From an optimization exercise on the open Yosys and OpenROAD flow, aimed at small area, a short achievable clock period and few clock cycles per item; shortcuts taken in it are not production practice. Only simulation tests tie the RTL to the original design; equivalence was not proved. Some runs may be left out. An edit can pass the tests and still lose a function that they never use. Power and IR drop assume default switching activity.

==> flow/design.v <==
`timescale 1ns / 1ps
module evaluate(input wire [2:0] t0, input wire [2:0] t1, input wire [2:0] t2,
                input wire [2:0] t3, output wire [11:0] key);
function [9:0] w;  
  input [2:0] t;
  case (t)
    3'd7: w = {2'b10, 8'd0};
    3'd6: w = {2'b01, 8'd0};
    3'd5: w = {2'b00, 8'd32};
    3'd4: w = {2'b00, 8'd48};
    3'd3: w = {2'b00, 8'd8};
    3'd2: w = {2'b00, 8'd2};
    3'd1: w = {2'b00, 8'd1};
    default: w = 10'd0;
  endcase
endfunction
wire [9:0] w0 = w(t0), w1 = w(t1), w2 = w(t2), w3 = w(t3);
wire [2:0] n7 = w0[9] + w1[9] + w2[9] + w3[9];
wire [2:0] n6 = w0[8] + w1[8] + w2[8] + w3[8];
wire [7:0] low = w0[7:0] + w1[7:0] + w2[7:0] + w3[7:0];
reg [3:0] rank;
always @* begin
  case (n7)
    3'd0: rank = {1'b0, n6};
    3'd1: rank = 4'd5 + n6;
    3'd2: rank = 4'd9 + n6;
    3'd3: rank = 4'd12 + n6;
    default: rank = 4'd14;
  endcase
end
assign key = {rank, low};
endmodule
`timescale 1ns / 1ps
module judgeChessForm(input wire [7:0] h, input wire [7:0] a, output wire [2:0] tA, output wire [2:0] tH);
wire new_n23;
wire new_n24;
wire new_n25;
wire new_n26;
wire new_n27;
wire new_n28;
wire new_n29;
wire new_n30;
wire new_n31;
wire new_n32;
wire new_n33;
wire new_n34;
wire new_n35;
wire new_n36;
wire new_n37;
wire new_n38;
wire new_n39;
wire new_n40;
wire new_n41;
wire new_n42;
wire new_n43;
wire new_n44;
wire new_n45;
wire new_n46;
wire new_n47;
wire new_n48;
wire new_n49;
wire new_n50;
wire new_n51;
wire new_n52;
wire new_n53;
wire new_n54;
wire new_n55;
wire new_n56;
wire new_n57;
wire new_n58;
wire new_n59;
wire new_n60;
wire new_n61;
wire new_n62;
wire new_n63;
wire new_n64;
wire new_n65;
wire new_n66;
wire new_n67;
wire new_n68;
wire new_n69;
wire new_n70;
wire new_n71;
wire new_n72;
wire new_n73;
wire new_n74;
wire new_n75;
wire new_n76;
wire new_n77;
wire new_n78;
wire new_n79;
wire new_n80;
wire new_n81;
wire new_n82;
wire new_n83;
wire new_n84;
wire new_n85;
wire new_n86;
wire new_n87;
wire new_n88;
wire new_n89;
wire new_n90;
wire new_n91;
wire new_n92;
wire new_n93;
wire new_n94;
wire new_n95;
wire new_n96;
wire new_n97;
wire new_n98;
wire new_n99;
wire new_n100;
wire new_n101;
wire new_n102;
wire new_n103;
wire new_n104;
wire new_n105;
wire new_n106;
wire new_n107;
wire new_n108;
wire new_n109;
wire new_n110;
wire new_n111;
wire new_n112;
wire new_n113;
wire new_n114;
wire new_n115;
wire new_n116;
wire new_n117;
wire new_n118;
wire new_n119;
wire new_n120;
wire new_n121;
wire new_n122;
wire new_n123;
wire new_n124;
wire new_n125;
wire new_n126;
wire new_n127;
wire new_n128;
wire new_n129;
wire new_n130;
wire new_n131;
wire new_n132;
wire new_n133;
wire new_n134;
wire new_n135;
wire new_n136;
wire new_n137;
wire new_n138;
wire new_n139;
wire new_n140;
wire new_n141;
wire new_n142;
wire new_n143;
wire new_n144;
wire new_n145;
wire new_n146;
wire new_n147;
wire new_n148;
wire new_n149;
wire new_n150;
wire new_n151;
wire new_n152;
wire new_n153;
wire new_n154;
wire new_n155;
wire new_n156;
wire new_n157;
wire new_n158;
wire new_n159;
wire new_n160;
wire new_n161;
wire new_n162;
wire new_n163;
wire new_n164;
wire new_n165;
wire new_n166;
wire new_n167;
wire new_n168;
wire new_n169;
wire new_n170;
wire new_n171;
wire new_n172;
wire new_n173;
wire new_n174;
wire new_n175;
wire new_n176;
wire new_n177;
wire new_n178;
wire new_n179;
wire new_n180;
wire new_n181;
wire new_n182;
wire new_n183;
wire new_n185;
wire new_n186;
wire new_n187;
wire new_n188;
wire new_n189;
wire new_n190;
wire new_n191;
wire new_n192;
wire new_n193;
wire new_n194;
wire new_n195;
wire new_n196;
wire new_n197;
wire new_n198;
wire new_n199;
wire new_n200;
wire new_n201;
wire new_n202;
wire new_n203;
wire new_n204;
wire new_n206;
wire new_n208;
wire new_n209;
wire new_n210;
wire new_n211;
wire new_n212;
wire new_n213;
wire new_n214;
wire new_n215;
wire new_n216;
wire new_n217;
wire new_n218;
wire new_n219;
wire new_n220;
wire new_n221;
wire new_n222;
wire new_n223;
wire new_n224;
wire new_n225;
wire new_n226;
wire new_n227;
wire new_n228;
wire new_n229;
wire new_n230;
wire new_n231;
wire new_n232;
wire new_n233;
wire new_n234;
wire new_n235;
wire new_n236;
wire new_n237;
wire new_n238;
wire new_n239;
wire new_n240;
wire new_n241;
wire new_n242;
wire new_n243;
wire new_n244;
wire new_n245;
wire new_n246;
wire new_n247;
wire new_n248;
wire new_n249;
wire new_n250;
wire new_n251;
wire new_n252;
wire new_n253;
wire new_n254;
wire new_n255;
wire new_n256;
wire new_n257;
wire new_n258;
wire new_n259;
wire new_n260;
wire new_n261;
wire new_n262;
wire new_n263;
wire new_n264;
wire new_n265;
wire new_n266;
wire new_n267;
wire new_n268;
wire new_n269;
wire new_n270;
wire new_n271;
wire new_n272;
wire new_n273;
wire new_n274;
wire new_n275;
wire new_n276;
wire new_n277;
wire new_n278;
wire new_n279;
wire new_n280;
wire new_n281;
wire new_n282;
wire new_n283;
wire new_n284;
wire new_n285;
wire new_n286;
wire new_n287;
wire new_n288;
wire new_n289;
wire new_n290;
wire new_n291;
wire new_n292;
wire new_n293;
wire new_n294;
wire new_n295;
wire new_n296;
wire new_n297;
wire new_n298;
wire new_n299;
wire new_n300;
wire new_n301;
wire new_n302;
wire new_n303;
wire new_n304;
wire new_n305;
wire new_n306;
wire new_n307;
wire new_n308;
wire new_n309;
wire new_n310;
wire new_n311;
wire new_n312;
wire new_n313;
wire new_n314;
wire new_n315;
wire new_n316;
wire new_n317;
wire new_n318;
wire new_n319;
wire new_n320;
wire new_n321;
wire new_n322;
wire new_n323;
wire new_n324;
wire new_n325;
wire new_n326;
wire new_n327;
wire new_n328;
wire new_n329;
wire new_n330;
wire new_n331;
wire new_n332;
wire new_n333;
wire new_n334;
wire new_n335;
wire new_n336;
wire new_n337;
wire new_n338;
wire new_n339;
wire new_n340;
wire new_n341;
wire new_n342;
wire new_n343;
wire new_n344;
wire new_n345;
wire new_n346;
wire new_n347;
wire new_n348;
wire new_n349;
wire new_n350;
wire new_n351;
wire new_n352;
wire new_n353;
wire new_n354;
wire new_n355;
wire new_n357;
wire new_n358;
wire new_n359;
wire new_n360;
wire new_n361;
wire new_n362;
wire new_n363;
wire new_n364;
wire new_n365;
wire new_n366;
wire new_n367;
wire new_n368;
wire new_n369;
wire new_n370;
wire new_n371;
wire new_n372;
wire new_n373;
wire new_n374;
wire new_n376;
wire new_n377;
wire new_n378;
wire new_n379;
wire new_n380;
wire new_n381;
wire new_n382;
wire new_n383;
wire new_n384;
wire new_n385;
wire new_n386;
assign new_n23 = ~h[2] & ~h[3];
assign new_n24 = ~h[1] & new_n23;
assign new_n25 = h[0] & a[2];
assign new_n26 = new_n24 & ~new_n25;
assign new_n27 = ~h[5] & a[5];
assign new_n28 = ~h[2] & a[2];
assign new_n29 = ~new_n27 & ~new_n28;
assign new_n30 = ~h[4] & ~h[5];
assign new_n31 = new_n23 & new_n30;
assign new_n32 = ~new_n29 & new_n31;
assign new_n33 = ~h[6] & new_n30;
assign new_n34 = h[7] & a[5];
assign new_n35 = new_n33 & ~new_n34;
assign new_n36 = ~new_n32 & ~new_n35;
assign new_n37 = ~new_n26 & new_n36;
assign new_n38 = h[7] & a[6];
assign new_n39 = ~h[6] & ~new_n38;
assign new_n40 = ~h[3] & ~a[3];
assign new_n41 = h[0] & a[1];
assign new_n42 = ~h[1] & ~new_n41;
assign new_n43 = a[2] & ~new_n42;
assign new_n44 = new_n23 & ~new_n43;
assign new_n45 = ~new_n40 & ~new_n44;
assign new_n46 = new_n39 & ~new_n45;
assign new_n47 = ~a[2] & ~a[3];
assign new_n48 = h[1] & a[0];
assign new_n49 = ~a[1] & ~new_n48;
assign new_n50 = h[2] & ~new_n49;
assign new_n51 = new_n47 & ~new_n50;
assign new_n52 = ~new_n40 & ~new_n51;
assign new_n53 = new_n28 & ~new_n52;
assign new_n54 = a[1] & new_n24;
assign new_n55 = ~h[0] & a[0];
assign new_n56 = new_n24 & new_n55;
assign new_n57 = ~new_n54 & ~new_n56;
assign new_n58 = ~new_n53 & new_n57;
assign new_n59 = a[1] & a[3];
assign new_n60 = ~a[2] & ~new_n59;
assign new_n61 = ~new_n58 & ~new_n60;
assign new_n62 = ~h[7] & a[7];
assign new_n63 = new_n33 & new_n62;
assign new_n64 = a[4] & new_n63;
assign new_n65 = a[6] & new_n33;
assign new_n66 = ~h[4] & ~a[4];
assign new_n67 = new_n27 & new_n66;
assign new_n68 = ~new_n65 & ~new_n67;
assign new_n69 = ~new_n64 & new_n68;
assign new_n70 = a[4] & a[6];
assign new_n71 = ~a[5] & ~new_n70;
assign new_n72 = ~new_n69 & ~new_n71;
assign new_n73 = ~new_n61 & new_n72;
assign new_n74 = new_n46 & new_n73;
assign new_n75 = h[0] & ~h[1];
assign new_n76 = ~h[2] & ~new_n75;
assign new_n77 = ~new_n40 & ~new_n76;
assign new_n78 = h[1] & ~a[3];
assign new_n79 = new_n23 & new_n78;
assign new_n80 = ~new_n30 & ~new_n66;
assign new_n81 = ~new_n79 & ~new_n80;
assign new_n82 = ~new_n77 & new_n81;
assign new_n83 = new_n61 & new_n82;
assign new_n84 = ~new_n74 & ~new_n83;
assign new_n85 = ~new_n37 & ~new_n84;
assign new_n86 = ~new_n61 & ~new_n72;
assign new_n87 = ~new_n37 & ~new_n86;
assign new_n88 = new_n84 & ~new_n87;
assign new_n89 = ~new_n85 & ~new_n88;
assign new_n90 = ~new_n61 & ~new_n63;
assign new_n91 = new_n72 & ~new_n90;
assign new_n92 = a[2] & new_n54;
assign new_n93 = a[5] & new_n65;
assign new_n94 = ~new_n92 & ~new_n93;
assign new_n95 = ~a[1] & ~a[2];
assign new_n96 = new_n56 & ~new_n95;
assign new_n97 = new_n62 & new_n65;
assign new_n98 = ~new_n96 & ~new_n97;
assign new_n99 = new_n94 & new_n98;
assign new_n100 = ~new_n91 & new_n99;
assign new_n101 = ~new_n39 & new_n45;
assign new_n102 = ~new_n46 & ~new_n101;
assign new_n103 = ~new_n54 & new_n65;
assign new_n104 = ~new_n102 & new_n103;
assign new_n105 = a[4] & a[5];
assign new_n106 = ~new_n39 & new_n105;
assign new_n107 = ~new_n80 & ~new_n106;
assign new_n108 = ~new_n42 & ~new_n107;
assign new_n109 = new_n42 & new_n107;
assign new_n110 = ~new_n108 & ~new_n109;
assign new_n111 = new_n54 & ~new_n110;
assign new_n112 = ~new_n104 & ~new_n111;
assign new_n113 = ~new_n63 & ~new_n65;
assign new_n114 = new_n58 & new_n113;
assign new_n115 = new_n86 & ~new_n114;
assign new_n116 = new_n112 & new_n115;
assign new_n117 = new_n100 & ~new_n116;
assign new_n118 = ~new_n89 & new_n117;
assign new_n119 = ~h[4] & a[4];
assign new_n120 = ~h[3] & a[3];
assign new_n121 = ~new_n119 & ~new_n120;
assign new_n122 = new_n55 & new_n92;
assign new_n123 = a[5] & new_n97;
assign new_n124 = ~new_n122 & ~new_n123;
assign new_n125 = ~new_n92 & new_n102;
assign new_n126 = new_n92 & new_n110;
assign new_n127 = ~new_n94 & ~new_n126;
assign new_n128 = ~new_n125 & new_n127;
assign new_n129 = new_n124 & new_n128;
assign new_n130 = new_n121 & ~new_n129;
assign new_n131 = ~new_n118 & new_n130;
assign new_n132 = new_n73 & ~new_n102;
assign new_n133 = new_n119 & new_n120;
assign new_n134 = ~new_n28 & new_n120;
assign new_n135 = ~new_n27 & new_n119;
assign new_n136 = ~new_n134 & ~new_n135;
assign new_n137 = ~new_n133 & ~new_n136;
assign new_n138 = new_n61 & ~new_n110;
assign new_n139 = new_n137 & ~new_n138;
assign new_n140 = ~new_n132 & new_n139;
assign new_n141 = ~a[1] & new_n47;
assign new_n142 = ~new_n58 & ~new_n141;
assign new_n143 = new_n69 & ~new_n142;
assign new_n144 = h[1] & h[6];
assign new_n145 = new_n31 & ~new_n144;
assign new_n146 = ~h[2] & ~h[5];
assign new_n147 = ~h[5] & ~h[6];
assign new_n148 = h[7] & new_n147;
assign new_n149 = ~new_n146 & ~new_n148;
assign new_n150 = new_n82 & new_n149;
assign new_n151 = ~new_n145 & ~new_n150;
assign new_n152 = new_n143 & ~new_n151;
assign new_n153 = new_n140 & ~new_n152;
assign new_n154 = a[3] & new_n92;
assign new_n155 = ~new_n29 & new_n133;
assign new_n156 = new_n65 & new_n105;
assign new_n157 = ~new_n155 & ~new_n156;
assign new_n158 = ~new_n154 & new_n157;
assign new_n159 = ~new_n121 & ~new_n137;
assign new_n160 = new_n158 & new_n159;
assign new_n161 = ~new_n86 & new_n160;
assign new_n162 = new_n56 & new_n59;
assign new_n163 = a[6] & new_n64;
assign new_n164 = ~new_n162 & ~new_n163;
assign new_n165 = new_n94 & new_n164;
assign new_n166 = new_n137 & ~new_n165;
assign new_n167 = ~new_n155 & new_n164;
assign new_n168 = ~new_n94 & new_n155;
assign new_n169 = ~new_n136 & ~new_n168;
assign new_n170 = ~new_n167 & ~new_n169;
assign new_n171 = ~new_n166 & ~new_n170;
assign new_n172 = ~new_n161 & new_n171;
assign new_n173 = ~new_n45 & new_n107;
assign new_n174 = new_n37 & ~new_n173;
assign new_n175 = ~new_n37 & new_n173;
assign new_n176 = new_n160 & ~new_n175;
assign new_n177 = ~new_n174 & new_n176;
assign new_n178 = new_n45 & ~new_n107;
assign new_n179 = ~new_n158 & ~new_n178;
assign new_n180 = ~new_n173 & new_n179;
assign new_n181 = ~new_n177 & ~new_n180;
assign new_n182 = new_n172 & new_n181;
assign new_n183 = ~new_n153 & new_n182;
assign tA[0] = ~(~new_n131 & new_n183);
assign new_n185 = ~new_n84 & new_n137;
assign new_n186 = new_n160 & new_n175;
assign new_n187 = new_n124 & ~new_n179;
assign new_n188 = ~new_n186 & new_n187;
assign new_n189 = new_n172 & new_n188;
assign new_n190 = ~new_n185 & new_n189;
assign new_n191 = new_n86 & new_n173;
assign new_n192 = ~new_n112 & new_n191;
assign new_n193 = new_n100 & ~new_n192;
assign new_n194 = ~new_n85 & new_n193;
assign new_n195 = ~new_n128 & ~new_n194;
assign new_n196 = ~new_n177 & ~new_n195;
assign new_n197 = new_n190 & ~new_n196;
assign new_n198 = ~new_n37 & ~new_n151;
assign new_n199 = new_n143 & ~new_n198;
assign new_n200 = new_n165 & ~new_n199;
assign new_n201 = new_n140 & new_n200;
assign new_n202 = ~new_n158 & new_n173;
assign new_n203 = ~new_n170 & ~new_n202;
assign new_n204 = ~new_n201 & new_n203;
assign tA[1] = ~(~new_n197 & new_n204);
assign new_n206 = new_n128 & new_n173;
assign tA[2] = ~(new_n190 & ~new_n206);
assign new_n208 = h[3] & ~a[3];
assign new_n209 = h[4] & ~a[4];
assign new_n210 = ~new_n208 & ~new_n209;
assign new_n211 = h[2] & ~a[2];
assign new_n212 = h[1] & new_n141;
assign new_n213 = new_n211 & ~new_n212;
assign new_n214 = new_n208 & ~new_n213;
assign new_n215 = ~a[4] & ~a[5];
assign new_n216 = h[5] & new_n215;
assign new_n217 = new_n209 & ~new_n216;
assign new_n218 = new_n214 & ~new_n217;
assign new_n219 = h[6] & ~a[6];
assign new_n220 = new_n215 & new_n219;
assign new_n221 = h[4] & new_n220;
assign new_n222 = ~new_n217 & ~new_n221;
assign new_n223 = ~new_n214 & ~new_n222;
assign new_n224 = ~new_n218 & ~new_n223;
assign new_n225 = ~new_n210 & new_n224;
assign new_n226 = h[2] & new_n212;
assign new_n227 = new_n208 & ~new_n226;
assign new_n228 = ~new_n209 & new_n227;
assign new_n229 = new_n217 & ~new_n227;
assign new_n230 = ~new_n228 & ~new_n229;
assign new_n231 = ~new_n225 & new_n230;
assign new_n232 = h[2] & new_n47;
assign new_n233 = h[0] & ~a[0];
assign new_n234 = new_n141 & new_n233;
assign new_n235 = h[3] & ~new_n234;
assign new_n236 = new_n232 & ~new_n235;
assign new_n237 = ~new_n23 & new_n212;
assign new_n238 = ~new_n236 & ~new_n237;
assign new_n239 = ~a[6] & ~a[7];
assign new_n240 = h[7] & new_n239;
assign new_n241 = h[4] & ~new_n240;
assign new_n242 = new_n216 & ~new_n241;
assign new_n243 = ~new_n221 & ~new_n242;
assign new_n244 = new_n238 & new_n243;
assign new_n245 = h[5] & new_n220;
assign new_n246 = ~new_n235 & new_n237;
assign new_n247 = ~new_n245 & ~new_n246;
assign new_n248 = new_n215 & new_n240;
assign new_n249 = h[4] & new_n248;
assign new_n250 = h[6] & new_n249;
assign new_n251 = new_n247 & ~new_n250;
assign new_n252 = ~new_n244 & new_n251;
assign new_n253 = ~h[6] & ~a[6];
assign new_n254 = ~new_n239 & ~new_n253;
assign new_n255 = ~new_n52 & ~new_n254;
assign new_n256 = new_n52 & new_n254;
assign new_n257 = ~new_n255 & ~new_n256;
assign new_n258 = new_n238 & ~new_n257;
assign new_n259 = h[5] & new_n254;
assign new_n260 = new_n215 & ~new_n259;
assign new_n261 = ~new_n66 & ~new_n260;
assign new_n262 = new_n49 & ~new_n261;
assign new_n263 = ~new_n49 & new_n261;
assign new_n264 = ~new_n262 & ~new_n263;
assign new_n265 = ~new_n238 & ~new_n264;
assign new_n266 = ~new_n258 & ~new_n265;
assign new_n267 = new_n252 & new_n266;
assign new_n268 = ~new_n231 & ~new_n267;
assign new_n269 = ~h[3] & ~new_n212;
assign new_n270 = ~new_n235 & ~new_n269;
assign new_n271 = ~h[4] & new_n220;
assign new_n272 = ~new_n249 & ~new_n271;
assign new_n273 = ~new_n270 & new_n272;
assign new_n274 = ~new_n52 & ~new_n261;
assign new_n275 = a[0] & ~a[1];
assign new_n276 = a[5] & new_n275;
assign new_n277 = a[2] & ~a[6];
assign new_n278 = a[7] & new_n277;
assign new_n279 = ~a[2] & a[6];
assign new_n280 = a[1] & ~a[5];
assign new_n281 = new_n279 & new_n280;
assign new_n282 = ~new_n278 & ~new_n281;
assign new_n283 = ~new_n276 & new_n282;
assign new_n284 = new_n274 & new_n283;
assign new_n285 = new_n273 & new_n284;
assign new_n286 = ~new_n252 & ~new_n285;
assign new_n287 = new_n268 & ~new_n286;
assign new_n288 = new_n52 & new_n261;
assign new_n289 = ~new_n274 & ~new_n288;
assign new_n290 = new_n230 & ~new_n289;
assign new_n291 = ~new_n224 & ~new_n290;
assign new_n292 = ~new_n287 & new_n291;
assign new_n293 = new_n240 & new_n245;
assign new_n294 = h[4] & new_n293;
assign new_n295 = ~new_n209 & ~new_n233;
assign new_n296 = ~new_n227 & ~new_n295;
assign new_n297 = h[4] & new_n216;
assign new_n298 = ~new_n296 & ~new_n297;
assign new_n299 = ~new_n211 & ~new_n219;
assign new_n300 = new_n208 & ~new_n299;
assign new_n301 = ~new_n298 & new_n300;
assign new_n302 = ~new_n294 & ~new_n301;
assign new_n303 = new_n225 & ~new_n244;
assign new_n304 = new_n302 & ~new_n303;
assign new_n305 = ~new_n292 & new_n304;
assign new_n306 = a[1] & ~new_n23;
assign new_n307 = h[2] & a[0];
assign new_n308 = new_n47 & ~new_n307;
assign new_n309 = ~new_n306 & new_n308;
assign new_n310 = h[5] & a[7];
assign new_n311 = h[4] & a[6];
assign new_n312 = new_n215 & ~new_n311;
assign new_n313 = ~new_n310 & new_n312;
assign new_n314 = ~new_n309 & ~new_n313;
assign new_n315 = ~new_n274 & new_n314;
assign new_n316 = new_n274 & ~new_n314;
assign new_n317 = ~new_n315 & ~new_n316;
assign new_n318 = new_n225 & new_n317;
assign new_n319 = ~new_n262 & new_n314;
assign new_n320 = new_n262 & ~new_n314;
assign new_n321 = ~new_n238 & ~new_n320;
assign new_n322 = ~new_n319 & new_n321;
assign new_n323 = ~new_n147 & new_n248;
assign new_n324 = new_n216 & new_n232;
assign new_n325 = ~h[1] & ~h[2];
assign new_n326 = new_n234 & ~new_n325;
assign new_n327 = ~new_n324 & ~new_n326;
assign new_n328 = ~new_n323 & new_n327;
assign new_n329 = ~a[3] & ~new_n279;
assign new_n330 = ~new_n278 & new_n329;
assign new_n331 = a[3] & ~new_n239;
assign new_n332 = new_n216 & ~new_n331;
assign new_n333 = ~new_n330 & new_n332;
assign new_n334 = new_n328 & ~new_n333;
assign new_n335 = ~new_n322 & new_n334;
assign new_n336 = new_n226 & new_n233;
assign new_n337 = ~new_n293 & ~new_n336;
assign new_n338 = ~new_n247 & new_n337;
assign new_n339 = ~new_n335 & ~new_n338;
assign new_n340 = new_n246 & new_n264;
assign new_n341 = ~new_n246 & new_n257;
assign new_n342 = ~new_n340 & ~new_n341;
assign new_n343 = ~new_n247 & ~new_n342;
assign new_n344 = new_n220 & new_n257;
assign new_n345 = ~new_n220 & new_n234;
assign new_n346 = ~new_n212 & ~new_n248;
assign new_n347 = ~new_n345 & new_n346;
assign new_n348 = ~new_n344 & new_n347;
assign new_n349 = new_n212 & ~new_n264;
assign new_n350 = new_n244 & ~new_n349;
assign new_n351 = ~new_n348 & new_n350;
assign new_n352 = ~new_n343 & ~new_n351;
assign new_n353 = ~new_n339 & new_n352;
assign new_n354 = new_n210 & ~new_n353;
assign new_n355 = ~new_n318 & ~new_n354;
assign tH[0] = ~(new_n305 & new_n355);
assign new_n357 = new_n230 & ~new_n274;
assign new_n358 = ~new_n224 & ~new_n357;
assign new_n359 = ~new_n238 & ~new_n262;
assign new_n360 = new_n238 & ~new_n255;
assign new_n361 = ~new_n244 & ~new_n360;
assign new_n362 = ~new_n359 & new_n361;
assign new_n363 = new_n251 & ~new_n362;
assign new_n364 = ~new_n231 & new_n284;
assign new_n365 = new_n363 & ~new_n364;
assign new_n366 = ~new_n247 & new_n274;
assign new_n367 = new_n342 & new_n366;
assign new_n368 = new_n231 & new_n337;
assign new_n369 = ~new_n367 & new_n368;
assign new_n370 = ~new_n365 & ~new_n369;
assign new_n371 = ~new_n358 & ~new_n370;
assign new_n372 = new_n305 & new_n371;
assign new_n373 = ~new_n224 & ~new_n230;
assign new_n374 = new_n363 & new_n373;
assign tH[2] = ~new_n372 & ~new_n374;
assign new_n376 = new_n274 & new_n353;
assign new_n377 = new_n231 & ~new_n376;
assign new_n378 = ~new_n273 & ~new_n377;
assign new_n379 = ~new_n314 & ~new_n365;
assign new_n380 = ~new_n318 & new_n328;
assign new_n381 = ~new_n343 & new_n380;
assign new_n382 = ~new_n379 & new_n381;
assign new_n383 = ~new_n378 & new_n382;
assign new_n384 = ~tH[2] & ~new_n383;
assign new_n385 = ~new_n268 & new_n358;
assign new_n386 = new_n302 & ~new_n385;
assign tH[1] = ~(~new_n384 & new_n386);
endmodule
`timescale 1ns / 1ps
module aiGo(reset,clk,humanIn,enable,AIOut,finish,x,y);
input wire clk,enable;
input wire reset;
input wire [224:0] humanIn;
output wire [224:0] AIOut;
output wire finish;
output reg [3:0] x,y;
reg [224:0] AI;
reg firstIn, isFinished;
reg [3:0] row;               
reg [3:0] lastRow;           
reg [1:0] ph;                
reg [134:0] W;               
reg [134:0] AW;              
reg [32:0] bestA, bestD;     
assign AIOut = AI;
assign finish = isFinished;
wire busy = !firstIn && !isFinished;
wire start = !firstIn && isFinished;
genvar g, c, d, k;
wire [224:0] occ = humanIn | AI;
wire [14:0] rowAny;
generate
  for (g = 0; g < 15; g = g + 1) begin : ra
    assign rowAny[g] = |occ[g*15 +: 15];
  end
endgenerate
reg [3:0] lastNext;
integer j;
always @* begin
  lastNext = 4'd14;
  for (j = 0; j < 11; j = j + 1)
    if (rowAny[j]) lastNext = j + 4;
  if (rowAny[14:11] != 4'd0) lastNext = 4'd14;
end
reg [14:0] hIn, aIn;
always @* begin
  hIn = 15'h7fff;
  aIn = 15'h7fff;
  for (j = 0; j < 10; j = j + 1)
    if (row == j) begin
      hIn = humanIn[(j + 5)*15 +: 15];
      aIn = AI[(j + 5)*15 +: 15];
    end
end
wire [25*15-1:0] cls;
generate
  for (c = 0; c < 15; c = c + 1) begin : col
    wire [2:0] tA [0:3];
    wire [2:0] tH [0:3];
    for (d = 0; d < 4; d = d + 1) begin : dir
      wire [7:0] hl, al;
      for (k = 0; k < 8; k = k + 1) begin : cl
        localparam integer OFS = (k < 4) ? k - 4 : k - 3;
        localparam integer DI = (d == 0) ? 0 : 1;
        localparam integer DC = (d == 0) ? 1 : (d == 1) ? 0 : (d == 2) ? 1 : -1;
        localparam integer J = 4 + DI*OFS;
        localparam integer CC = c + DC*OFS;
        if (CC < 0 || CC > 14) begin : offb
          assign hl[k] = 1'b1;
          assign al[k] = 1'b1;
        end else begin : onb
          assign hl[k] = W[J*15 + CC];
          assign al[k] = AW[J*15 + CC];
        end
      end
      judgeChessForm jd(hl, al, tA[d], tH[d]);
    end
    wire emp = !W[4*15 + c] && !AW[4*15 + c];
    assign cls[c*25 +: 25] = {emp, tA[3], tA[2], tA[1], tA[0], tH[3], tH[2], tH[1], tH[0]};
  end
endgenerate
reg [15*25+4:0] CR;
always @(posedge clk)
  CR <= {busy && ph == 2'd0, row, cls};
wire [25*15-1:0] kp;
generate
  for (c = 0; c < 15; c = c + 1) begin : key
    wire [24:0] cc = CR[c*25 +: 25];
    wire [11:0] kA, kH;
    evaluate eA(cc[14:12], cc[17:15], cc[20:18], cc[23:21], kA);
    evaluate eH(cc[2:0], cc[5:3], cc[8:6], cc[11:9], kH);
    assign kp[c*25 +: 25] = {cc[24], kA, kH};
  end
endgenerate
wire [28:0] eA [0:14];
wire [28:0] eD [0:14];
generate
  for (c = 0; c < 15; c = c + 1) begin : ent
    wire [3:0] cc = c;
    assign eA[c] = {kp[c*25 + 24], kp[c*25 +: 24], cc};
    assign eD[c] = {kp[c*25 + 24], kp[c*25 +: 12], kp[c*25 + 12 +: 12], cc};
  end
endgenerate
wire [224:0] bA, bD;
generate
  for (c = 0; c < 15; c = c + 1) begin : pi
    for (k = 0; k < 15; k = k + 1) begin : pj
      if (c / 4 == k / 4 && c < k) begin : pr
        wire [24:0] pl = kp[c*25 +: 25];
        wire [24:0] pr = kp[k*25 +: 25];
        wire gtA = pr[23:12] > pl[23:12];
        wire eqA = pr[23:12] == pl[23:12];
        wire gtH = pr[11:0] > pl[11:0];
        wire eqH = pr[11:0] == pl[11:0];
        assign bA[c*15 + k] = pr[24] && (!pl[24] || gtA || (eqA && gtH));
        assign bD[c*15 + k] = pr[24] && (!pl[24] || gtH || (eqH && gtA));
      end else begin : np
        assign bA[c*15 + k] = 1'b0;
        assign bD[c*15 + k] = 1'b0;
      end
    end
  end
endgenerate
reg [14:0] wA, wD;
reg [28:0] gA [0:3];
reg [28:0] gD [0:3];
integer p, q;
always @* begin
  for (p = 0; p < 15; p = p + 1) begin
    wA[p] = 1'b1;
    wD[p] = 1'b1;
    for (q = 0; q < 15; q = q + 1)
      if (p / 4 == q / 4) begin
        if (q > p) begin
          wA[p] = wA[p] & !bA[p*15 + q];
          wD[p] = wD[p] & !bD[p*15 + q];
        end
        if (q < p) begin
          wA[p] = wA[p] & bA[q*15 + p];
          wD[p] = wD[p] & bD[q*15 + p];
        end
      end
  end
  for (q = 0; q < 4; q = q + 1) begin
    gA[q] = 29'd0;
    gD[q] = 29'd0;
  end
  for (p = 0; p < 15; p = p + 1) begin
    gA[p / 4] = gA[p / 4] | ({29{wA[p]}} & eA[p]);
    gD[p / 4] = gD[p / 4] | ({29{wD[p]}} & eD[p]);
  end
end
reg [8*29+4:0] GR;
always @(posedge clk)
  GR <= {CR[15*25+4:15*25], gA[0], gA[1], gA[2], gA[3], gD[0], gD[1], gD[2], gD[3]};
wire [28:0] qA [0:3];
wire [28:0] qD [0:3];
generate
  for (g = 0; g < 4; g = g + 1) begin : gq
    assign qA[g] = GR[(7-g)*29 +: 29];
    assign qD[g] = GR[(3-g)*29 +: 29];
  end
endgenerate
reg [15:0] hA, hD;
reg [3:0] vA, vD;
reg [28:0] rA, rD;
always @* begin
  hA = 16'd0;
  hD = 16'd0;
  for (p = 0; p < 4; p = p + 1)
    for (q = p + 1; q < 4; q = q + 1) begin
      hA[p*4 + q] = qA[q][28:4] > qA[p][28:4];
      hD[p*4 + q] = qD[q][28:4] > qD[p][28:4];
    end
  for (p = 0; p < 4; p = p + 1) begin
    vA[p] = 1'b1;
    vD[p] = 1'b1;
    for (q = 0; q < 4; q = q + 1) begin
      if (q > p) begin
        vA[p] = vA[p] & !hA[p*4 + q];
        vD[p] = vD[p] & !hD[p*4 + q];
      end
      if (q < p) begin
        vA[p] = vA[p] & hA[q*4 + p];
        vD[p] = vD[p] & hD[q*4 + p];
      end
    end
  end
  rA = 29'd0;
  rD = 29'd0;
  for (p = 0; p < 4; p = p + 1) begin
    rA = rA | ({29{vA[p]}} & qA[p]);
    rD = rD | ({29{vD[p]}} & qD[p]);
  end
end
reg [2*29+4:0] RW;
always @(posedge clk)
  RW <= {GR[8*29+4:8*29], rA, rD};
wire rwValid = RW[2*29+4];
wire [3:0] rwRow = RW[2*29 +: 4];
wire [28:0] rowA = RW[29 +: 29];
wire [28:0] rowD = RW[0 +: 29];
wire mA = rwValid && (rowA[28:4] > bestA[32:8]);
wire mD = rwValid && (rowD[28:4] > bestD[32:8]);
wire c_bb = bestA[31:20] > bestD[31:20];
wire c_br = bestA[31:20] > rowD[27:16];
wire c_rb = rowA[27:16] > bestD[31:20];
wire c_rr = rowA[27:16] > rowD[27:16];
wire useA = mA ? (mD ? c_rr : c_rb) : (mD ? c_br : c_bb);
wire [7:0] posA = mA ? {rowA[3:0], rwRow} : bestA[7:0];
wire [7:0] posD = mD ? {rowD[3:0], rwRow} : bestD[7:0];
wire [3:0] mvRow = useA ? posA[3:0] : posD[3:0];
wire [3:0] mvCol = useA ? posA[7:4] : posD[7:4];
wire [224:0] setMask;
generate
  for (g = 0; g < 225; g = g + 1) begin : dec
    assign setMask[g] = (mvRow == g / 15) && (mvCol == g % 15);
  end
endgenerate
wire play = enable && busy && ph == 2'd3;
always @(posedge clk or negedge reset)
begin
  if (!reset) begin
    firstIn <= 1'b1;
    AI <= 225'd0;
    AI[112] <= 1'b1;
    isFinished <= 1'b0;
  end else begin
    AI <= AI | (setMask & {225{play}});
    if (enable) begin
      if (firstIn) begin
        isFinished <= 1'b1;
        firstIn <= 1'b0;
      end else if (isFinished) begin
        isFinished <= 1'b0;
      end else if (ph == 2'd3) begin
        isFinished <= 1'b1;
      end
    end
  end
end
always @(posedge clk)
begin
  if (enable) begin
    if (firstIn) begin
      x <= 4'd7;
      y <= 4'd7;
    end else if (start) begin
      row <= 4'd0;
      ph <= 2'd0;
      lastRow <= lastNext;
      W <= {humanIn[74:0], {60{1'b1}}};
      AW <= {AI[74:0], {60{1'b1}}};
    end else if (busy) begin
      if (ph == 2'd0) begin
        W <= {hIn, W[134:15]};
        AW <= {aIn, AW[134:15]};
        if (row == lastRow) ph <= 2'd1;
        row <= row + 4'd1;
      end else if (ph != 2'd3) begin
        ph <= ph + 2'd1;
      end else begin
        x <= mvRow;
        y <= mvCol;
      end
    end
  end
end
always @(posedge clk)
begin
  if (enable && start) begin
    bestA <= 33'd0;
    bestD <= 33'd0;
  end else if (rwValid) begin
    if (rowA[28:4] > bestA[32:8]) bestA <= {rowA, rwRow};
    if (rowD[28:4] > bestD[32:8]) bestD <= {rowD, rwRow};
  end
end
endmodule
==> flow/run.sh <==
#!/bin/bash
# synth_recipe.tcl (not shown) runs the flow's synth.tcl, then flattens the netlist and writes it again
# the make line also repeats each setting of config.mk as NAME=value (left out here)
make -C /OpenROAD-flow-scripts/flow DESIGN_CONFIG=/design/flow/config.mk WORK_HOME=/design/flow/orfs CLKGATE_MAP_FILE= SYNTH_SCRIPT=/design/flow/synth_recipe.tcl finish
==> flow/config.mk <==
export PLATFORM = sky130hd
export DESIGN_NAME = aiGo
export DESIGN_NICKNAME = aiGo
export VERILOG_FILES = /design/flow/design.v
export SDC_FILE = /design/flow/constraint.sdc
export NUM_CORES = 4
export LEC_CHECK = 0
export ABC_AREA = 1
export CAP_MARGIN = 20
export CORE_MARGIN = 2
export CORE_UTILIZATION = 40
export PLACE_DENSITY = 0.6
export SLEW_MARGIN = 20
==> flow/constraint.sdc <==
create_clock -name core_clock -period 15.0 [get_ports {clk}]
set_input_delay 3.0000 -clock core_clock [delete_from_list [all_inputs] [get_ports {clk}]]
set_output_delay 3.0000 -clock core_clock [all_outputs]
set_load 0.01 [all_outputs]
### Congestion heat map, run 1

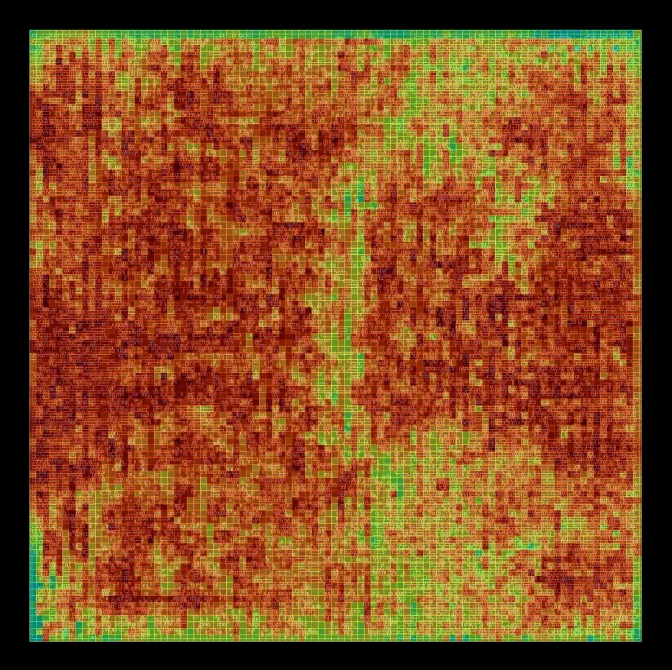
GRT Total Usage: 49.2%
Global Route met3 Usage: 19.7%
GR Layer Usage met1: 57.4%
post-route core utilization: 44.9%

### A small window of the routed layout, run 1

Window x 148 to 173, y 470 to 495 um. Cells in grey, sequential cells in the stronger grey; small squares are vias.
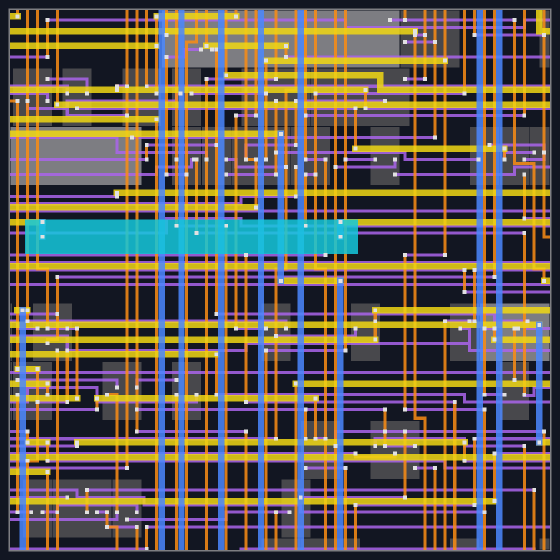
[met5] cyan
[met2] orange
[met3] yellow
[met4] blue
[met1] purple
netlist names of flops here include: `AW` (2)
most frequent: nand2_1 (7), inv_1 (5), a21oi_1 (4)
sequential cells in the window: 2
cells with their middle in the window: 31

==> reports/qor.yml, run 1 <==
status:
  status: "no timing/DRC/antenna violations"
synth:
  synth-compound-area-share_pct: 19.6
  yosys.area_share.simple_pct: 34.1
  synth_top_cell_area_share_pct: 13.7
  synth_mux_area_share_pct: 0
  post-synth-top-count-cell: "nand2_1"
  yosysSeqAreaShare_pct: 17.8
  synth_edf_count: 288
  synthArstFlopShare_pct: 18.1
  synth_top_family_by_area: "simple AND/OR/NAND/NOR gates"
  synth_commonest_cells: "nand2_1, inv_1, nor2_1"
  synthAdderAreaFrac_pct: 14.9
setup_path:
  cpLargestDelayFamily: "simple AND/OR/NAND/NOR gates"
  cp-start-kind: "register"
  reg2reg_slack_ps: 8490
  crit_type: "register to register"
  crit_top_cell: "nand2_1"
  crit_slowest_cell: "inv_1"
  r2r_cells: 21
  required_ps: 15870
  cp.depth: 21
  critical_path_buf_inv_count: 3
  path_max_fanout: 26
  cp_slowest_stage_delay_ps: 1010
place:
  dpl_worst_slack_ps: 8500
  gp_congestion: 1.15
  hpwl_um: 867000
  numPlacedInstances: 32500
  io_buffers: 461
clock_network:
  numCtsBuffers: 169
  holdBufCountCts: 0
  htreeDepth: 4
  cts_resized: 0
  clock_latency_ps: 990
  cts_tree: "done"
route:
  wl_met1_um: 385000
  drtAntennaViolNets: 0
  dr_wl_met3_um: 149000
  top_layer: "met5"
  wl_met2_um: 413000
power_and_ir_drop:
  p_leak_nw: 90.0
  power.total_mw: 35.7
finish:
  nets: 29300
  layout-drive-gt1-share_pct: 4.26
  final_common_cell: "nand2_1"
  syn_to_final_growth_pct: 11.5
sta:
  clock_skew_ps: 98.2
  rsz0062_at_grt: "false"
  period_share_pct: 43.4
  finalHoldViolCount: 0
  tightest_slew_ps: 1390
  max_freq_mhz: 154
  final.setup.tns_ps: 0
grt:
  grt_util_met2_pct: 68.3
  overflow: 0
  grt_pass1_vias: 189000
  grt_max_degree: 119
  grt-busiest-layer: "met2"
  antenna_found_initial: 233
floorplanning:
  io_pins: 462
  rows: 234
  die_h_um: 643
  die_x_um: 643
  dieArea_mm2: 0.414
  initial_utilization_pct: 40.2
Testbench counts for the RTL of run 1, summed over its fixed seeds: cycles 49,049, moves 2,936.
### Metal layers overlaid, run 1

Bar = 200 um.
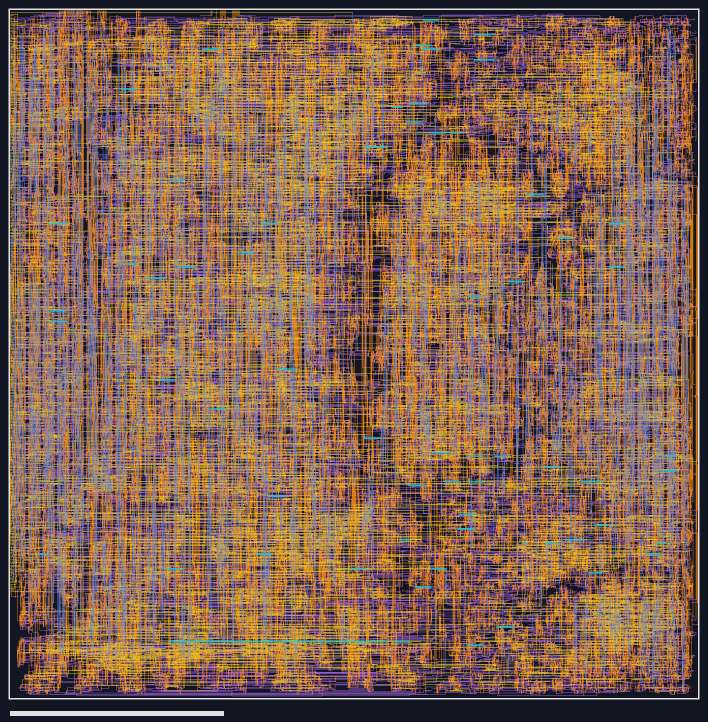
[met1] purple | wire length: 385 mm
[met2] orange | wire length: 413 mm
[met3] yellow | wire length: 149 mm
[met5] cyan | wire length: 1030 um
[met4] blue | wire length: 119 mm

[run 1: layout make-up]
| class | instances | area, um2 |
|---|---|---|
| antenna | 348 | 871 |
| clock buffer | 205 | 4590 |
| clock inverter | 102 | 1180 |
| fill | 43600 | 224000 |
| inverter | 4609 | 17300 |
| multi-input combinational | 20300 | 114000 |
| sequential | 1251 | 29100 |
| tap | 5428 | 6790 |
| timing repair buffer | 987 | 8670 |
[run 1: worst paths after layout]
path,startpoint,end
worst max-delay path,CR[10],GR[112]
worst min-delay path,CR[378],GR[235]
worst max register to register,CR[10],GR[112]
worst min register to register,CR[378],GR[235]
max in group asynchronous,reset,AI[57]
min in group asynchronous,reset,AI[1]
[run 1: power breakdown]
group | internal, mW | leakage, nW | switching [mW]
clock | 2.46 | 2.78 | 1.99
combinational | 7.09 | 76.5 | 18.4
sequential | 4.30 | 10.7 | 1.46
[run 1: flip-flops by register name (all words and copies together) (netlist names), 2 cells and up]
name / flops
y: 4
GR: 227
lastRow: 4
W: 135
CR: 380
RW: 63
bestD: 33
ph: 2
bestA: 33
AI: 225
x: 4
AW: 135
row: 4
--- run 2 (changed files replaced; the others as in run 1) ---
==> flow/design.v <==
`timescale 1ns / 1ps
module evaluate(input wire [2:0] t0, input wire [2:0] t1, input wire [2:0] t2, input wire [2:0] t3, output wire [11:0] key);
wire new_n25;
wire new_n26;
wire new_n27;
wire new_n28;
wire new_n29;
wire new_n30;
wire new_n31;
wire new_n32;
wire new_n33;
wire new_n34;
wire new_n35;
wire new_n36;
wire new_n37;
wire new_n38;
wire new_n39;
wire new_n40;
wire new_n42;
wire new_n43;
wire new_n44;
wire new_n45;
wire new_n46;
wire new_n47;
wire new_n48;
wire new_n49;
wire new_n50;
wire new_n51;
wire new_n52;
wire new_n53;
wire new_n54;
wire new_n55;
wire new_n56;
wire new_n57;
wire new_n58;
wire new_n59;
wire new_n60;
wire new_n61;
wire new_n62;
wire new_n63;
wire new_n64;
wire new_n65;
wire new_n66;
wire new_n67;
wire new_n69;
wire new_n70;
wire new_n71;
wire new_n72;
wire new_n73;
wire new_n74;
wire new_n75;
wire new_n77;
wire new_n78;
wire new_n79;
wire new_n80;
wire new_n81;
wire new_n82;
wire new_n83;
wire new_n84;
wire new_n85;
wire new_n86;
wire new_n87;
wire new_n88;
wire new_n89;
wire new_n90;
wire new_n91;
wire new_n92;
wire new_n93;
wire new_n95;
wire new_n96;
wire new_n97;
wire new_n98;
wire new_n99;
wire new_n100;
wire new_n101;
wire new_n102;
wire new_n103;
wire new_n104;
wire new_n105;
wire new_n106;
wire new_n107;
wire new_n108;
wire new_n109;
wire new_n110;
wire new_n111;
wire new_n112;
wire new_n113;
wire new_n114;
wire new_n115;
wire new_n116;
wire new_n117;
wire new_n119;
wire new_n120;
wire new_n121;
wire new_n122;
wire new_n123;
wire new_n124;
wire new_n125;
wire new_n126;
wire new_n127;
wire new_n128;
wire new_n129;
wire new_n130;
wire new_n131;
wire new_n132;
wire new_n133;
wire new_n134;
wire new_n135;
wire new_n136;
wire new_n137;
wire new_n138;
wire new_n139;
wire new_n140;
wire new_n142;
wire new_n143;
wire new_n144;
wire new_n145;
wire new_n146;
wire new_n147;
wire new_n148;
wire new_n149;
wire new_n150;
wire new_n151;
wire new_n152;
wire new_n153;
wire new_n154;
wire new_n155;
wire new_n158;
wire new_n159;
wire new_n160;
wire new_n161;
wire new_n162;
wire new_n163;
wire new_n164;
wire new_n165;
wire new_n166;
wire new_n167;
wire new_n168;
wire new_n169;
wire new_n170;
wire new_n171;
wire new_n172;
wire new_n173;
wire new_n174;
wire new_n175;
wire new_n176;
wire new_n177;
wire new_n178;
wire new_n179;
wire new_n180;
wire new_n181;
wire new_n182;
wire new_n183;
wire new_n184;
wire new_n185;
wire new_n186;
wire new_n188;
wire new_n189;
wire new_n190;
wire new_n191;
wire new_n192;
wire new_n193;
wire new_n194;
wire new_n195;
wire new_n196;
wire new_n197;
wire new_n199;
wire new_n200;
wire new_n201;
wire new_n202;
wire new_n203;
wire new_n204;
wire new_n205;
wire new_n206;
wire new_n207;
wire new_n208;
wire new_n209;
wire new_n210;
wire new_n211;
wire new_n212;
wire new_n213;
wire new_n214;
wire new_n216;
wire new_n217;
wire new_n218;
assign new_n25 = ~t0[1] & ~t0[2];
assign new_n26 = t0[0] & new_n25;
assign new_n27 = t1[0] & ~t1[1];
assign new_n28 = ~t1[2] & new_n27;
assign new_n29 = ~new_n26 & new_n28;
assign new_n30 = new_n26 & ~new_n28;
assign new_n31 = ~new_n29 & ~new_n30;
assign new_n32 = t2[0] & ~t2[1];
assign new_n33 = ~t2[2] & new_n32;
assign new_n34 = ~new_n31 & new_n33;
assign new_n35 = new_n31 & ~new_n33;
assign new_n36 = ~new_n34 & ~new_n35;
assign new_n37 = t3[0] & ~t3[1];
assign new_n38 = ~t3[2] & new_n37;
assign new_n39 = ~new_n36 & new_n38;
assign new_n40 = new_n36 & ~new_n38;
assign key[0] = ~(~new_n39 & ~new_n40);
assign new_n42 = ~t2[0] & t2[1];
assign new_n43 = ~new_n31 & new_n32;
assign new_n44 = ~new_n42 & ~new_n43;
assign new_n45 = ~t2[2] & ~new_n44;
assign new_n46 = ~t1[0] & t1[1];
assign new_n47 = new_n25 & new_n27;
assign new_n48 = ~new_n46 & ~new_n47;
assign new_n49 = t0[0] & ~new_n48;
assign new_n50 = t0[1] & ~t0[2];
assign new_n51 = new_n46 & ~new_n50;
assign new_n52 = ~new_n49 & ~new_n51;
assign new_n53 = ~t1[2] & ~new_n52;
assign new_n54 = ~t1[2] & new_n46;
assign new_n55 = ~t0[0] & t0[1];
assign new_n56 = ~t0[2] & new_n55;
assign new_n57 = ~new_n54 & new_n56;
assign new_n58 = ~new_n53 & ~new_n57;
assign new_n59 = ~t3[0] & t3[1];
assign new_n60 = new_n36 & new_n37;
assign new_n61 = ~new_n59 & ~new_n60;
assign new_n62 = ~t3[2] & ~new_n61;
assign new_n63 = new_n58 & ~new_n62;
assign new_n64 = ~new_n58 & new_n62;
assign new_n65 = ~new_n63 & ~new_n64;
assign new_n66 = new_n45 & new_n65;
assign new_n67 = ~new_n45 & ~new_n65;
assign key[1] = ~new_n66 & ~new_n67;
assign new_n69 = new_n54 & new_n56;
assign new_n70 = ~new_n45 & ~new_n62;
assign new_n71 = ~new_n58 & ~new_n70;
assign new_n72 = new_n45 & new_n62;
assign new_n73 = ~new_n71 & ~new_n72;
assign new_n74 = ~new_n69 & new_n73;
assign new_n75 = new_n69 & ~new_n73;
assign key[2] = ~new_n74 & ~new_n75;
assign new_n77 = t3[0] & t3[1];
assign new_n78 = ~t3[2] & new_n77;
assign new_n79 = t2[0] & t2[1];
assign new_n80 = ~t2[2] & new_n79;
assign new_n81 = t1[0] & t1[1];
assign new_n82 = ~t1[2] & new_n81;
assign new_n83 = ~new_n80 & new_n82;
assign new_n84 = new_n80 & ~new_n82;
assign new_n85 = ~new_n83 & ~new_n84;
assign new_n86 = t0[0] & t0[1];
assign new_n87 = ~t0[2] & new_n86;
assign new_n88 = ~new_n85 & new_n87;
assign new_n89 = new_n85 & ~new_n87;
assign new_n90 = ~new_n88 & ~new_n89;
assign new_n91 = new_n78 & new_n90;
assign new_n92 = ~new_n78 & ~new_n90;
assign new_n93 = ~new_n75 & new_n92;
assign key[3] = ~new_n91 & ~new_n93;
assign new_n95 = ~t0[1] & t0[2];
assign new_n96 = ~t0[0] & new_n95;
assign new_n97 = ~new_n88 & ~new_n96;
assign new_n98 = ~t3[1] & t3[2];
assign new_n99 = ~t3[0] & new_n98;
assign new_n100 = ~new_n91 & ~new_n99;
assign new_n101 = ~t2[1] & t2[2];
assign new_n102 = ~t2[0] & new_n101;
assign new_n103 = t1[1] & ~t1[2];
assign new_n104 = new_n80 & new_n103;
assign new_n105 = ~new_n102 & ~new_n104;
assign new_n106 = t1[0] & ~new_n105;
assign new_n107 = ~t1[1] & t1[2];
assign new_n108 = new_n102 & new_n107;
assign new_n109 = ~t1[0] & new_n107;
assign new_n110 = ~new_n102 & ~new_n109;
assign new_n111 = ~new_n108 & ~new_n110;
assign new_n112 = ~new_n106 & ~new_n111;
assign new_n113 = new_n100 & ~new_n112;
assign new_n114 = ~new_n100 & new_n112;
assign new_n115 = ~new_n113 & ~new_n114;
assign new_n116 = new_n97 & new_n115;
assign new_n117 = ~new_n97 & ~new_n115;
assign key[4] = ~new_n116 & ~new_n117;
assign new_n119 = new_n101 & ~new_n107;
assign new_n120 = ~new_n101 & new_n107;
assign new_n121 = ~new_n119 & ~new_n120;
assign new_n122 = new_n95 & new_n121;
assign new_n123 = ~new_n95 & ~new_n121;
assign new_n124 = ~new_n122 & ~new_n123;
assign new_n125 = new_n98 & new_n124;
assign new_n126 = ~new_n98 & ~new_n124;
assign new_n127 = ~new_n125 & ~new_n126;
assign new_n128 = ~new_n100 & ~new_n112;
assign new_n129 = new_n102 & new_n109;
assign new_n130 = new_n100 & new_n112;
assign new_n131 = ~new_n97 & ~new_n130;
assign new_n132 = new_n129 & ~new_n131;
assign new_n133 = ~new_n128 & ~new_n132;
assign new_n134 = new_n127 & ~new_n133;
assign new_n135 = new_n127 & new_n131;
assign new_n136 = new_n97 & ~new_n128;
assign new_n137 = ~new_n130 & ~new_n136;
assign new_n138 = ~new_n127 & ~new_n137;
assign new_n139 = ~new_n135 & ~new_n138;
assign new_n140 = ~new_n129 & ~new_n139;
assign key[5] = ~(~new_n134 & ~new_n140);
assign new_n142 = ~new_n98 & new_n124;
assign new_n143 = new_n98 & ~new_n124;
assign new_n144 = ~new_n129 & ~new_n143;
assign new_n145 = ~new_n137 & new_n144;
assign new_n146 = ~new_n142 & ~new_n145;
assign new_n147 = ~new_n97 & new_n129;
assign new_n148 = ~new_n100 & new_n147;
assign new_n149 = new_n101 & new_n107;
assign new_n150 = ~new_n95 & ~new_n149;
assign new_n151 = ~new_n101 & ~new_n107;
assign new_n152 = ~new_n150 & ~new_n151;
assign new_n153 = ~new_n148 & new_n152;
assign new_n154 = new_n146 & new_n153;
assign new_n155 = ~new_n146 & ~new_n152;
assign key[6] = ~new_n154 & ~new_n155;
assign key[7] = new_n146 & new_n152;
assign new_n158 = t3[1] & t3[2];
assign new_n159 = ~t3[0] & new_n158;
assign new_n160 = t2[2] & new_n42;
assign new_n161 = new_n159 & ~new_n160;
assign new_n162 = ~new_n159 & new_n160;
assign new_n163 = ~new_n161 & ~new_n162;
assign new_n164 = t1[2] & new_n81;
assign new_n165 = t2[2] & new_n79;
assign new_n166 = new_n164 & new_n165;
assign new_n167 = t0[2] & new_n86;
assign new_n168 = t3[0] & new_n158;
assign new_n169 = new_n167 & new_n168;
assign new_n170 = ~new_n166 & ~new_n169;
assign new_n171 = ~new_n164 & ~new_n165;
assign new_n172 = ~new_n167 & ~new_n168;
assign new_n173 = ~new_n171 & ~new_n172;
assign new_n174 = ~new_n170 & new_n173;
assign new_n175 = new_n171 & new_n172;
assign new_n176 = ~new_n174 & ~new_n175;
assign new_n177 = new_n163 & ~new_n176;
assign new_n178 = ~new_n163 & new_n176;
assign new_n179 = ~new_n177 & ~new_n178;
assign new_n180 = t1[2] & new_n46;
assign new_n181 = t0[2] & new_n55;
assign new_n182 = new_n180 & ~new_n181;
assign new_n183 = ~new_n180 & new_n181;
assign new_n184 = ~new_n182 & ~new_n183;
assign new_n185 = ~new_n179 & ~new_n184;
assign new_n186 = new_n179 & new_n184;
assign key[8] = ~(~new_n185 & ~new_n186);
assign new_n188 = new_n166 & new_n169;
assign new_n189 = new_n159 & new_n160;
assign new_n190 = ~new_n178 & ~new_n189;
assign new_n191 = new_n180 & new_n181;
assign new_n192 = ~new_n179 & ~new_n191;
assign new_n193 = ~new_n180 & ~new_n181;
assign new_n194 = ~new_n192 & ~new_n193;
assign new_n195 = ~new_n190 & new_n194;
assign new_n196 = new_n190 & ~new_n194;
assign new_n197 = ~new_n195 & ~new_n196;
assign key[9] = ~(~new_n188 & ~new_n197);
assign new_n199 = new_n171 & ~new_n172;
assign new_n200 = ~new_n171 & new_n172;
assign new_n201 = ~new_n199 & ~new_n200;
assign new_n202 = ~new_n178 & new_n180;
assign new_n203 = ~new_n177 & new_n202;
assign new_n204 = ~new_n181 & ~new_n203;
assign new_n205 = ~new_n163 & ~new_n180;
assign new_n206 = new_n176 & new_n205;
assign new_n207 = new_n163 & ~new_n180;
assign new_n208 = ~new_n176 & new_n207;
assign new_n209 = ~new_n206 & ~new_n208;
assign new_n210 = ~new_n190 & new_n209;
assign new_n211 = ~new_n204 & new_n210;
assign new_n212 = new_n170 & ~new_n211;
assign new_n213 = ~new_n201 & ~new_n212;
assign new_n214 = new_n201 & new_n212;
assign key[10] = ~new_n213 & ~new_n214;
assign new_n216 = ~new_n172 & ~new_n212;
assign new_n217 = new_n171 & ~new_n216;
assign new_n218 = new_n172 & new_n212;
assign key[11] = ~new_n217 & ~new_n218;
endmodule
`timescale 1ns / 1ps
module judgeChessForm(input wire [7:0] h, input wire [7:0] a, output wire [2:0] tA, output wire [2:0] tH);
wire new_n23;
wire new_n24;
wire new_n25;
wire new_n26;
wire new_n27;
wire new_n28;
wire new_n29;
wire new_n30;
wire new_n31;
wire new_n32;
wire new_n33;
wire new_n34;
wire new_n35;
wire new_n36;
wire new_n37;
wire new_n38;
wire new_n39;
wire new_n40;
wire new_n41;
wire new_n42;
wire new_n43;
wire new_n44;
wire new_n45;
wire new_n46;
wire new_n47;
wire new_n48;
wire new_n49;
wire new_n50;
wire new_n51;
wire new_n52;
wire new_n53;
wire new_n54;
wire new_n55;
wire new_n56;
wire new_n57;
wire new_n58;
wire new_n59;
wire new_n60;
wire new_n61;
wire new_n62;
wire new_n63;
wire new_n64;
wire new_n65;
wire new_n66;
wire new_n67;
wire new_n68;
wire new_n69;
wire new_n70;
wire new_n71;
wire new_n72;
wire new_n73;
wire new_n74;
wire new_n75;
wire new_n76;
wire new_n77;
wire new_n78;
wire new_n79;
wire new_n80;
wire new_n81;
wire new_n82;
wire new_n83;
wire new_n84;
wire new_n85;
wire new_n86;
wire new_n87;
wire new_n88;
wire new_n89;
wire new_n90;
wire new_n91;
wire new_n92;
wire new_n93;
wire new_n94;
wire new_n95;
wire new_n96;
wire new_n97;
wire new_n98;
wire new_n99;
wire new_n100;
wire new_n101;
wire new_n102;
wire new_n103;
wire new_n104;
wire new_n105;
wire new_n106;
wire new_n107;
wire new_n108;
wire new_n109;
wire new_n110;
wire new_n111;
wire new_n112;
wire new_n113;
wire new_n114;
wire new_n115;
wire new_n116;
wire new_n117;
wire new_n118;
wire new_n119;
wire new_n120;
wire new_n121;
wire new_n122;
wire new_n123;
wire new_n124;
wire new_n125;
wire new_n126;
wire new_n127;
wire new_n128;
wire new_n129;
wire new_n130;
wire new_n131;
wire new_n132;
wire new_n133;
wire new_n134;
wire new_n135;
wire new_n136;
wire new_n137;
wire new_n138;
wire new_n139;
wire new_n140;
wire new_n141;
wire new_n142;
wire new_n143;
wire new_n144;
wire new_n145;
wire new_n146;
wire new_n147;
wire new_n148;
wire new_n149;
wire new_n150;
wire new_n151;
wire new_n152;
wire new_n153;
wire new_n154;
wire new_n155;
wire new_n156;
wire new_n157;
wire new_n158;
wire new_n159;
wire new_n160;
wire new_n161;
wire new_n162;
wire new_n163;
wire new_n164;
wire new_n165;
wire new_n166;
wire new_n167;
wire new_n168;
wire new_n169;
wire new_n170;
wire new_n171;
wire new_n172;
wire new_n173;
wire new_n174;
wire new_n175;
wire new_n176;
wire new_n177;
wire new_n178;
wire new_n179;
wire new_n181;
wire new_n182;
wire new_n183;
wire new_n184;
wire new_n185;
wire new_n186;
wire new_n187;
wire new_n188;
wire new_n189;
wire new_n190;
wire new_n191;
wire new_n192;
wire new_n193;
wire new_n194;
wire new_n195;
wire new_n196;
wire new_n197;
wire new_n198;
wire new_n199;
wire new_n201;
wire new_n203;
wire new_n204;
wire new_n205;
wire new_n206;
wire new_n207;
wire new_n208;
wire new_n209;
wire new_n210;
wire new_n211;
wire new_n212;
wire new_n213;
wire new_n214;
wire new_n215;
wire new_n216;
wire new_n217;
wire new_n218;
wire new_n219;
wire new_n220;
wire new_n221;
wire new_n222;
wire new_n223;
wire new_n224;
wire new_n225;
wire new_n226;
wire new_n227;
wire new_n228;
wire new_n229;
wire new_n230;
wire new_n231;
wire new_n232;
wire new_n233;
wire new_n234;
wire new_n235;
wire new_n236;
wire new_n237;
wire new_n238;
wire new_n239;
wire new_n240;
wire new_n241;
wire new_n242;
wire new_n243;
wire new_n244;
wire new_n245;
wire new_n246;
wire new_n247;
wire new_n248;
wire new_n249;
wire new_n250;
wire new_n251;
wire new_n252;
wire new_n253;
wire new_n254;
wire new_n255;
wire new_n256;
wire new_n257;
wire new_n258;
wire new_n259;
wire new_n260;
wire new_n261;
wire new_n262;
wire new_n263;
wire new_n264;
wire new_n265;
wire new_n266;
wire new_n267;
wire new_n268;
wire new_n269;
wire new_n270;
wire new_n271;
wire new_n272;
wire new_n273;
wire new_n274;
wire new_n275;
wire new_n276;
wire new_n277;
wire new_n278;
wire new_n279;
wire new_n280;
wire new_n281;
wire new_n282;
wire new_n283;
wire new_n284;
wire new_n285;
wire new_n286;
wire new_n287;
wire new_n288;
wire new_n289;
wire new_n290;
wire new_n291;
wire new_n292;
wire new_n293;
wire new_n294;
wire new_n295;
wire new_n296;
wire new_n297;
wire new_n298;
wire new_n299;
wire new_n300;
wire new_n301;
wire new_n302;
wire new_n303;
wire new_n304;
wire new_n305;
wire new_n306;
wire new_n307;
wire new_n308;
wire new_n309;
wire new_n310;
wire new_n311;
wire new_n312;
wire new_n313;
wire new_n314;
wire new_n315;
wire new_n316;
wire new_n317;
wire new_n318;
wire new_n319;
wire new_n320;
wire new_n321;
wire new_n322;
wire new_n323;
wire new_n324;
wire new_n325;
wire new_n326;
wire new_n327;
wire new_n328;
wire new_n329;
wire new_n330;
wire new_n331;
wire new_n332;
wire new_n333;
wire new_n334;
wire new_n335;
wire new_n336;
wire new_n337;
wire new_n338;
wire new_n339;
wire new_n340;
wire new_n341;
wire new_n342;
wire new_n343;
wire new_n344;
wire new_n345;
wire new_n346;
wire new_n347;
wire new_n348;
wire new_n349;
wire new_n350;
wire new_n351;
wire new_n352;
wire new_n353;
wire new_n355;
wire new_n356;
wire new_n357;
wire new_n358;
wire new_n359;
wire new_n360;
wire new_n361;
wire new_n362;
wire new_n363;
wire new_n364;
wire new_n365;
wire new_n366;
wire new_n367;
wire new_n368;
wire new_n369;
wire new_n370;
wire new_n371;
wire new_n372;
wire new_n374;
wire new_n375;
wire new_n376;
wire new_n377;
wire new_n378;
wire new_n379;
wire new_n380;
wire new_n381;
assign new_n23 = ~h[2] & ~h[3];
assign new_n24 = ~h[1] & new_n23;
assign new_n25 = a[1] & new_n24;
assign new_n26 = ~h[0] & ~h[1];
assign new_n27 = ~h[1] & ~a[1];
assign new_n28 = ~new_n26 & ~new_n27;
assign new_n29 = ~h[4] & ~h[5];
assign new_n30 = ~h[4] & ~a[4];
assign new_n31 = ~new_n29 & ~new_n30;
assign new_n32 = ~h[6] & ~h[7];
assign new_n33 = ~h[6] & ~a[6];
assign new_n34 = ~new_n32 & ~new_n33;
assign new_n35 = a[4] & a[5];
assign new_n36 = new_n34 & new_n35;
assign new_n37 = ~new_n31 & ~new_n36;
assign new_n38 = new_n28 & ~new_n37;
assign new_n39 = ~new_n28 & new_n37;
assign new_n40 = ~new_n38 & ~new_n39;
assign new_n41 = new_n25 & ~new_n40;
assign new_n42 = a[6] & new_n29;
assign new_n43 = a[2] & new_n28;
assign new_n44 = new_n23 & ~new_n43;
assign new_n45 = ~h[3] & ~a[3];
assign new_n46 = ~new_n44 & ~new_n45;
assign new_n47 = ~new_n34 & ~new_n46;
assign new_n48 = new_n34 & new_n46;
assign new_n49 = ~new_n47 & ~new_n48;
assign new_n50 = new_n42 & ~new_n49;
assign new_n51 = ~new_n25 & new_n50;
assign new_n52 = ~new_n41 & ~new_n51;
assign new_n53 = a[3] & new_n25;
assign new_n54 = a[2] & new_n23;
assign new_n55 = a[0] & new_n26;
assign new_n56 = a[3] & ~new_n55;
assign new_n57 = new_n54 & ~new_n56;
assign new_n58 = ~new_n53 & ~new_n57;
assign new_n59 = ~h[6] & new_n42;
assign new_n60 = a[5] & new_n29;
assign new_n61 = ~new_n59 & ~new_n60;
assign new_n62 = ~a[4] & ~a[5];
assign new_n63 = ~new_n61 & ~new_n62;
assign new_n64 = a[7] & new_n32;
assign new_n65 = new_n35 & ~new_n64;
assign new_n66 = new_n63 & ~new_n65;
assign new_n67 = new_n58 & ~new_n66;
assign new_n68 = new_n29 & new_n64;
assign new_n69 = ~new_n25 & ~new_n54;
assign new_n70 = ~h[4] & a[4];
assign new_n71 = new_n23 & ~new_n70;
assign new_n72 = new_n55 & new_n71;
assign new_n73 = new_n61 & ~new_n72;
assign new_n74 = new_n69 & new_n73;
assign new_n75 = ~new_n68 & new_n74;
assign new_n76 = new_n67 & ~new_n75;
assign new_n77 = new_n52 & new_n76;
assign new_n78 = ~h[5] & ~h[6];
assign new_n79 = h[7] & a[5];
assign new_n80 = new_n78 & ~new_n79;
assign new_n81 = ~new_n24 & ~new_n80;
assign new_n82 = ~new_n54 & ~new_n81;
assign new_n83 = ~new_n26 & ~new_n29;
assign new_n84 = ~a[2] & ~a[5];
assign new_n85 = new_n23 & ~new_n84;
assign new_n86 = ~new_n83 & new_n85;
assign new_n87 = ~new_n82 & ~new_n86;
assign new_n88 = new_n58 & new_n63;
assign new_n89 = new_n47 & new_n88;
assign new_n90 = h[0] & ~h[1];
assign new_n91 = ~h[2] & ~new_n90;
assign new_n92 = a[3] & ~new_n91;
assign new_n93 = h[1] & ~h[2];
assign new_n94 = ~a[3] & new_n93;
assign new_n95 = ~new_n31 & ~new_n94;
assign new_n96 = ~new_n92 & new_n95;
assign new_n97 = ~new_n58 & new_n96;
assign new_n98 = ~new_n89 & ~new_n97;
assign new_n99 = ~new_n87 & ~new_n98;
assign new_n100 = ~new_n67 & ~new_n87;
assign new_n101 = new_n98 & ~new_n100;
assign new_n102 = ~new_n99 & ~new_n101;
assign new_n103 = ~new_n58 & new_n60;
assign new_n104 = a[2] & new_n25;
assign new_n105 = a[5] & new_n59;
assign new_n106 = ~new_n104 & ~new_n105;
assign new_n107 = ~new_n61 & new_n64;
assign new_n108 = new_n55 & ~new_n69;
assign new_n109 = ~new_n107 & ~new_n108;
assign new_n110 = new_n106 & new_n109;
assign new_n111 = ~new_n103 & new_n110;
assign new_n112 = ~new_n102 & new_n111;
assign new_n113 = ~new_n77 & new_n112;
assign new_n114 = ~h[3] & a[3];
assign new_n115 = ~new_n70 & ~new_n114;
assign new_n116 = new_n55 & new_n104;
assign new_n117 = new_n64 & new_n105;
assign new_n118 = ~new_n116 & ~new_n117;
assign new_n119 = a[5] & ~new_n104;
assign new_n120 = new_n50 & new_n119;
assign new_n121 = ~new_n40 & new_n104;
assign new_n122 = ~new_n120 & ~new_n121;
assign new_n123 = new_n118 & ~new_n122;
assign new_n124 = new_n115 & ~new_n123;
assign new_n125 = ~new_n113 & new_n124;
assign new_n126 = new_n70 & new_n114;
assign new_n127 = ~h[2] & a[2];
assign new_n128 = ~h[5] & a[5];
assign new_n129 = ~new_n127 & ~new_n128;
assign new_n130 = new_n126 & ~new_n129;
assign new_n131 = new_n114 & ~new_n127;
assign new_n132 = new_n70 & ~new_n128;
assign new_n133 = ~new_n131 & ~new_n132;
assign new_n134 = new_n106 & ~new_n133;
assign new_n135 = new_n130 & ~new_n134;
assign new_n136 = a[4] & new_n68;
assign new_n137 = a[6] & new_n136;
assign new_n138 = new_n53 & new_n55;
assign new_n139 = ~new_n137 & ~new_n138;
assign new_n140 = new_n133 & ~new_n139;
assign new_n141 = ~new_n135 & ~new_n140;
assign new_n142 = a[3] & new_n104;
assign new_n143 = new_n35 & new_n59;
assign new_n144 = ~new_n130 & ~new_n143;
assign new_n145 = ~new_n142 & new_n144;
assign new_n146 = ~new_n126 & ~new_n133;
assign new_n147 = ~new_n115 & ~new_n146;
assign new_n148 = new_n145 & new_n147;
assign new_n149 = ~new_n67 & new_n148;
assign new_n150 = new_n106 & new_n139;
assign new_n151 = new_n146 & ~new_n150;
assign new_n152 = ~new_n149 & ~new_n151;
assign new_n153 = new_n141 & new_n152;
assign new_n154 = ~new_n49 & new_n88;
assign new_n155 = ~new_n40 & ~new_n58;
assign new_n156 = new_n146 & ~new_n155;
assign new_n157 = ~new_n154 & new_n156;
assign new_n158 = new_n74 & ~new_n136;
assign new_n159 = new_n23 & new_n29;
assign new_n160 = h[7] & new_n78;
assign new_n161 = ~h[3] & ~new_n160;
assign new_n162 = new_n96 & new_n161;
assign new_n163 = ~new_n159 & ~new_n162;
assign new_n164 = ~h[5] & h[6];
assign new_n165 = new_n93 & new_n164;
assign new_n166 = ~new_n163 & ~new_n165;
assign new_n167 = new_n158 & new_n166;
assign new_n168 = new_n157 & ~new_n167;
assign new_n169 = new_n37 & ~new_n46;
assign new_n170 = new_n87 & ~new_n169;
assign new_n171 = ~new_n87 & new_n169;
assign new_n172 = ~new_n170 & ~new_n171;
assign new_n173 = new_n148 & new_n172;
assign new_n174 = ~new_n37 & new_n46;
assign new_n175 = ~new_n145 & ~new_n174;
assign new_n176 = ~new_n169 & new_n175;
assign new_n177 = ~new_n173 & ~new_n176;
assign new_n178 = ~new_n168 & new_n177;
assign new_n179 = new_n153 & new_n178;
assign tA[0] = ~(~new_n125 & new_n179);
assign new_n181 = ~new_n98 & new_n146;
assign new_n182 = new_n148 & new_n171;
assign new_n183 = new_n118 & ~new_n175;
assign new_n184 = ~new_n182 & new_n183;
assign new_n185 = ~new_n181 & new_n184;
assign new_n186 = new_n153 & new_n185;
assign new_n187 = new_n67 & new_n169;
assign new_n188 = ~new_n52 & new_n187;
assign new_n189 = ~new_n99 & new_n111;
assign new_n190 = ~new_n188 & new_n189;
assign new_n191 = new_n122 & ~new_n190;
assign new_n192 = new_n82 & ~new_n163;
assign new_n193 = new_n158 & ~new_n192;
assign new_n194 = new_n157 & ~new_n193;
assign new_n195 = ~new_n173 & ~new_n194;
assign new_n196 = ~new_n191 & new_n195;
assign new_n197 = new_n186 & ~new_n196;
assign new_n198 = ~new_n145 & new_n169;
assign new_n199 = new_n141 & ~new_n198;
assign tA[1] = ~(~new_n197 & new_n199);
assign new_n201 = ~new_n122 & new_n169;
assign tA[2] = ~(new_n186 & ~new_n201);
assign new_n203 = h[3] & ~a[3];
assign new_n204 = h[4] & ~a[4];
assign new_n205 = ~new_n203 & ~new_n204;
assign new_n206 = ~a[2] & ~a[3];
assign new_n207 = h[1] & new_n206;
assign new_n208 = ~a[1] & new_n207;
assign new_n209 = h[2] & new_n208;
assign new_n210 = h[6] & ~a[6];
assign new_n211 = new_n62 & new_n210;
assign new_n212 = h[5] & new_n211;
assign new_n213 = ~new_n209 & ~new_n212;
assign new_n214 = ~a[0] & ~a[1];
assign new_n215 = h[0] & new_n214;
assign new_n216 = new_n206 & new_n215;
assign new_n217 = h[1] & new_n216;
assign new_n218 = h[3] & new_n217;
assign new_n219 = new_n213 & ~new_n218;
assign new_n220 = h[2] & new_n217;
assign new_n221 = ~a[6] & ~a[7];
assign new_n222 = h[7] & new_n62;
assign new_n223 = new_n221 & new_n222;
assign new_n224 = h[5] & new_n223;
assign new_n225 = h[6] & new_n224;
assign new_n226 = ~new_n220 & ~new_n225;
assign new_n227 = ~new_n219 & new_n226;
assign new_n228 = ~new_n33 & ~new_n221;
assign new_n229 = h[5] & new_n228;
assign new_n230 = new_n62 & ~new_n229;
assign new_n231 = ~new_n30 & ~new_n230;
assign new_n232 = ~new_n27 & ~new_n214;
assign new_n233 = ~new_n231 & ~new_n232;
assign new_n234 = h[5] & new_n62;
assign new_n235 = h[2] & a[0];
assign new_n236 = ~a[1] & ~new_n235;
assign new_n237 = ~new_n234 & ~new_n236;
assign new_n238 = new_n206 & ~new_n237;
assign new_n239 = h[5] & a[7];
assign new_n240 = h[4] & a[6];
assign new_n241 = new_n62 & ~new_n240;
assign new_n242 = ~new_n239 & new_n241;
assign new_n243 = ~new_n238 & ~new_n242;
assign new_n244 = new_n233 & ~new_n243;
assign new_n245 = h[3] & new_n208;
assign new_n246 = h[2] & new_n206;
assign new_n247 = h[3] & ~new_n215;
assign new_n248 = new_n246 & ~new_n247;
assign new_n249 = ~new_n245 & ~new_n248;
assign new_n250 = ~new_n233 & new_n243;
assign new_n251 = ~new_n249 & ~new_n250;
assign new_n252 = ~new_n244 & new_n251;
assign new_n253 = ~new_n78 & new_n223;
assign new_n254 = ~new_n215 & ~new_n234;
assign new_n255 = new_n246 & ~new_n254;
assign new_n256 = ~new_n217 & ~new_n255;
assign new_n257 = ~new_n253 & new_n256;
assign new_n258 = a[2] & ~a[6];
assign new_n259 = a[7] & new_n258;
assign new_n260 = ~a[2] & a[6];
assign new_n261 = ~a[3] & ~new_n260;
assign new_n262 = ~new_n259 & new_n261;
assign new_n263 = a[3] & ~new_n221;
assign new_n264 = new_n234 & ~new_n263;
assign new_n265 = ~new_n262 & new_n264;
assign new_n266 = new_n257 & ~new_n265;
assign new_n267 = ~new_n252 & new_n266;
assign new_n268 = ~new_n227 & ~new_n267;
assign new_n269 = h[2] & new_n232;
assign new_n270 = new_n206 & ~new_n269;
assign new_n271 = ~new_n45 & ~new_n270;
assign new_n272 = ~new_n228 & ~new_n271;
assign new_n273 = new_n228 & new_n271;
assign new_n274 = ~new_n272 & ~new_n273;
assign new_n275 = new_n211 & new_n274;
assign new_n276 = ~new_n211 & new_n216;
assign new_n277 = ~new_n208 & ~new_n223;
assign new_n278 = ~new_n276 & new_n277;
assign new_n279 = ~new_n275 & new_n278;
assign new_n280 = h[4] & new_n211;
assign new_n281 = ~h[4] & new_n234;
assign new_n282 = ~new_n280 & ~new_n281;
assign new_n283 = ~new_n224 & new_n282;
assign new_n284 = new_n249 & new_n283;
assign new_n285 = new_n231 & new_n232;
assign new_n286 = ~new_n233 & ~new_n285;
assign new_n287 = new_n207 & ~new_n286;
assign new_n288 = new_n284 & ~new_n287;
assign new_n289 = ~new_n279 & new_n288;
assign new_n290 = ~new_n268 & ~new_n289;
assign new_n291 = new_n209 & ~new_n286;
assign new_n292 = ~new_n209 & ~new_n274;
assign new_n293 = ~new_n291 & ~new_n292;
assign new_n294 = ~new_n219 & new_n293;
assign new_n295 = new_n290 & ~new_n294;
assign new_n296 = new_n205 & ~new_n295;
assign new_n297 = new_n204 & ~new_n234;
assign new_n298 = new_n203 & ~new_n246;
assign new_n299 = new_n297 & new_n298;
assign new_n300 = ~new_n297 & ~new_n298;
assign new_n301 = ~new_n245 & ~new_n280;
assign new_n302 = new_n300 & new_n301;
assign new_n303 = ~new_n299 & ~new_n302;
assign new_n304 = ~new_n205 & ~new_n303;
assign new_n305 = ~new_n284 & new_n304;
assign new_n306 = new_n203 & new_n204;
assign new_n307 = ~new_n300 & ~new_n306;
assign new_n308 = ~new_n304 & ~new_n307;
assign new_n309 = h[4] & new_n223;
assign new_n310 = h[6] & new_n309;
assign new_n311 = new_n219 & ~new_n310;
assign new_n312 = new_n249 & ~new_n282;
assign new_n313 = new_n274 & new_n312;
assign new_n314 = ~new_n249 & new_n286;
assign new_n315 = ~new_n313 & ~new_n314;
assign new_n316 = new_n311 & ~new_n315;
assign new_n317 = ~new_n308 & ~new_n316;
assign new_n318 = ~h[4] & new_n211;
assign new_n319 = ~new_n309 & ~new_n318;
assign new_n320 = ~h[3] & new_n208;
assign new_n321 = h[3] & new_n216;
assign new_n322 = ~new_n320 & ~new_n321;
assign new_n323 = new_n319 & new_n322;
assign new_n324 = ~new_n231 & ~new_n271;
assign new_n325 = a[1] & a[6];
assign new_n326 = new_n84 & new_n325;
assign new_n327 = a[0] & ~a[1];
assign new_n328 = a[5] & new_n327;
assign new_n329 = ~new_n259 & ~new_n328;
assign new_n330 = ~new_n326 & new_n329;
assign new_n331 = new_n324 & new_n330;
assign new_n332 = new_n323 & new_n331;
assign new_n333 = ~new_n284 & new_n311;
assign new_n334 = ~new_n332 & ~new_n333;
assign new_n335 = new_n317 & ~new_n334;
assign new_n336 = new_n231 & new_n271;
assign new_n337 = ~new_n324 & ~new_n336;
assign new_n338 = ~new_n307 & ~new_n337;
assign new_n339 = new_n303 & ~new_n338;
assign new_n340 = ~new_n335 & new_n339;
assign new_n341 = ~new_n305 & ~new_n340;
assign new_n342 = new_n243 & ~new_n324;
assign new_n343 = ~new_n243 & new_n324;
assign new_n344 = ~new_n342 & ~new_n343;
assign new_n345 = new_n304 & new_n344;
assign new_n346 = new_n213 & ~new_n300;
assign new_n347 = h[4] & new_n225;
assign new_n348 = h[3] & new_n220;
assign new_n349 = ~new_n306 & ~new_n348;
assign new_n350 = ~new_n347 & new_n349;
assign new_n351 = ~new_n346 & ~new_n350;
assign new_n352 = ~new_n345 & ~new_n351;
assign new_n353 = new_n341 & new_n352;
assign tH[0] = ~(~new_n296 & new_n353);
assign new_n355 = ~new_n307 & ~new_n324;
assign new_n356 = new_n303 & ~new_n355;
assign new_n357 = ~new_n317 & new_n356;
assign new_n358 = ~new_n351 & ~new_n357;
assign new_n359 = new_n272 & new_n312;
assign new_n360 = new_n233 & ~new_n249;
assign new_n361 = new_n311 & ~new_n360;
assign new_n362 = ~new_n359 & new_n361;
assign new_n363 = new_n307 & new_n362;
assign new_n364 = ~new_n308 & new_n331;
assign new_n365 = new_n362 & ~new_n364;
assign new_n366 = ~new_n219 & new_n324;
assign new_n367 = ~new_n293 & new_n366;
assign new_n368 = new_n226 & new_n308;
assign new_n369 = ~new_n367 & new_n368;
assign new_n370 = ~new_n365 & ~new_n369;
assign new_n371 = new_n358 & ~new_n370;
assign new_n372 = new_n341 & new_n371;
assign tH[2] = ~new_n363 & ~new_n372;
assign new_n374 = new_n290 & new_n324;
assign new_n375 = new_n308 & ~new_n374;
assign new_n376 = ~new_n323 & ~new_n375;
assign new_n377 = ~new_n243 & ~new_n365;
assign new_n378 = new_n257 & ~new_n345;
assign new_n379 = ~new_n377 & new_n378;
assign new_n380 = ~new_n376 & new_n379;
assign new_n381 = ~tH[2] & ~new_n380;
assign tH[1] = ~(new_n358 & ~new_n381);
endmodule
`timescale 1ns / 1ps
module aiGo(reset,clk,humanIn,enable,AIOut,finish,x,y);
input wire clk,enable;
input wire reset;
input wire [224:0] humanIn;
output wire [224:0] AIOut;
output wire finish;
output reg [3:0] x,y;
reg [224:0] AI;
reg firstIn, isFinished;
reg [3:0] row;               
reg [3:0] lastRow;           
reg [1:0] ph;                
reg [134:0] W;               
reg [134:0] AW;              
reg [32:0] bestA, bestD;     
assign AIOut = AI;
assign finish = isFinished;
wire busy = !firstIn && !isFinished;
wire start = !firstIn && isFinished;
genvar g, c, d, k;
wire [224:0] occ = humanIn | AI;
wire [14:0] rowAny;
generate
  for (g = 0; g < 15; g = g + 1) begin : ra
    assign rowAny[g] = |occ[g*15 +: 15];
  end
endgenerate
reg [3:0] lastNext;
integer j;
always @* begin
  lastNext = 4'd14;
  for (j = 0; j < 11; j = j + 1)
    if (rowAny[j]) lastNext = j + 4;
  if (rowAny[14:11] != 4'd0) lastNext = 4'd14;
end
reg [14:0] hIn, aIn;
always @* begin
  hIn = 15'h7fff;
  aIn = 15'h7fff;
  for (j = 0; j < 10; j = j + 1)
    if (row == j) begin
      hIn = humanIn[(j + 5)*15 +: 15];
      aIn = AI[(j + 5)*15 +: 15];
    end
end
wire [25*15-1:0] cls;
generate
  for (c = 0; c < 15; c = c + 1) begin : col
    wire [2:0] tA [0:3];
    wire [2:0] tH [0:3];
    for (d = 0; d < 4; d = d + 1) begin : dir
      wire [7:0] hl, al;
      for (k = 0; k < 8; k = k + 1) begin : cl
        localparam integer OFS = (k < 4) ? k - 4 : k - 3;
        localparam integer DI = (d == 0) ? 0 : 1;
        localparam integer DC = (d == 0) ? 1 : (d == 1) ? 0 : (d == 2) ? 1 : -1;
        localparam integer J = 4 + DI*OFS;
        localparam integer CC = c + DC*OFS;
        if (CC < 0 || CC > 14) begin : offb
          assign hl[k] = 1'b1;
          assign al[k] = 1'b1;
        end else begin : onb
          assign hl[k] = W[J*15 + CC];
          assign al[k] = AW[J*15 + CC];
        end
      end
      judgeChessForm jd(hl, al, tA[d], tH[d]);
    end
    wire emp = !W[4*15 + c] && !AW[4*15 + c];
    assign cls[c*25 +: 25] = {emp, tA[3], tA[2], tA[1], tA[0], tH[3], tH[2], tH[1], tH[0]};
  end
endgenerate
reg [15*25+4:0] CR;
always @(posedge clk)
  CR <= {busy && ph == 2'd0, row, cls};
wire [25*15-1:0] kp;
generate
  for (c = 0; c < 15; c = c + 1) begin : key
    wire [24:0] cc = CR[c*25 +: 25];
    wire [11:0] kA, kH;
    evaluate eA(cc[14:12], cc[17:15], cc[20:18], cc[23:21], kA);
    evaluate eH(cc[2:0], cc[5:3], cc[8:6], cc[11:9], kH);
    assign kp[c*25 +: 25] = {cc[24], kA, kH};
  end
endgenerate
reg [15*25+34:0] GR;
wire [14:0] wA, wD;
always @(posedge clk)
  GR <= {CR[15*25+4:15*25], kp, wA, wD};
wire [25*15-1:0] gk = GR[30 +: 25*15];
wire [14:0] gwA = GR[15 +: 15];
wire [14:0] gwD = GR[0 +: 15];
wire [28:0] eA [0:14];
wire [28:0] eD [0:14];
generate
  for (c = 0; c < 15; c = c + 1) begin : ent
    wire [3:0] cc = c;
    assign eA[c] = {gk[c*25 + 24], gk[c*25 +: 24], cc};
    assign eD[c] = {gk[c*25 + 24], gk[c*25 +: 12], gk[c*25 + 12 +: 12], cc};
  end
endgenerate
wire [224:0] bA, bD;
generate
  for (c = 0; c < 15; c = c + 1) begin : pi
    for (k = 0; k < 15; k = k + 1) begin : pj
      if (c / 4 == k / 4 && c < k) begin : pr
        wire [24:0] pl = kp[c*25 +: 25];
        wire [24:0] pr = kp[k*25 +: 25];
        wire gtA = pr[23:12] > pl[23:12];
        wire eqA = pr[23:12] == pl[23:12];
        wire gtH = pr[11:0] > pl[11:0];
        wire eqH = pr[11:0] == pl[11:0];
        assign bA[c*15 + k] = pr[24] && (!pl[24] || gtA || (eqA && gtH));
        assign bD[c*15 + k] = pr[24] && (!pl[24] || gtH || (eqH && gtA));
      end else begin : np
        assign bA[c*15 + k] = 1'b0;
        assign bD[c*15 + k] = 1'b0;
      end
    end
  end
endgenerate
reg [14:0] wAc, wDc;
integer p, q;
always @* begin
  for (p = 0; p < 15; p = p + 1) begin
    wAc[p] = 1'b1;
    wDc[p] = 1'b1;
    for (q = 0; q < 15; q = q + 1)
      if (p / 4 == q / 4) begin
        if (q > p) begin
          wAc[p] = wAc[p] & !bA[p*15 + q];
          wDc[p] = wDc[p] & !bD[p*15 + q];
        end
        if (q < p) begin
          wAc[p] = wAc[p] & bA[q*15 + p];
          wDc[p] = wDc[p] & bD[q*15 + p];
        end
      end
  end
end
assign wA = wAc;
assign wD = wDc;
reg [28:0] qA [0:3];
reg [28:0] qD [0:3];
always @* begin
  for (q = 0; q < 4; q = q + 1) begin
    qA[q] = 29'd0;
    qD[q] = 29'd0;
  end
  for (p = 0; p < 15; p = p + 1) begin
    qA[p / 4] = qA[p / 4] | ({29{gwA[p]}} & eA[p]);
    qD[p / 4] = qD[p / 4] | ({29{gwD[p]}} & eD[p]);
  end
end
reg [15:0] hA, hD;
reg [3:0] vA, vD;
reg [28:0] rA, rD;
always @* begin
  hA = 16'd0;
  hD = 16'd0;
  for (p = 0; p < 4; p = p + 1)
    for (q = p + 1; q < 4; q = q + 1) begin
      hA[p*4 + q] = qA[q][28:4] > qA[p][28:4];
      hD[p*4 + q] = qD[q][28:4] > qD[p][28:4];
    end
  for (p = 0; p < 4; p = p + 1) begin
    vA[p] = 1'b1;
    vD[p] = 1'b1;
    for (q = 0; q < 4; q = q + 1) begin
      if (q > p) begin
        vA[p] = vA[p] & !hA[p*4 + q];
        vD[p] = vD[p] & !hD[p*4 + q];
      end
      if (q < p) begin
        vA[p] = vA[p] & hA[q*4 + p];
        vD[p] = vD[p] & hD[q*4 + p];
      end
    end
  end
  rA = 29'd0;
  rD = 29'd0;
  for (p = 0; p < 4; p = p + 1) begin
    rA = rA | ({29{vA[p]}} & qA[p]);
    rD = rD | ({29{vD[p]}} & qD[p]);
  end
end
reg [2*29+4:0] RW;
always @(posedge clk)
  RW <= {GR[15*25+34:15*25+30], rA, rD};
wire rwValid = RW[2*29+4];
wire [3:0] rwRow = RW[2*29 +: 4];
wire [28:0] rowA = RW[29 +: 29];
wire [28:0] rowD = RW[0 +: 29];
wire mA = rwValid && (rowA[28:4] > bestA[32:8]);
wire mD = rwValid && (rowD[28:4] > bestD[32:8]);
wire c_bb = bestA[31:20] > bestD[31:20];
wire c_br = bestA[31:20] > rowD[27:16];
wire c_rb = rowA[27:16] > bestD[31:20];
wire c_rr = rowA[27:16] > rowD[27:16];
wire useA = mA ? (mD ? c_rr : c_rb) : (mD ? c_br : c_bb);
wire [7:0] posA = mA ? {rowA[3:0], rwRow} : bestA[7:0];
wire [7:0] posD = mD ? {rowD[3:0], rwRow} : bestD[7:0];
wire [3:0] mvRow = useA ? posA[3:0] : posD[3:0];
wire [3:0] mvCol = useA ? posA[7:4] : posD[7:4];
wire [224:0] setMask;
generate
  for (g = 0; g < 225; g = g + 1) begin : dec
    assign setMask[g] = (mvRow == g / 15) && (mvCol == g % 15);
  end
endgenerate
wire play = enable && busy && ph == 2'd3;
always @(posedge clk or negedge reset)
begin
  if (!reset) begin
    firstIn <= 1'b1;
    AI <= 225'd0;
    AI[112] <= 1'b1;
    isFinished <= 1'b0;
  end else begin
    AI <= AI | (setMask & {225{play}});
    if (enable) begin
      if (firstIn) begin
        isFinished <= 1'b1;
        firstIn <= 1'b0;
      end else if (isFinished) begin
        isFinished <= 1'b0;
      end else if (ph == 2'd3) begin
        isFinished <= 1'b1;
      end
    end
  end
end
always @(posedge clk)
begin
  if (enable) begin
    if (firstIn) begin
      x <= 4'd7;
      y <= 4'd7;
    end else if (start) begin
      row <= 4'd0;
      ph <= 2'd0;
      lastRow <= lastNext;
      W <= {humanIn[74:0], {60{1'b1}}};
      AW <= {AI[74:0], {60{1'b1}}};
    end else if (busy) begin
      if (ph == 2'd0) begin
        W <= {hIn, W[134:15]};
        AW <= {aIn, AW[134:15]};
        if (row == lastRow) ph <= 2'd1;
        row <= row + 4'd1;
      end else if (ph != 2'd3) begin
        ph <= ph + 2'd1;
      end else begin
        x <= mvRow;
        y <= mvCol;
      end
    end
  end
end
always @(posedge clk)
begin
  if (enable && start) begin
    bestA <= 33'd0;
    bestD <= 33'd0;
  end else if (rwValid) begin
    if (rowA[28:4] > bestA[32:8]) bestA <= {rowA, rwRow};
    if (rowD[28:4] > bestD[32:8]) bestD <= {rowD, rwRow};
  end
end
endmodule
==> flow/config.mk <==
export PLATFORM = sky130hd
export DESIGN_NAME = aiGo
export DESIGN_NICKNAME = aiGo
export VERILOG_FILES = /design/flow/design.v
export SDC_FILE = /design/flow/constraint.sdc
export NUM_CORES = 4
export LEC_CHECK = 0
export ABC_AREA = 1
export CAP_MARGIN = 30
export CORE_MARGIN = 2
export CORE_UTILIZATION = 40
export PLACE_DENSITY = 0.5
export SLEW_MARGIN = 30
==> reports/qor.yml, run 2 <==
grt:
  overflow: 0  # unchanged
  grt_pass1_vias: 178000  # was 189000
  antenna_found_initial: 175  # was 233
finish:
  seq_cells: 1434  # was 1251
  clock_buffers: 255  # was 205
  final-clk-cell-share_pct: 3.60  # was 3.16%
  multi_input_area_share_pct: 60.1  # was 62.5%
  multi_input_area_mm2: 0.109  # was 0.114 mm2
  seq_share_pct: 18.1  # was 15.9%
  reg.largest.list: "GR (410), CR (380), AI (225)"  # was CR (380), GR (227), AI (225)
  bufAreaShareNonClock_pct: 4.45  # was 4.75%
  largestClassByArea: "multi-input gates"  # unchanged
  regArea_mm2: 0.0327  # was 0.0291 mm2
  largest_reg_flops: 410  # was 380
  multi_input_gates: 19800  # was 20300
  syn_to_final_growth_pct: 11.7  # was 11.5%
  inverters: 4619  # was 4609
  nets: 28800  # was 29300
sta:
  clock_skew_ps: 99.1  # was 98.2 ps
  rsz0062_at_grt: "false"  # unchanged
  max_freq_mhz: 181  # was 154 MHz
  final.setup.tns_ps: 0  # unchanged
  tightest_slew_ps: 1220  # was 1390 ps
place:
  dpl_worst_slack_ps: 8570  # was 8500 ps
  io_buffers: 461  # unchanged
  hpwl_um: 771000  # was 867000 um
  numPlacedInstances: 32000  # was 32500
  gp_congestion: 1.11  # was 1.15
synth:
  synth_top_cell_area_share_pct: 14.0  # was 13.7%
  post-synth-top-count-cell: "nand2_1"  # unchanged
  synth_edf_count: 288  # unchanged
  synthArstFlopShare_pct: 15.8  # was 18.1%
  synth_commonest_cells: "nand2_1, inv_1, nor2_1"  # unchanged
setup_path:
  cp_slowest_stage_delay_ps: 890  # was 1010 ps
  crit_type: "primary input to register"  # was register to register
  critical_path_buf_inv_count: 6  # was 3
  cp-start-kind: "primary input"  # was register
  cpLargestDelayFamily: "buffers and inverters"  # was simple AND/OR/NAND/NOR gates
  required_ps: 15570  # was 15870 ps
  path_max_fanout: 114  # was 26
  crit_top_cell: "buf_4"  # was nand2_1
  crit_slowest_cell: "buf_4"  # was inv_1
floorplanning:
  dieArea_mm2: 0.409  # was 0.414 mm2
  die_h_um: 639  # was 643 um
  rows: 233  # was 234
  initial_utilization_pct: 40.1  # was 40.2%
  die_x_um: 639  # was 643 um
route:
  wl_met2_um: 377000  # was 413000 um
  dr_wl_met3_um: 117000  # was 149000 um
  drtAntennaViolNets: 0  # unchanged
clock_network:
  holdBufCountCts: 0  # unchanged
  htreeDepth: 4  # unchanged
  cts_resized: 0  # unchanged
  clock_latency_ps: 990  # about the same
  cts_tree: "done"  # unchanged
status:
  status: "no timing/DRC/antenna violations"  # unchanged
power_and_ir_drop:
  power.total_mw: 32.2  # was 35.7 mW
Testbench counts for the RTL of run 2, summed over its fixed seeds: cycles 49,049, moves 2,936.
[run 2: cell count changes after synthesis, moves of 93 or more]
cell and change:
dfxtp_1 +183, nor2_1 +129, nand4_1 -481, fa_1 -159, a22o_1 +103, o22ai_1 +233, o211ai_1 -93, nand3_1 -159
[run 2: worst paths after layout]
kind,startpoint,to,slack [ps],depth (start not counted)
max,enable,W[30],9470,8
min,CR[377],GR[407],330,0
max reg2reg,CR[254],GR[10],9670,21
min reg2reg,CR[377],GR[407],330,0
max in group asynchronous,reset,AI[15],11000,3
min in group asynchronous,reset,AI[38],2050,1
[run 2: kinds of logic (layout without fill, tap and decap cells)]
logic type | Yosys count | after routing | synth area share, %
adder cells (fa/ha/maj) | 1652 | 1652 | 13.6
AND/OR/NAND/NOR | 12200 | 12200 | 31.6
buffers and inverters | 5338 | 5862 | 12.7
multiplexers | 2 | 2 | 0.0124
XOR/XNOR | 234 | 234 | 1.27
flip-flops | 1434 | 1434 | 20.3
other | 0 | 289 | 0
AO/OA/AOI/OAI | 5686 | 5686 | 20.6
[run 2: power breakdown]
group	internal, mW	total, mW	leakage (nW)	switching, mW
Combinational	6.25	21.4	71.6	15.1
Clock	2.84	4.95	3.17	2.11
Sequential	4.90	5.94	12.2	1.04
### Metal layers overlaid, run 2

Bar = 200 um.
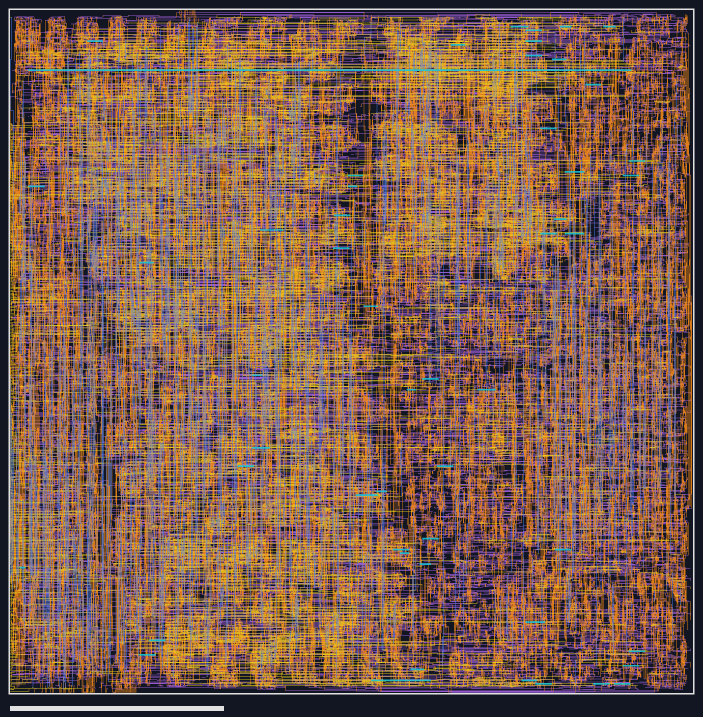
[met3] yellow | wire length: 117 mm
[met4] blue | wire length: 90.8 mm
[met2] orange | wire length: 377 mm
[met5] cyan | wire length: 1260 um
[met1] purple | wire length: 360 mm

### A small window of the routed layout, run 2

Window x 147 to 172, y 467 to 492 um. Cells in grey, sequential cells in the stronger grey; small squares are vias.
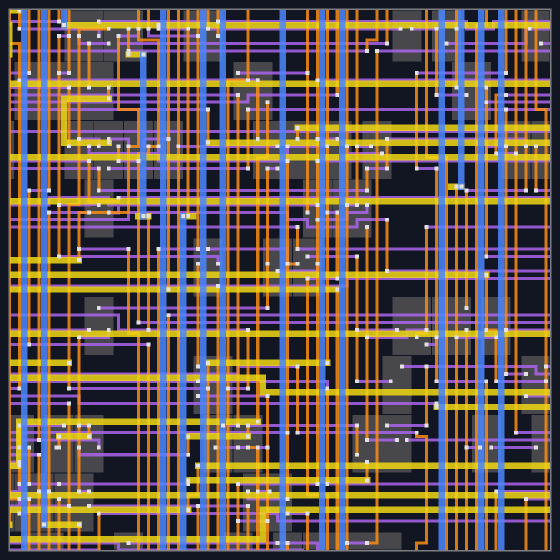
[met1] purple
[met3] yellow
[met2] orange
[met4] blue
most frequent: nand2_1 (11), inv_1 (7), nor2_1 (6)
cells with their middle in the window: 40
sequential cells in the window: 0

### Congestion heat map, run 2

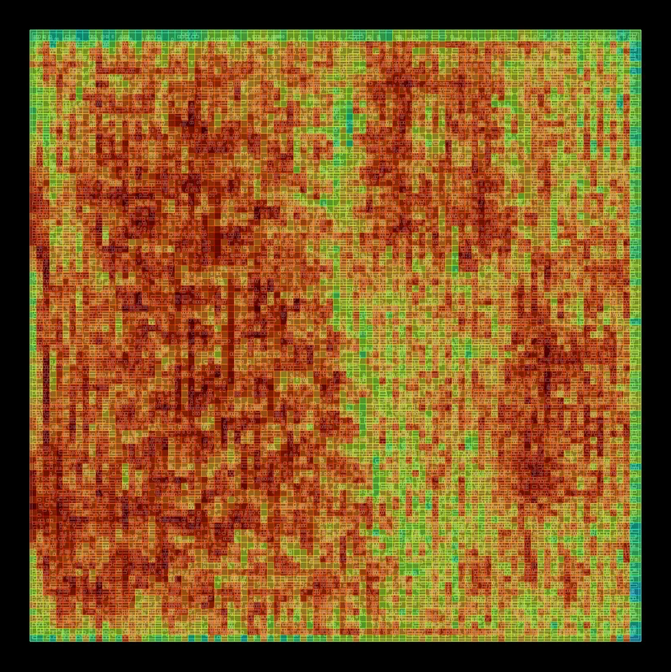
GRT Total Usage: 44.3%
Global Route met3 Usage: 15.4%
grt met2 use: 63.7%
GR Layer Usage met1: 52.9%
post-route core utilization: 44.9%

-- re-timing with driven ports --
No port has a modelled driver above. Below, the same layouts with a new extraction and two added sets of constraints.
Step 1 assumes that a clkbuf_16 drives the clock port and a buf_2 every other input.
Step 2 moves the port delays by t, midway between the first and last clock arrival at a register: inputs arrive t later, outputs are due t later. That takes back most of the time a late clock gives input paths.
Three values: no drivers, after step 1, after step 2; two values: the first two.
run | shift t [ns] | slack for setup (ns) | slew at the worst register clock pin (ns)
run 1 | 1.061 | 8.492 / 8.492 / 8.310 | 0.09 / 0.09
run 2 | 1.083 | 9.471 / 9.366 / 8.494 | 0.08 / 0.08
After both steps every run listed still meets setup and hold. For run 2, which loses most, drivers alone change the setup slack by -0.105 ns; drivers and shift together by -0.977 ns.
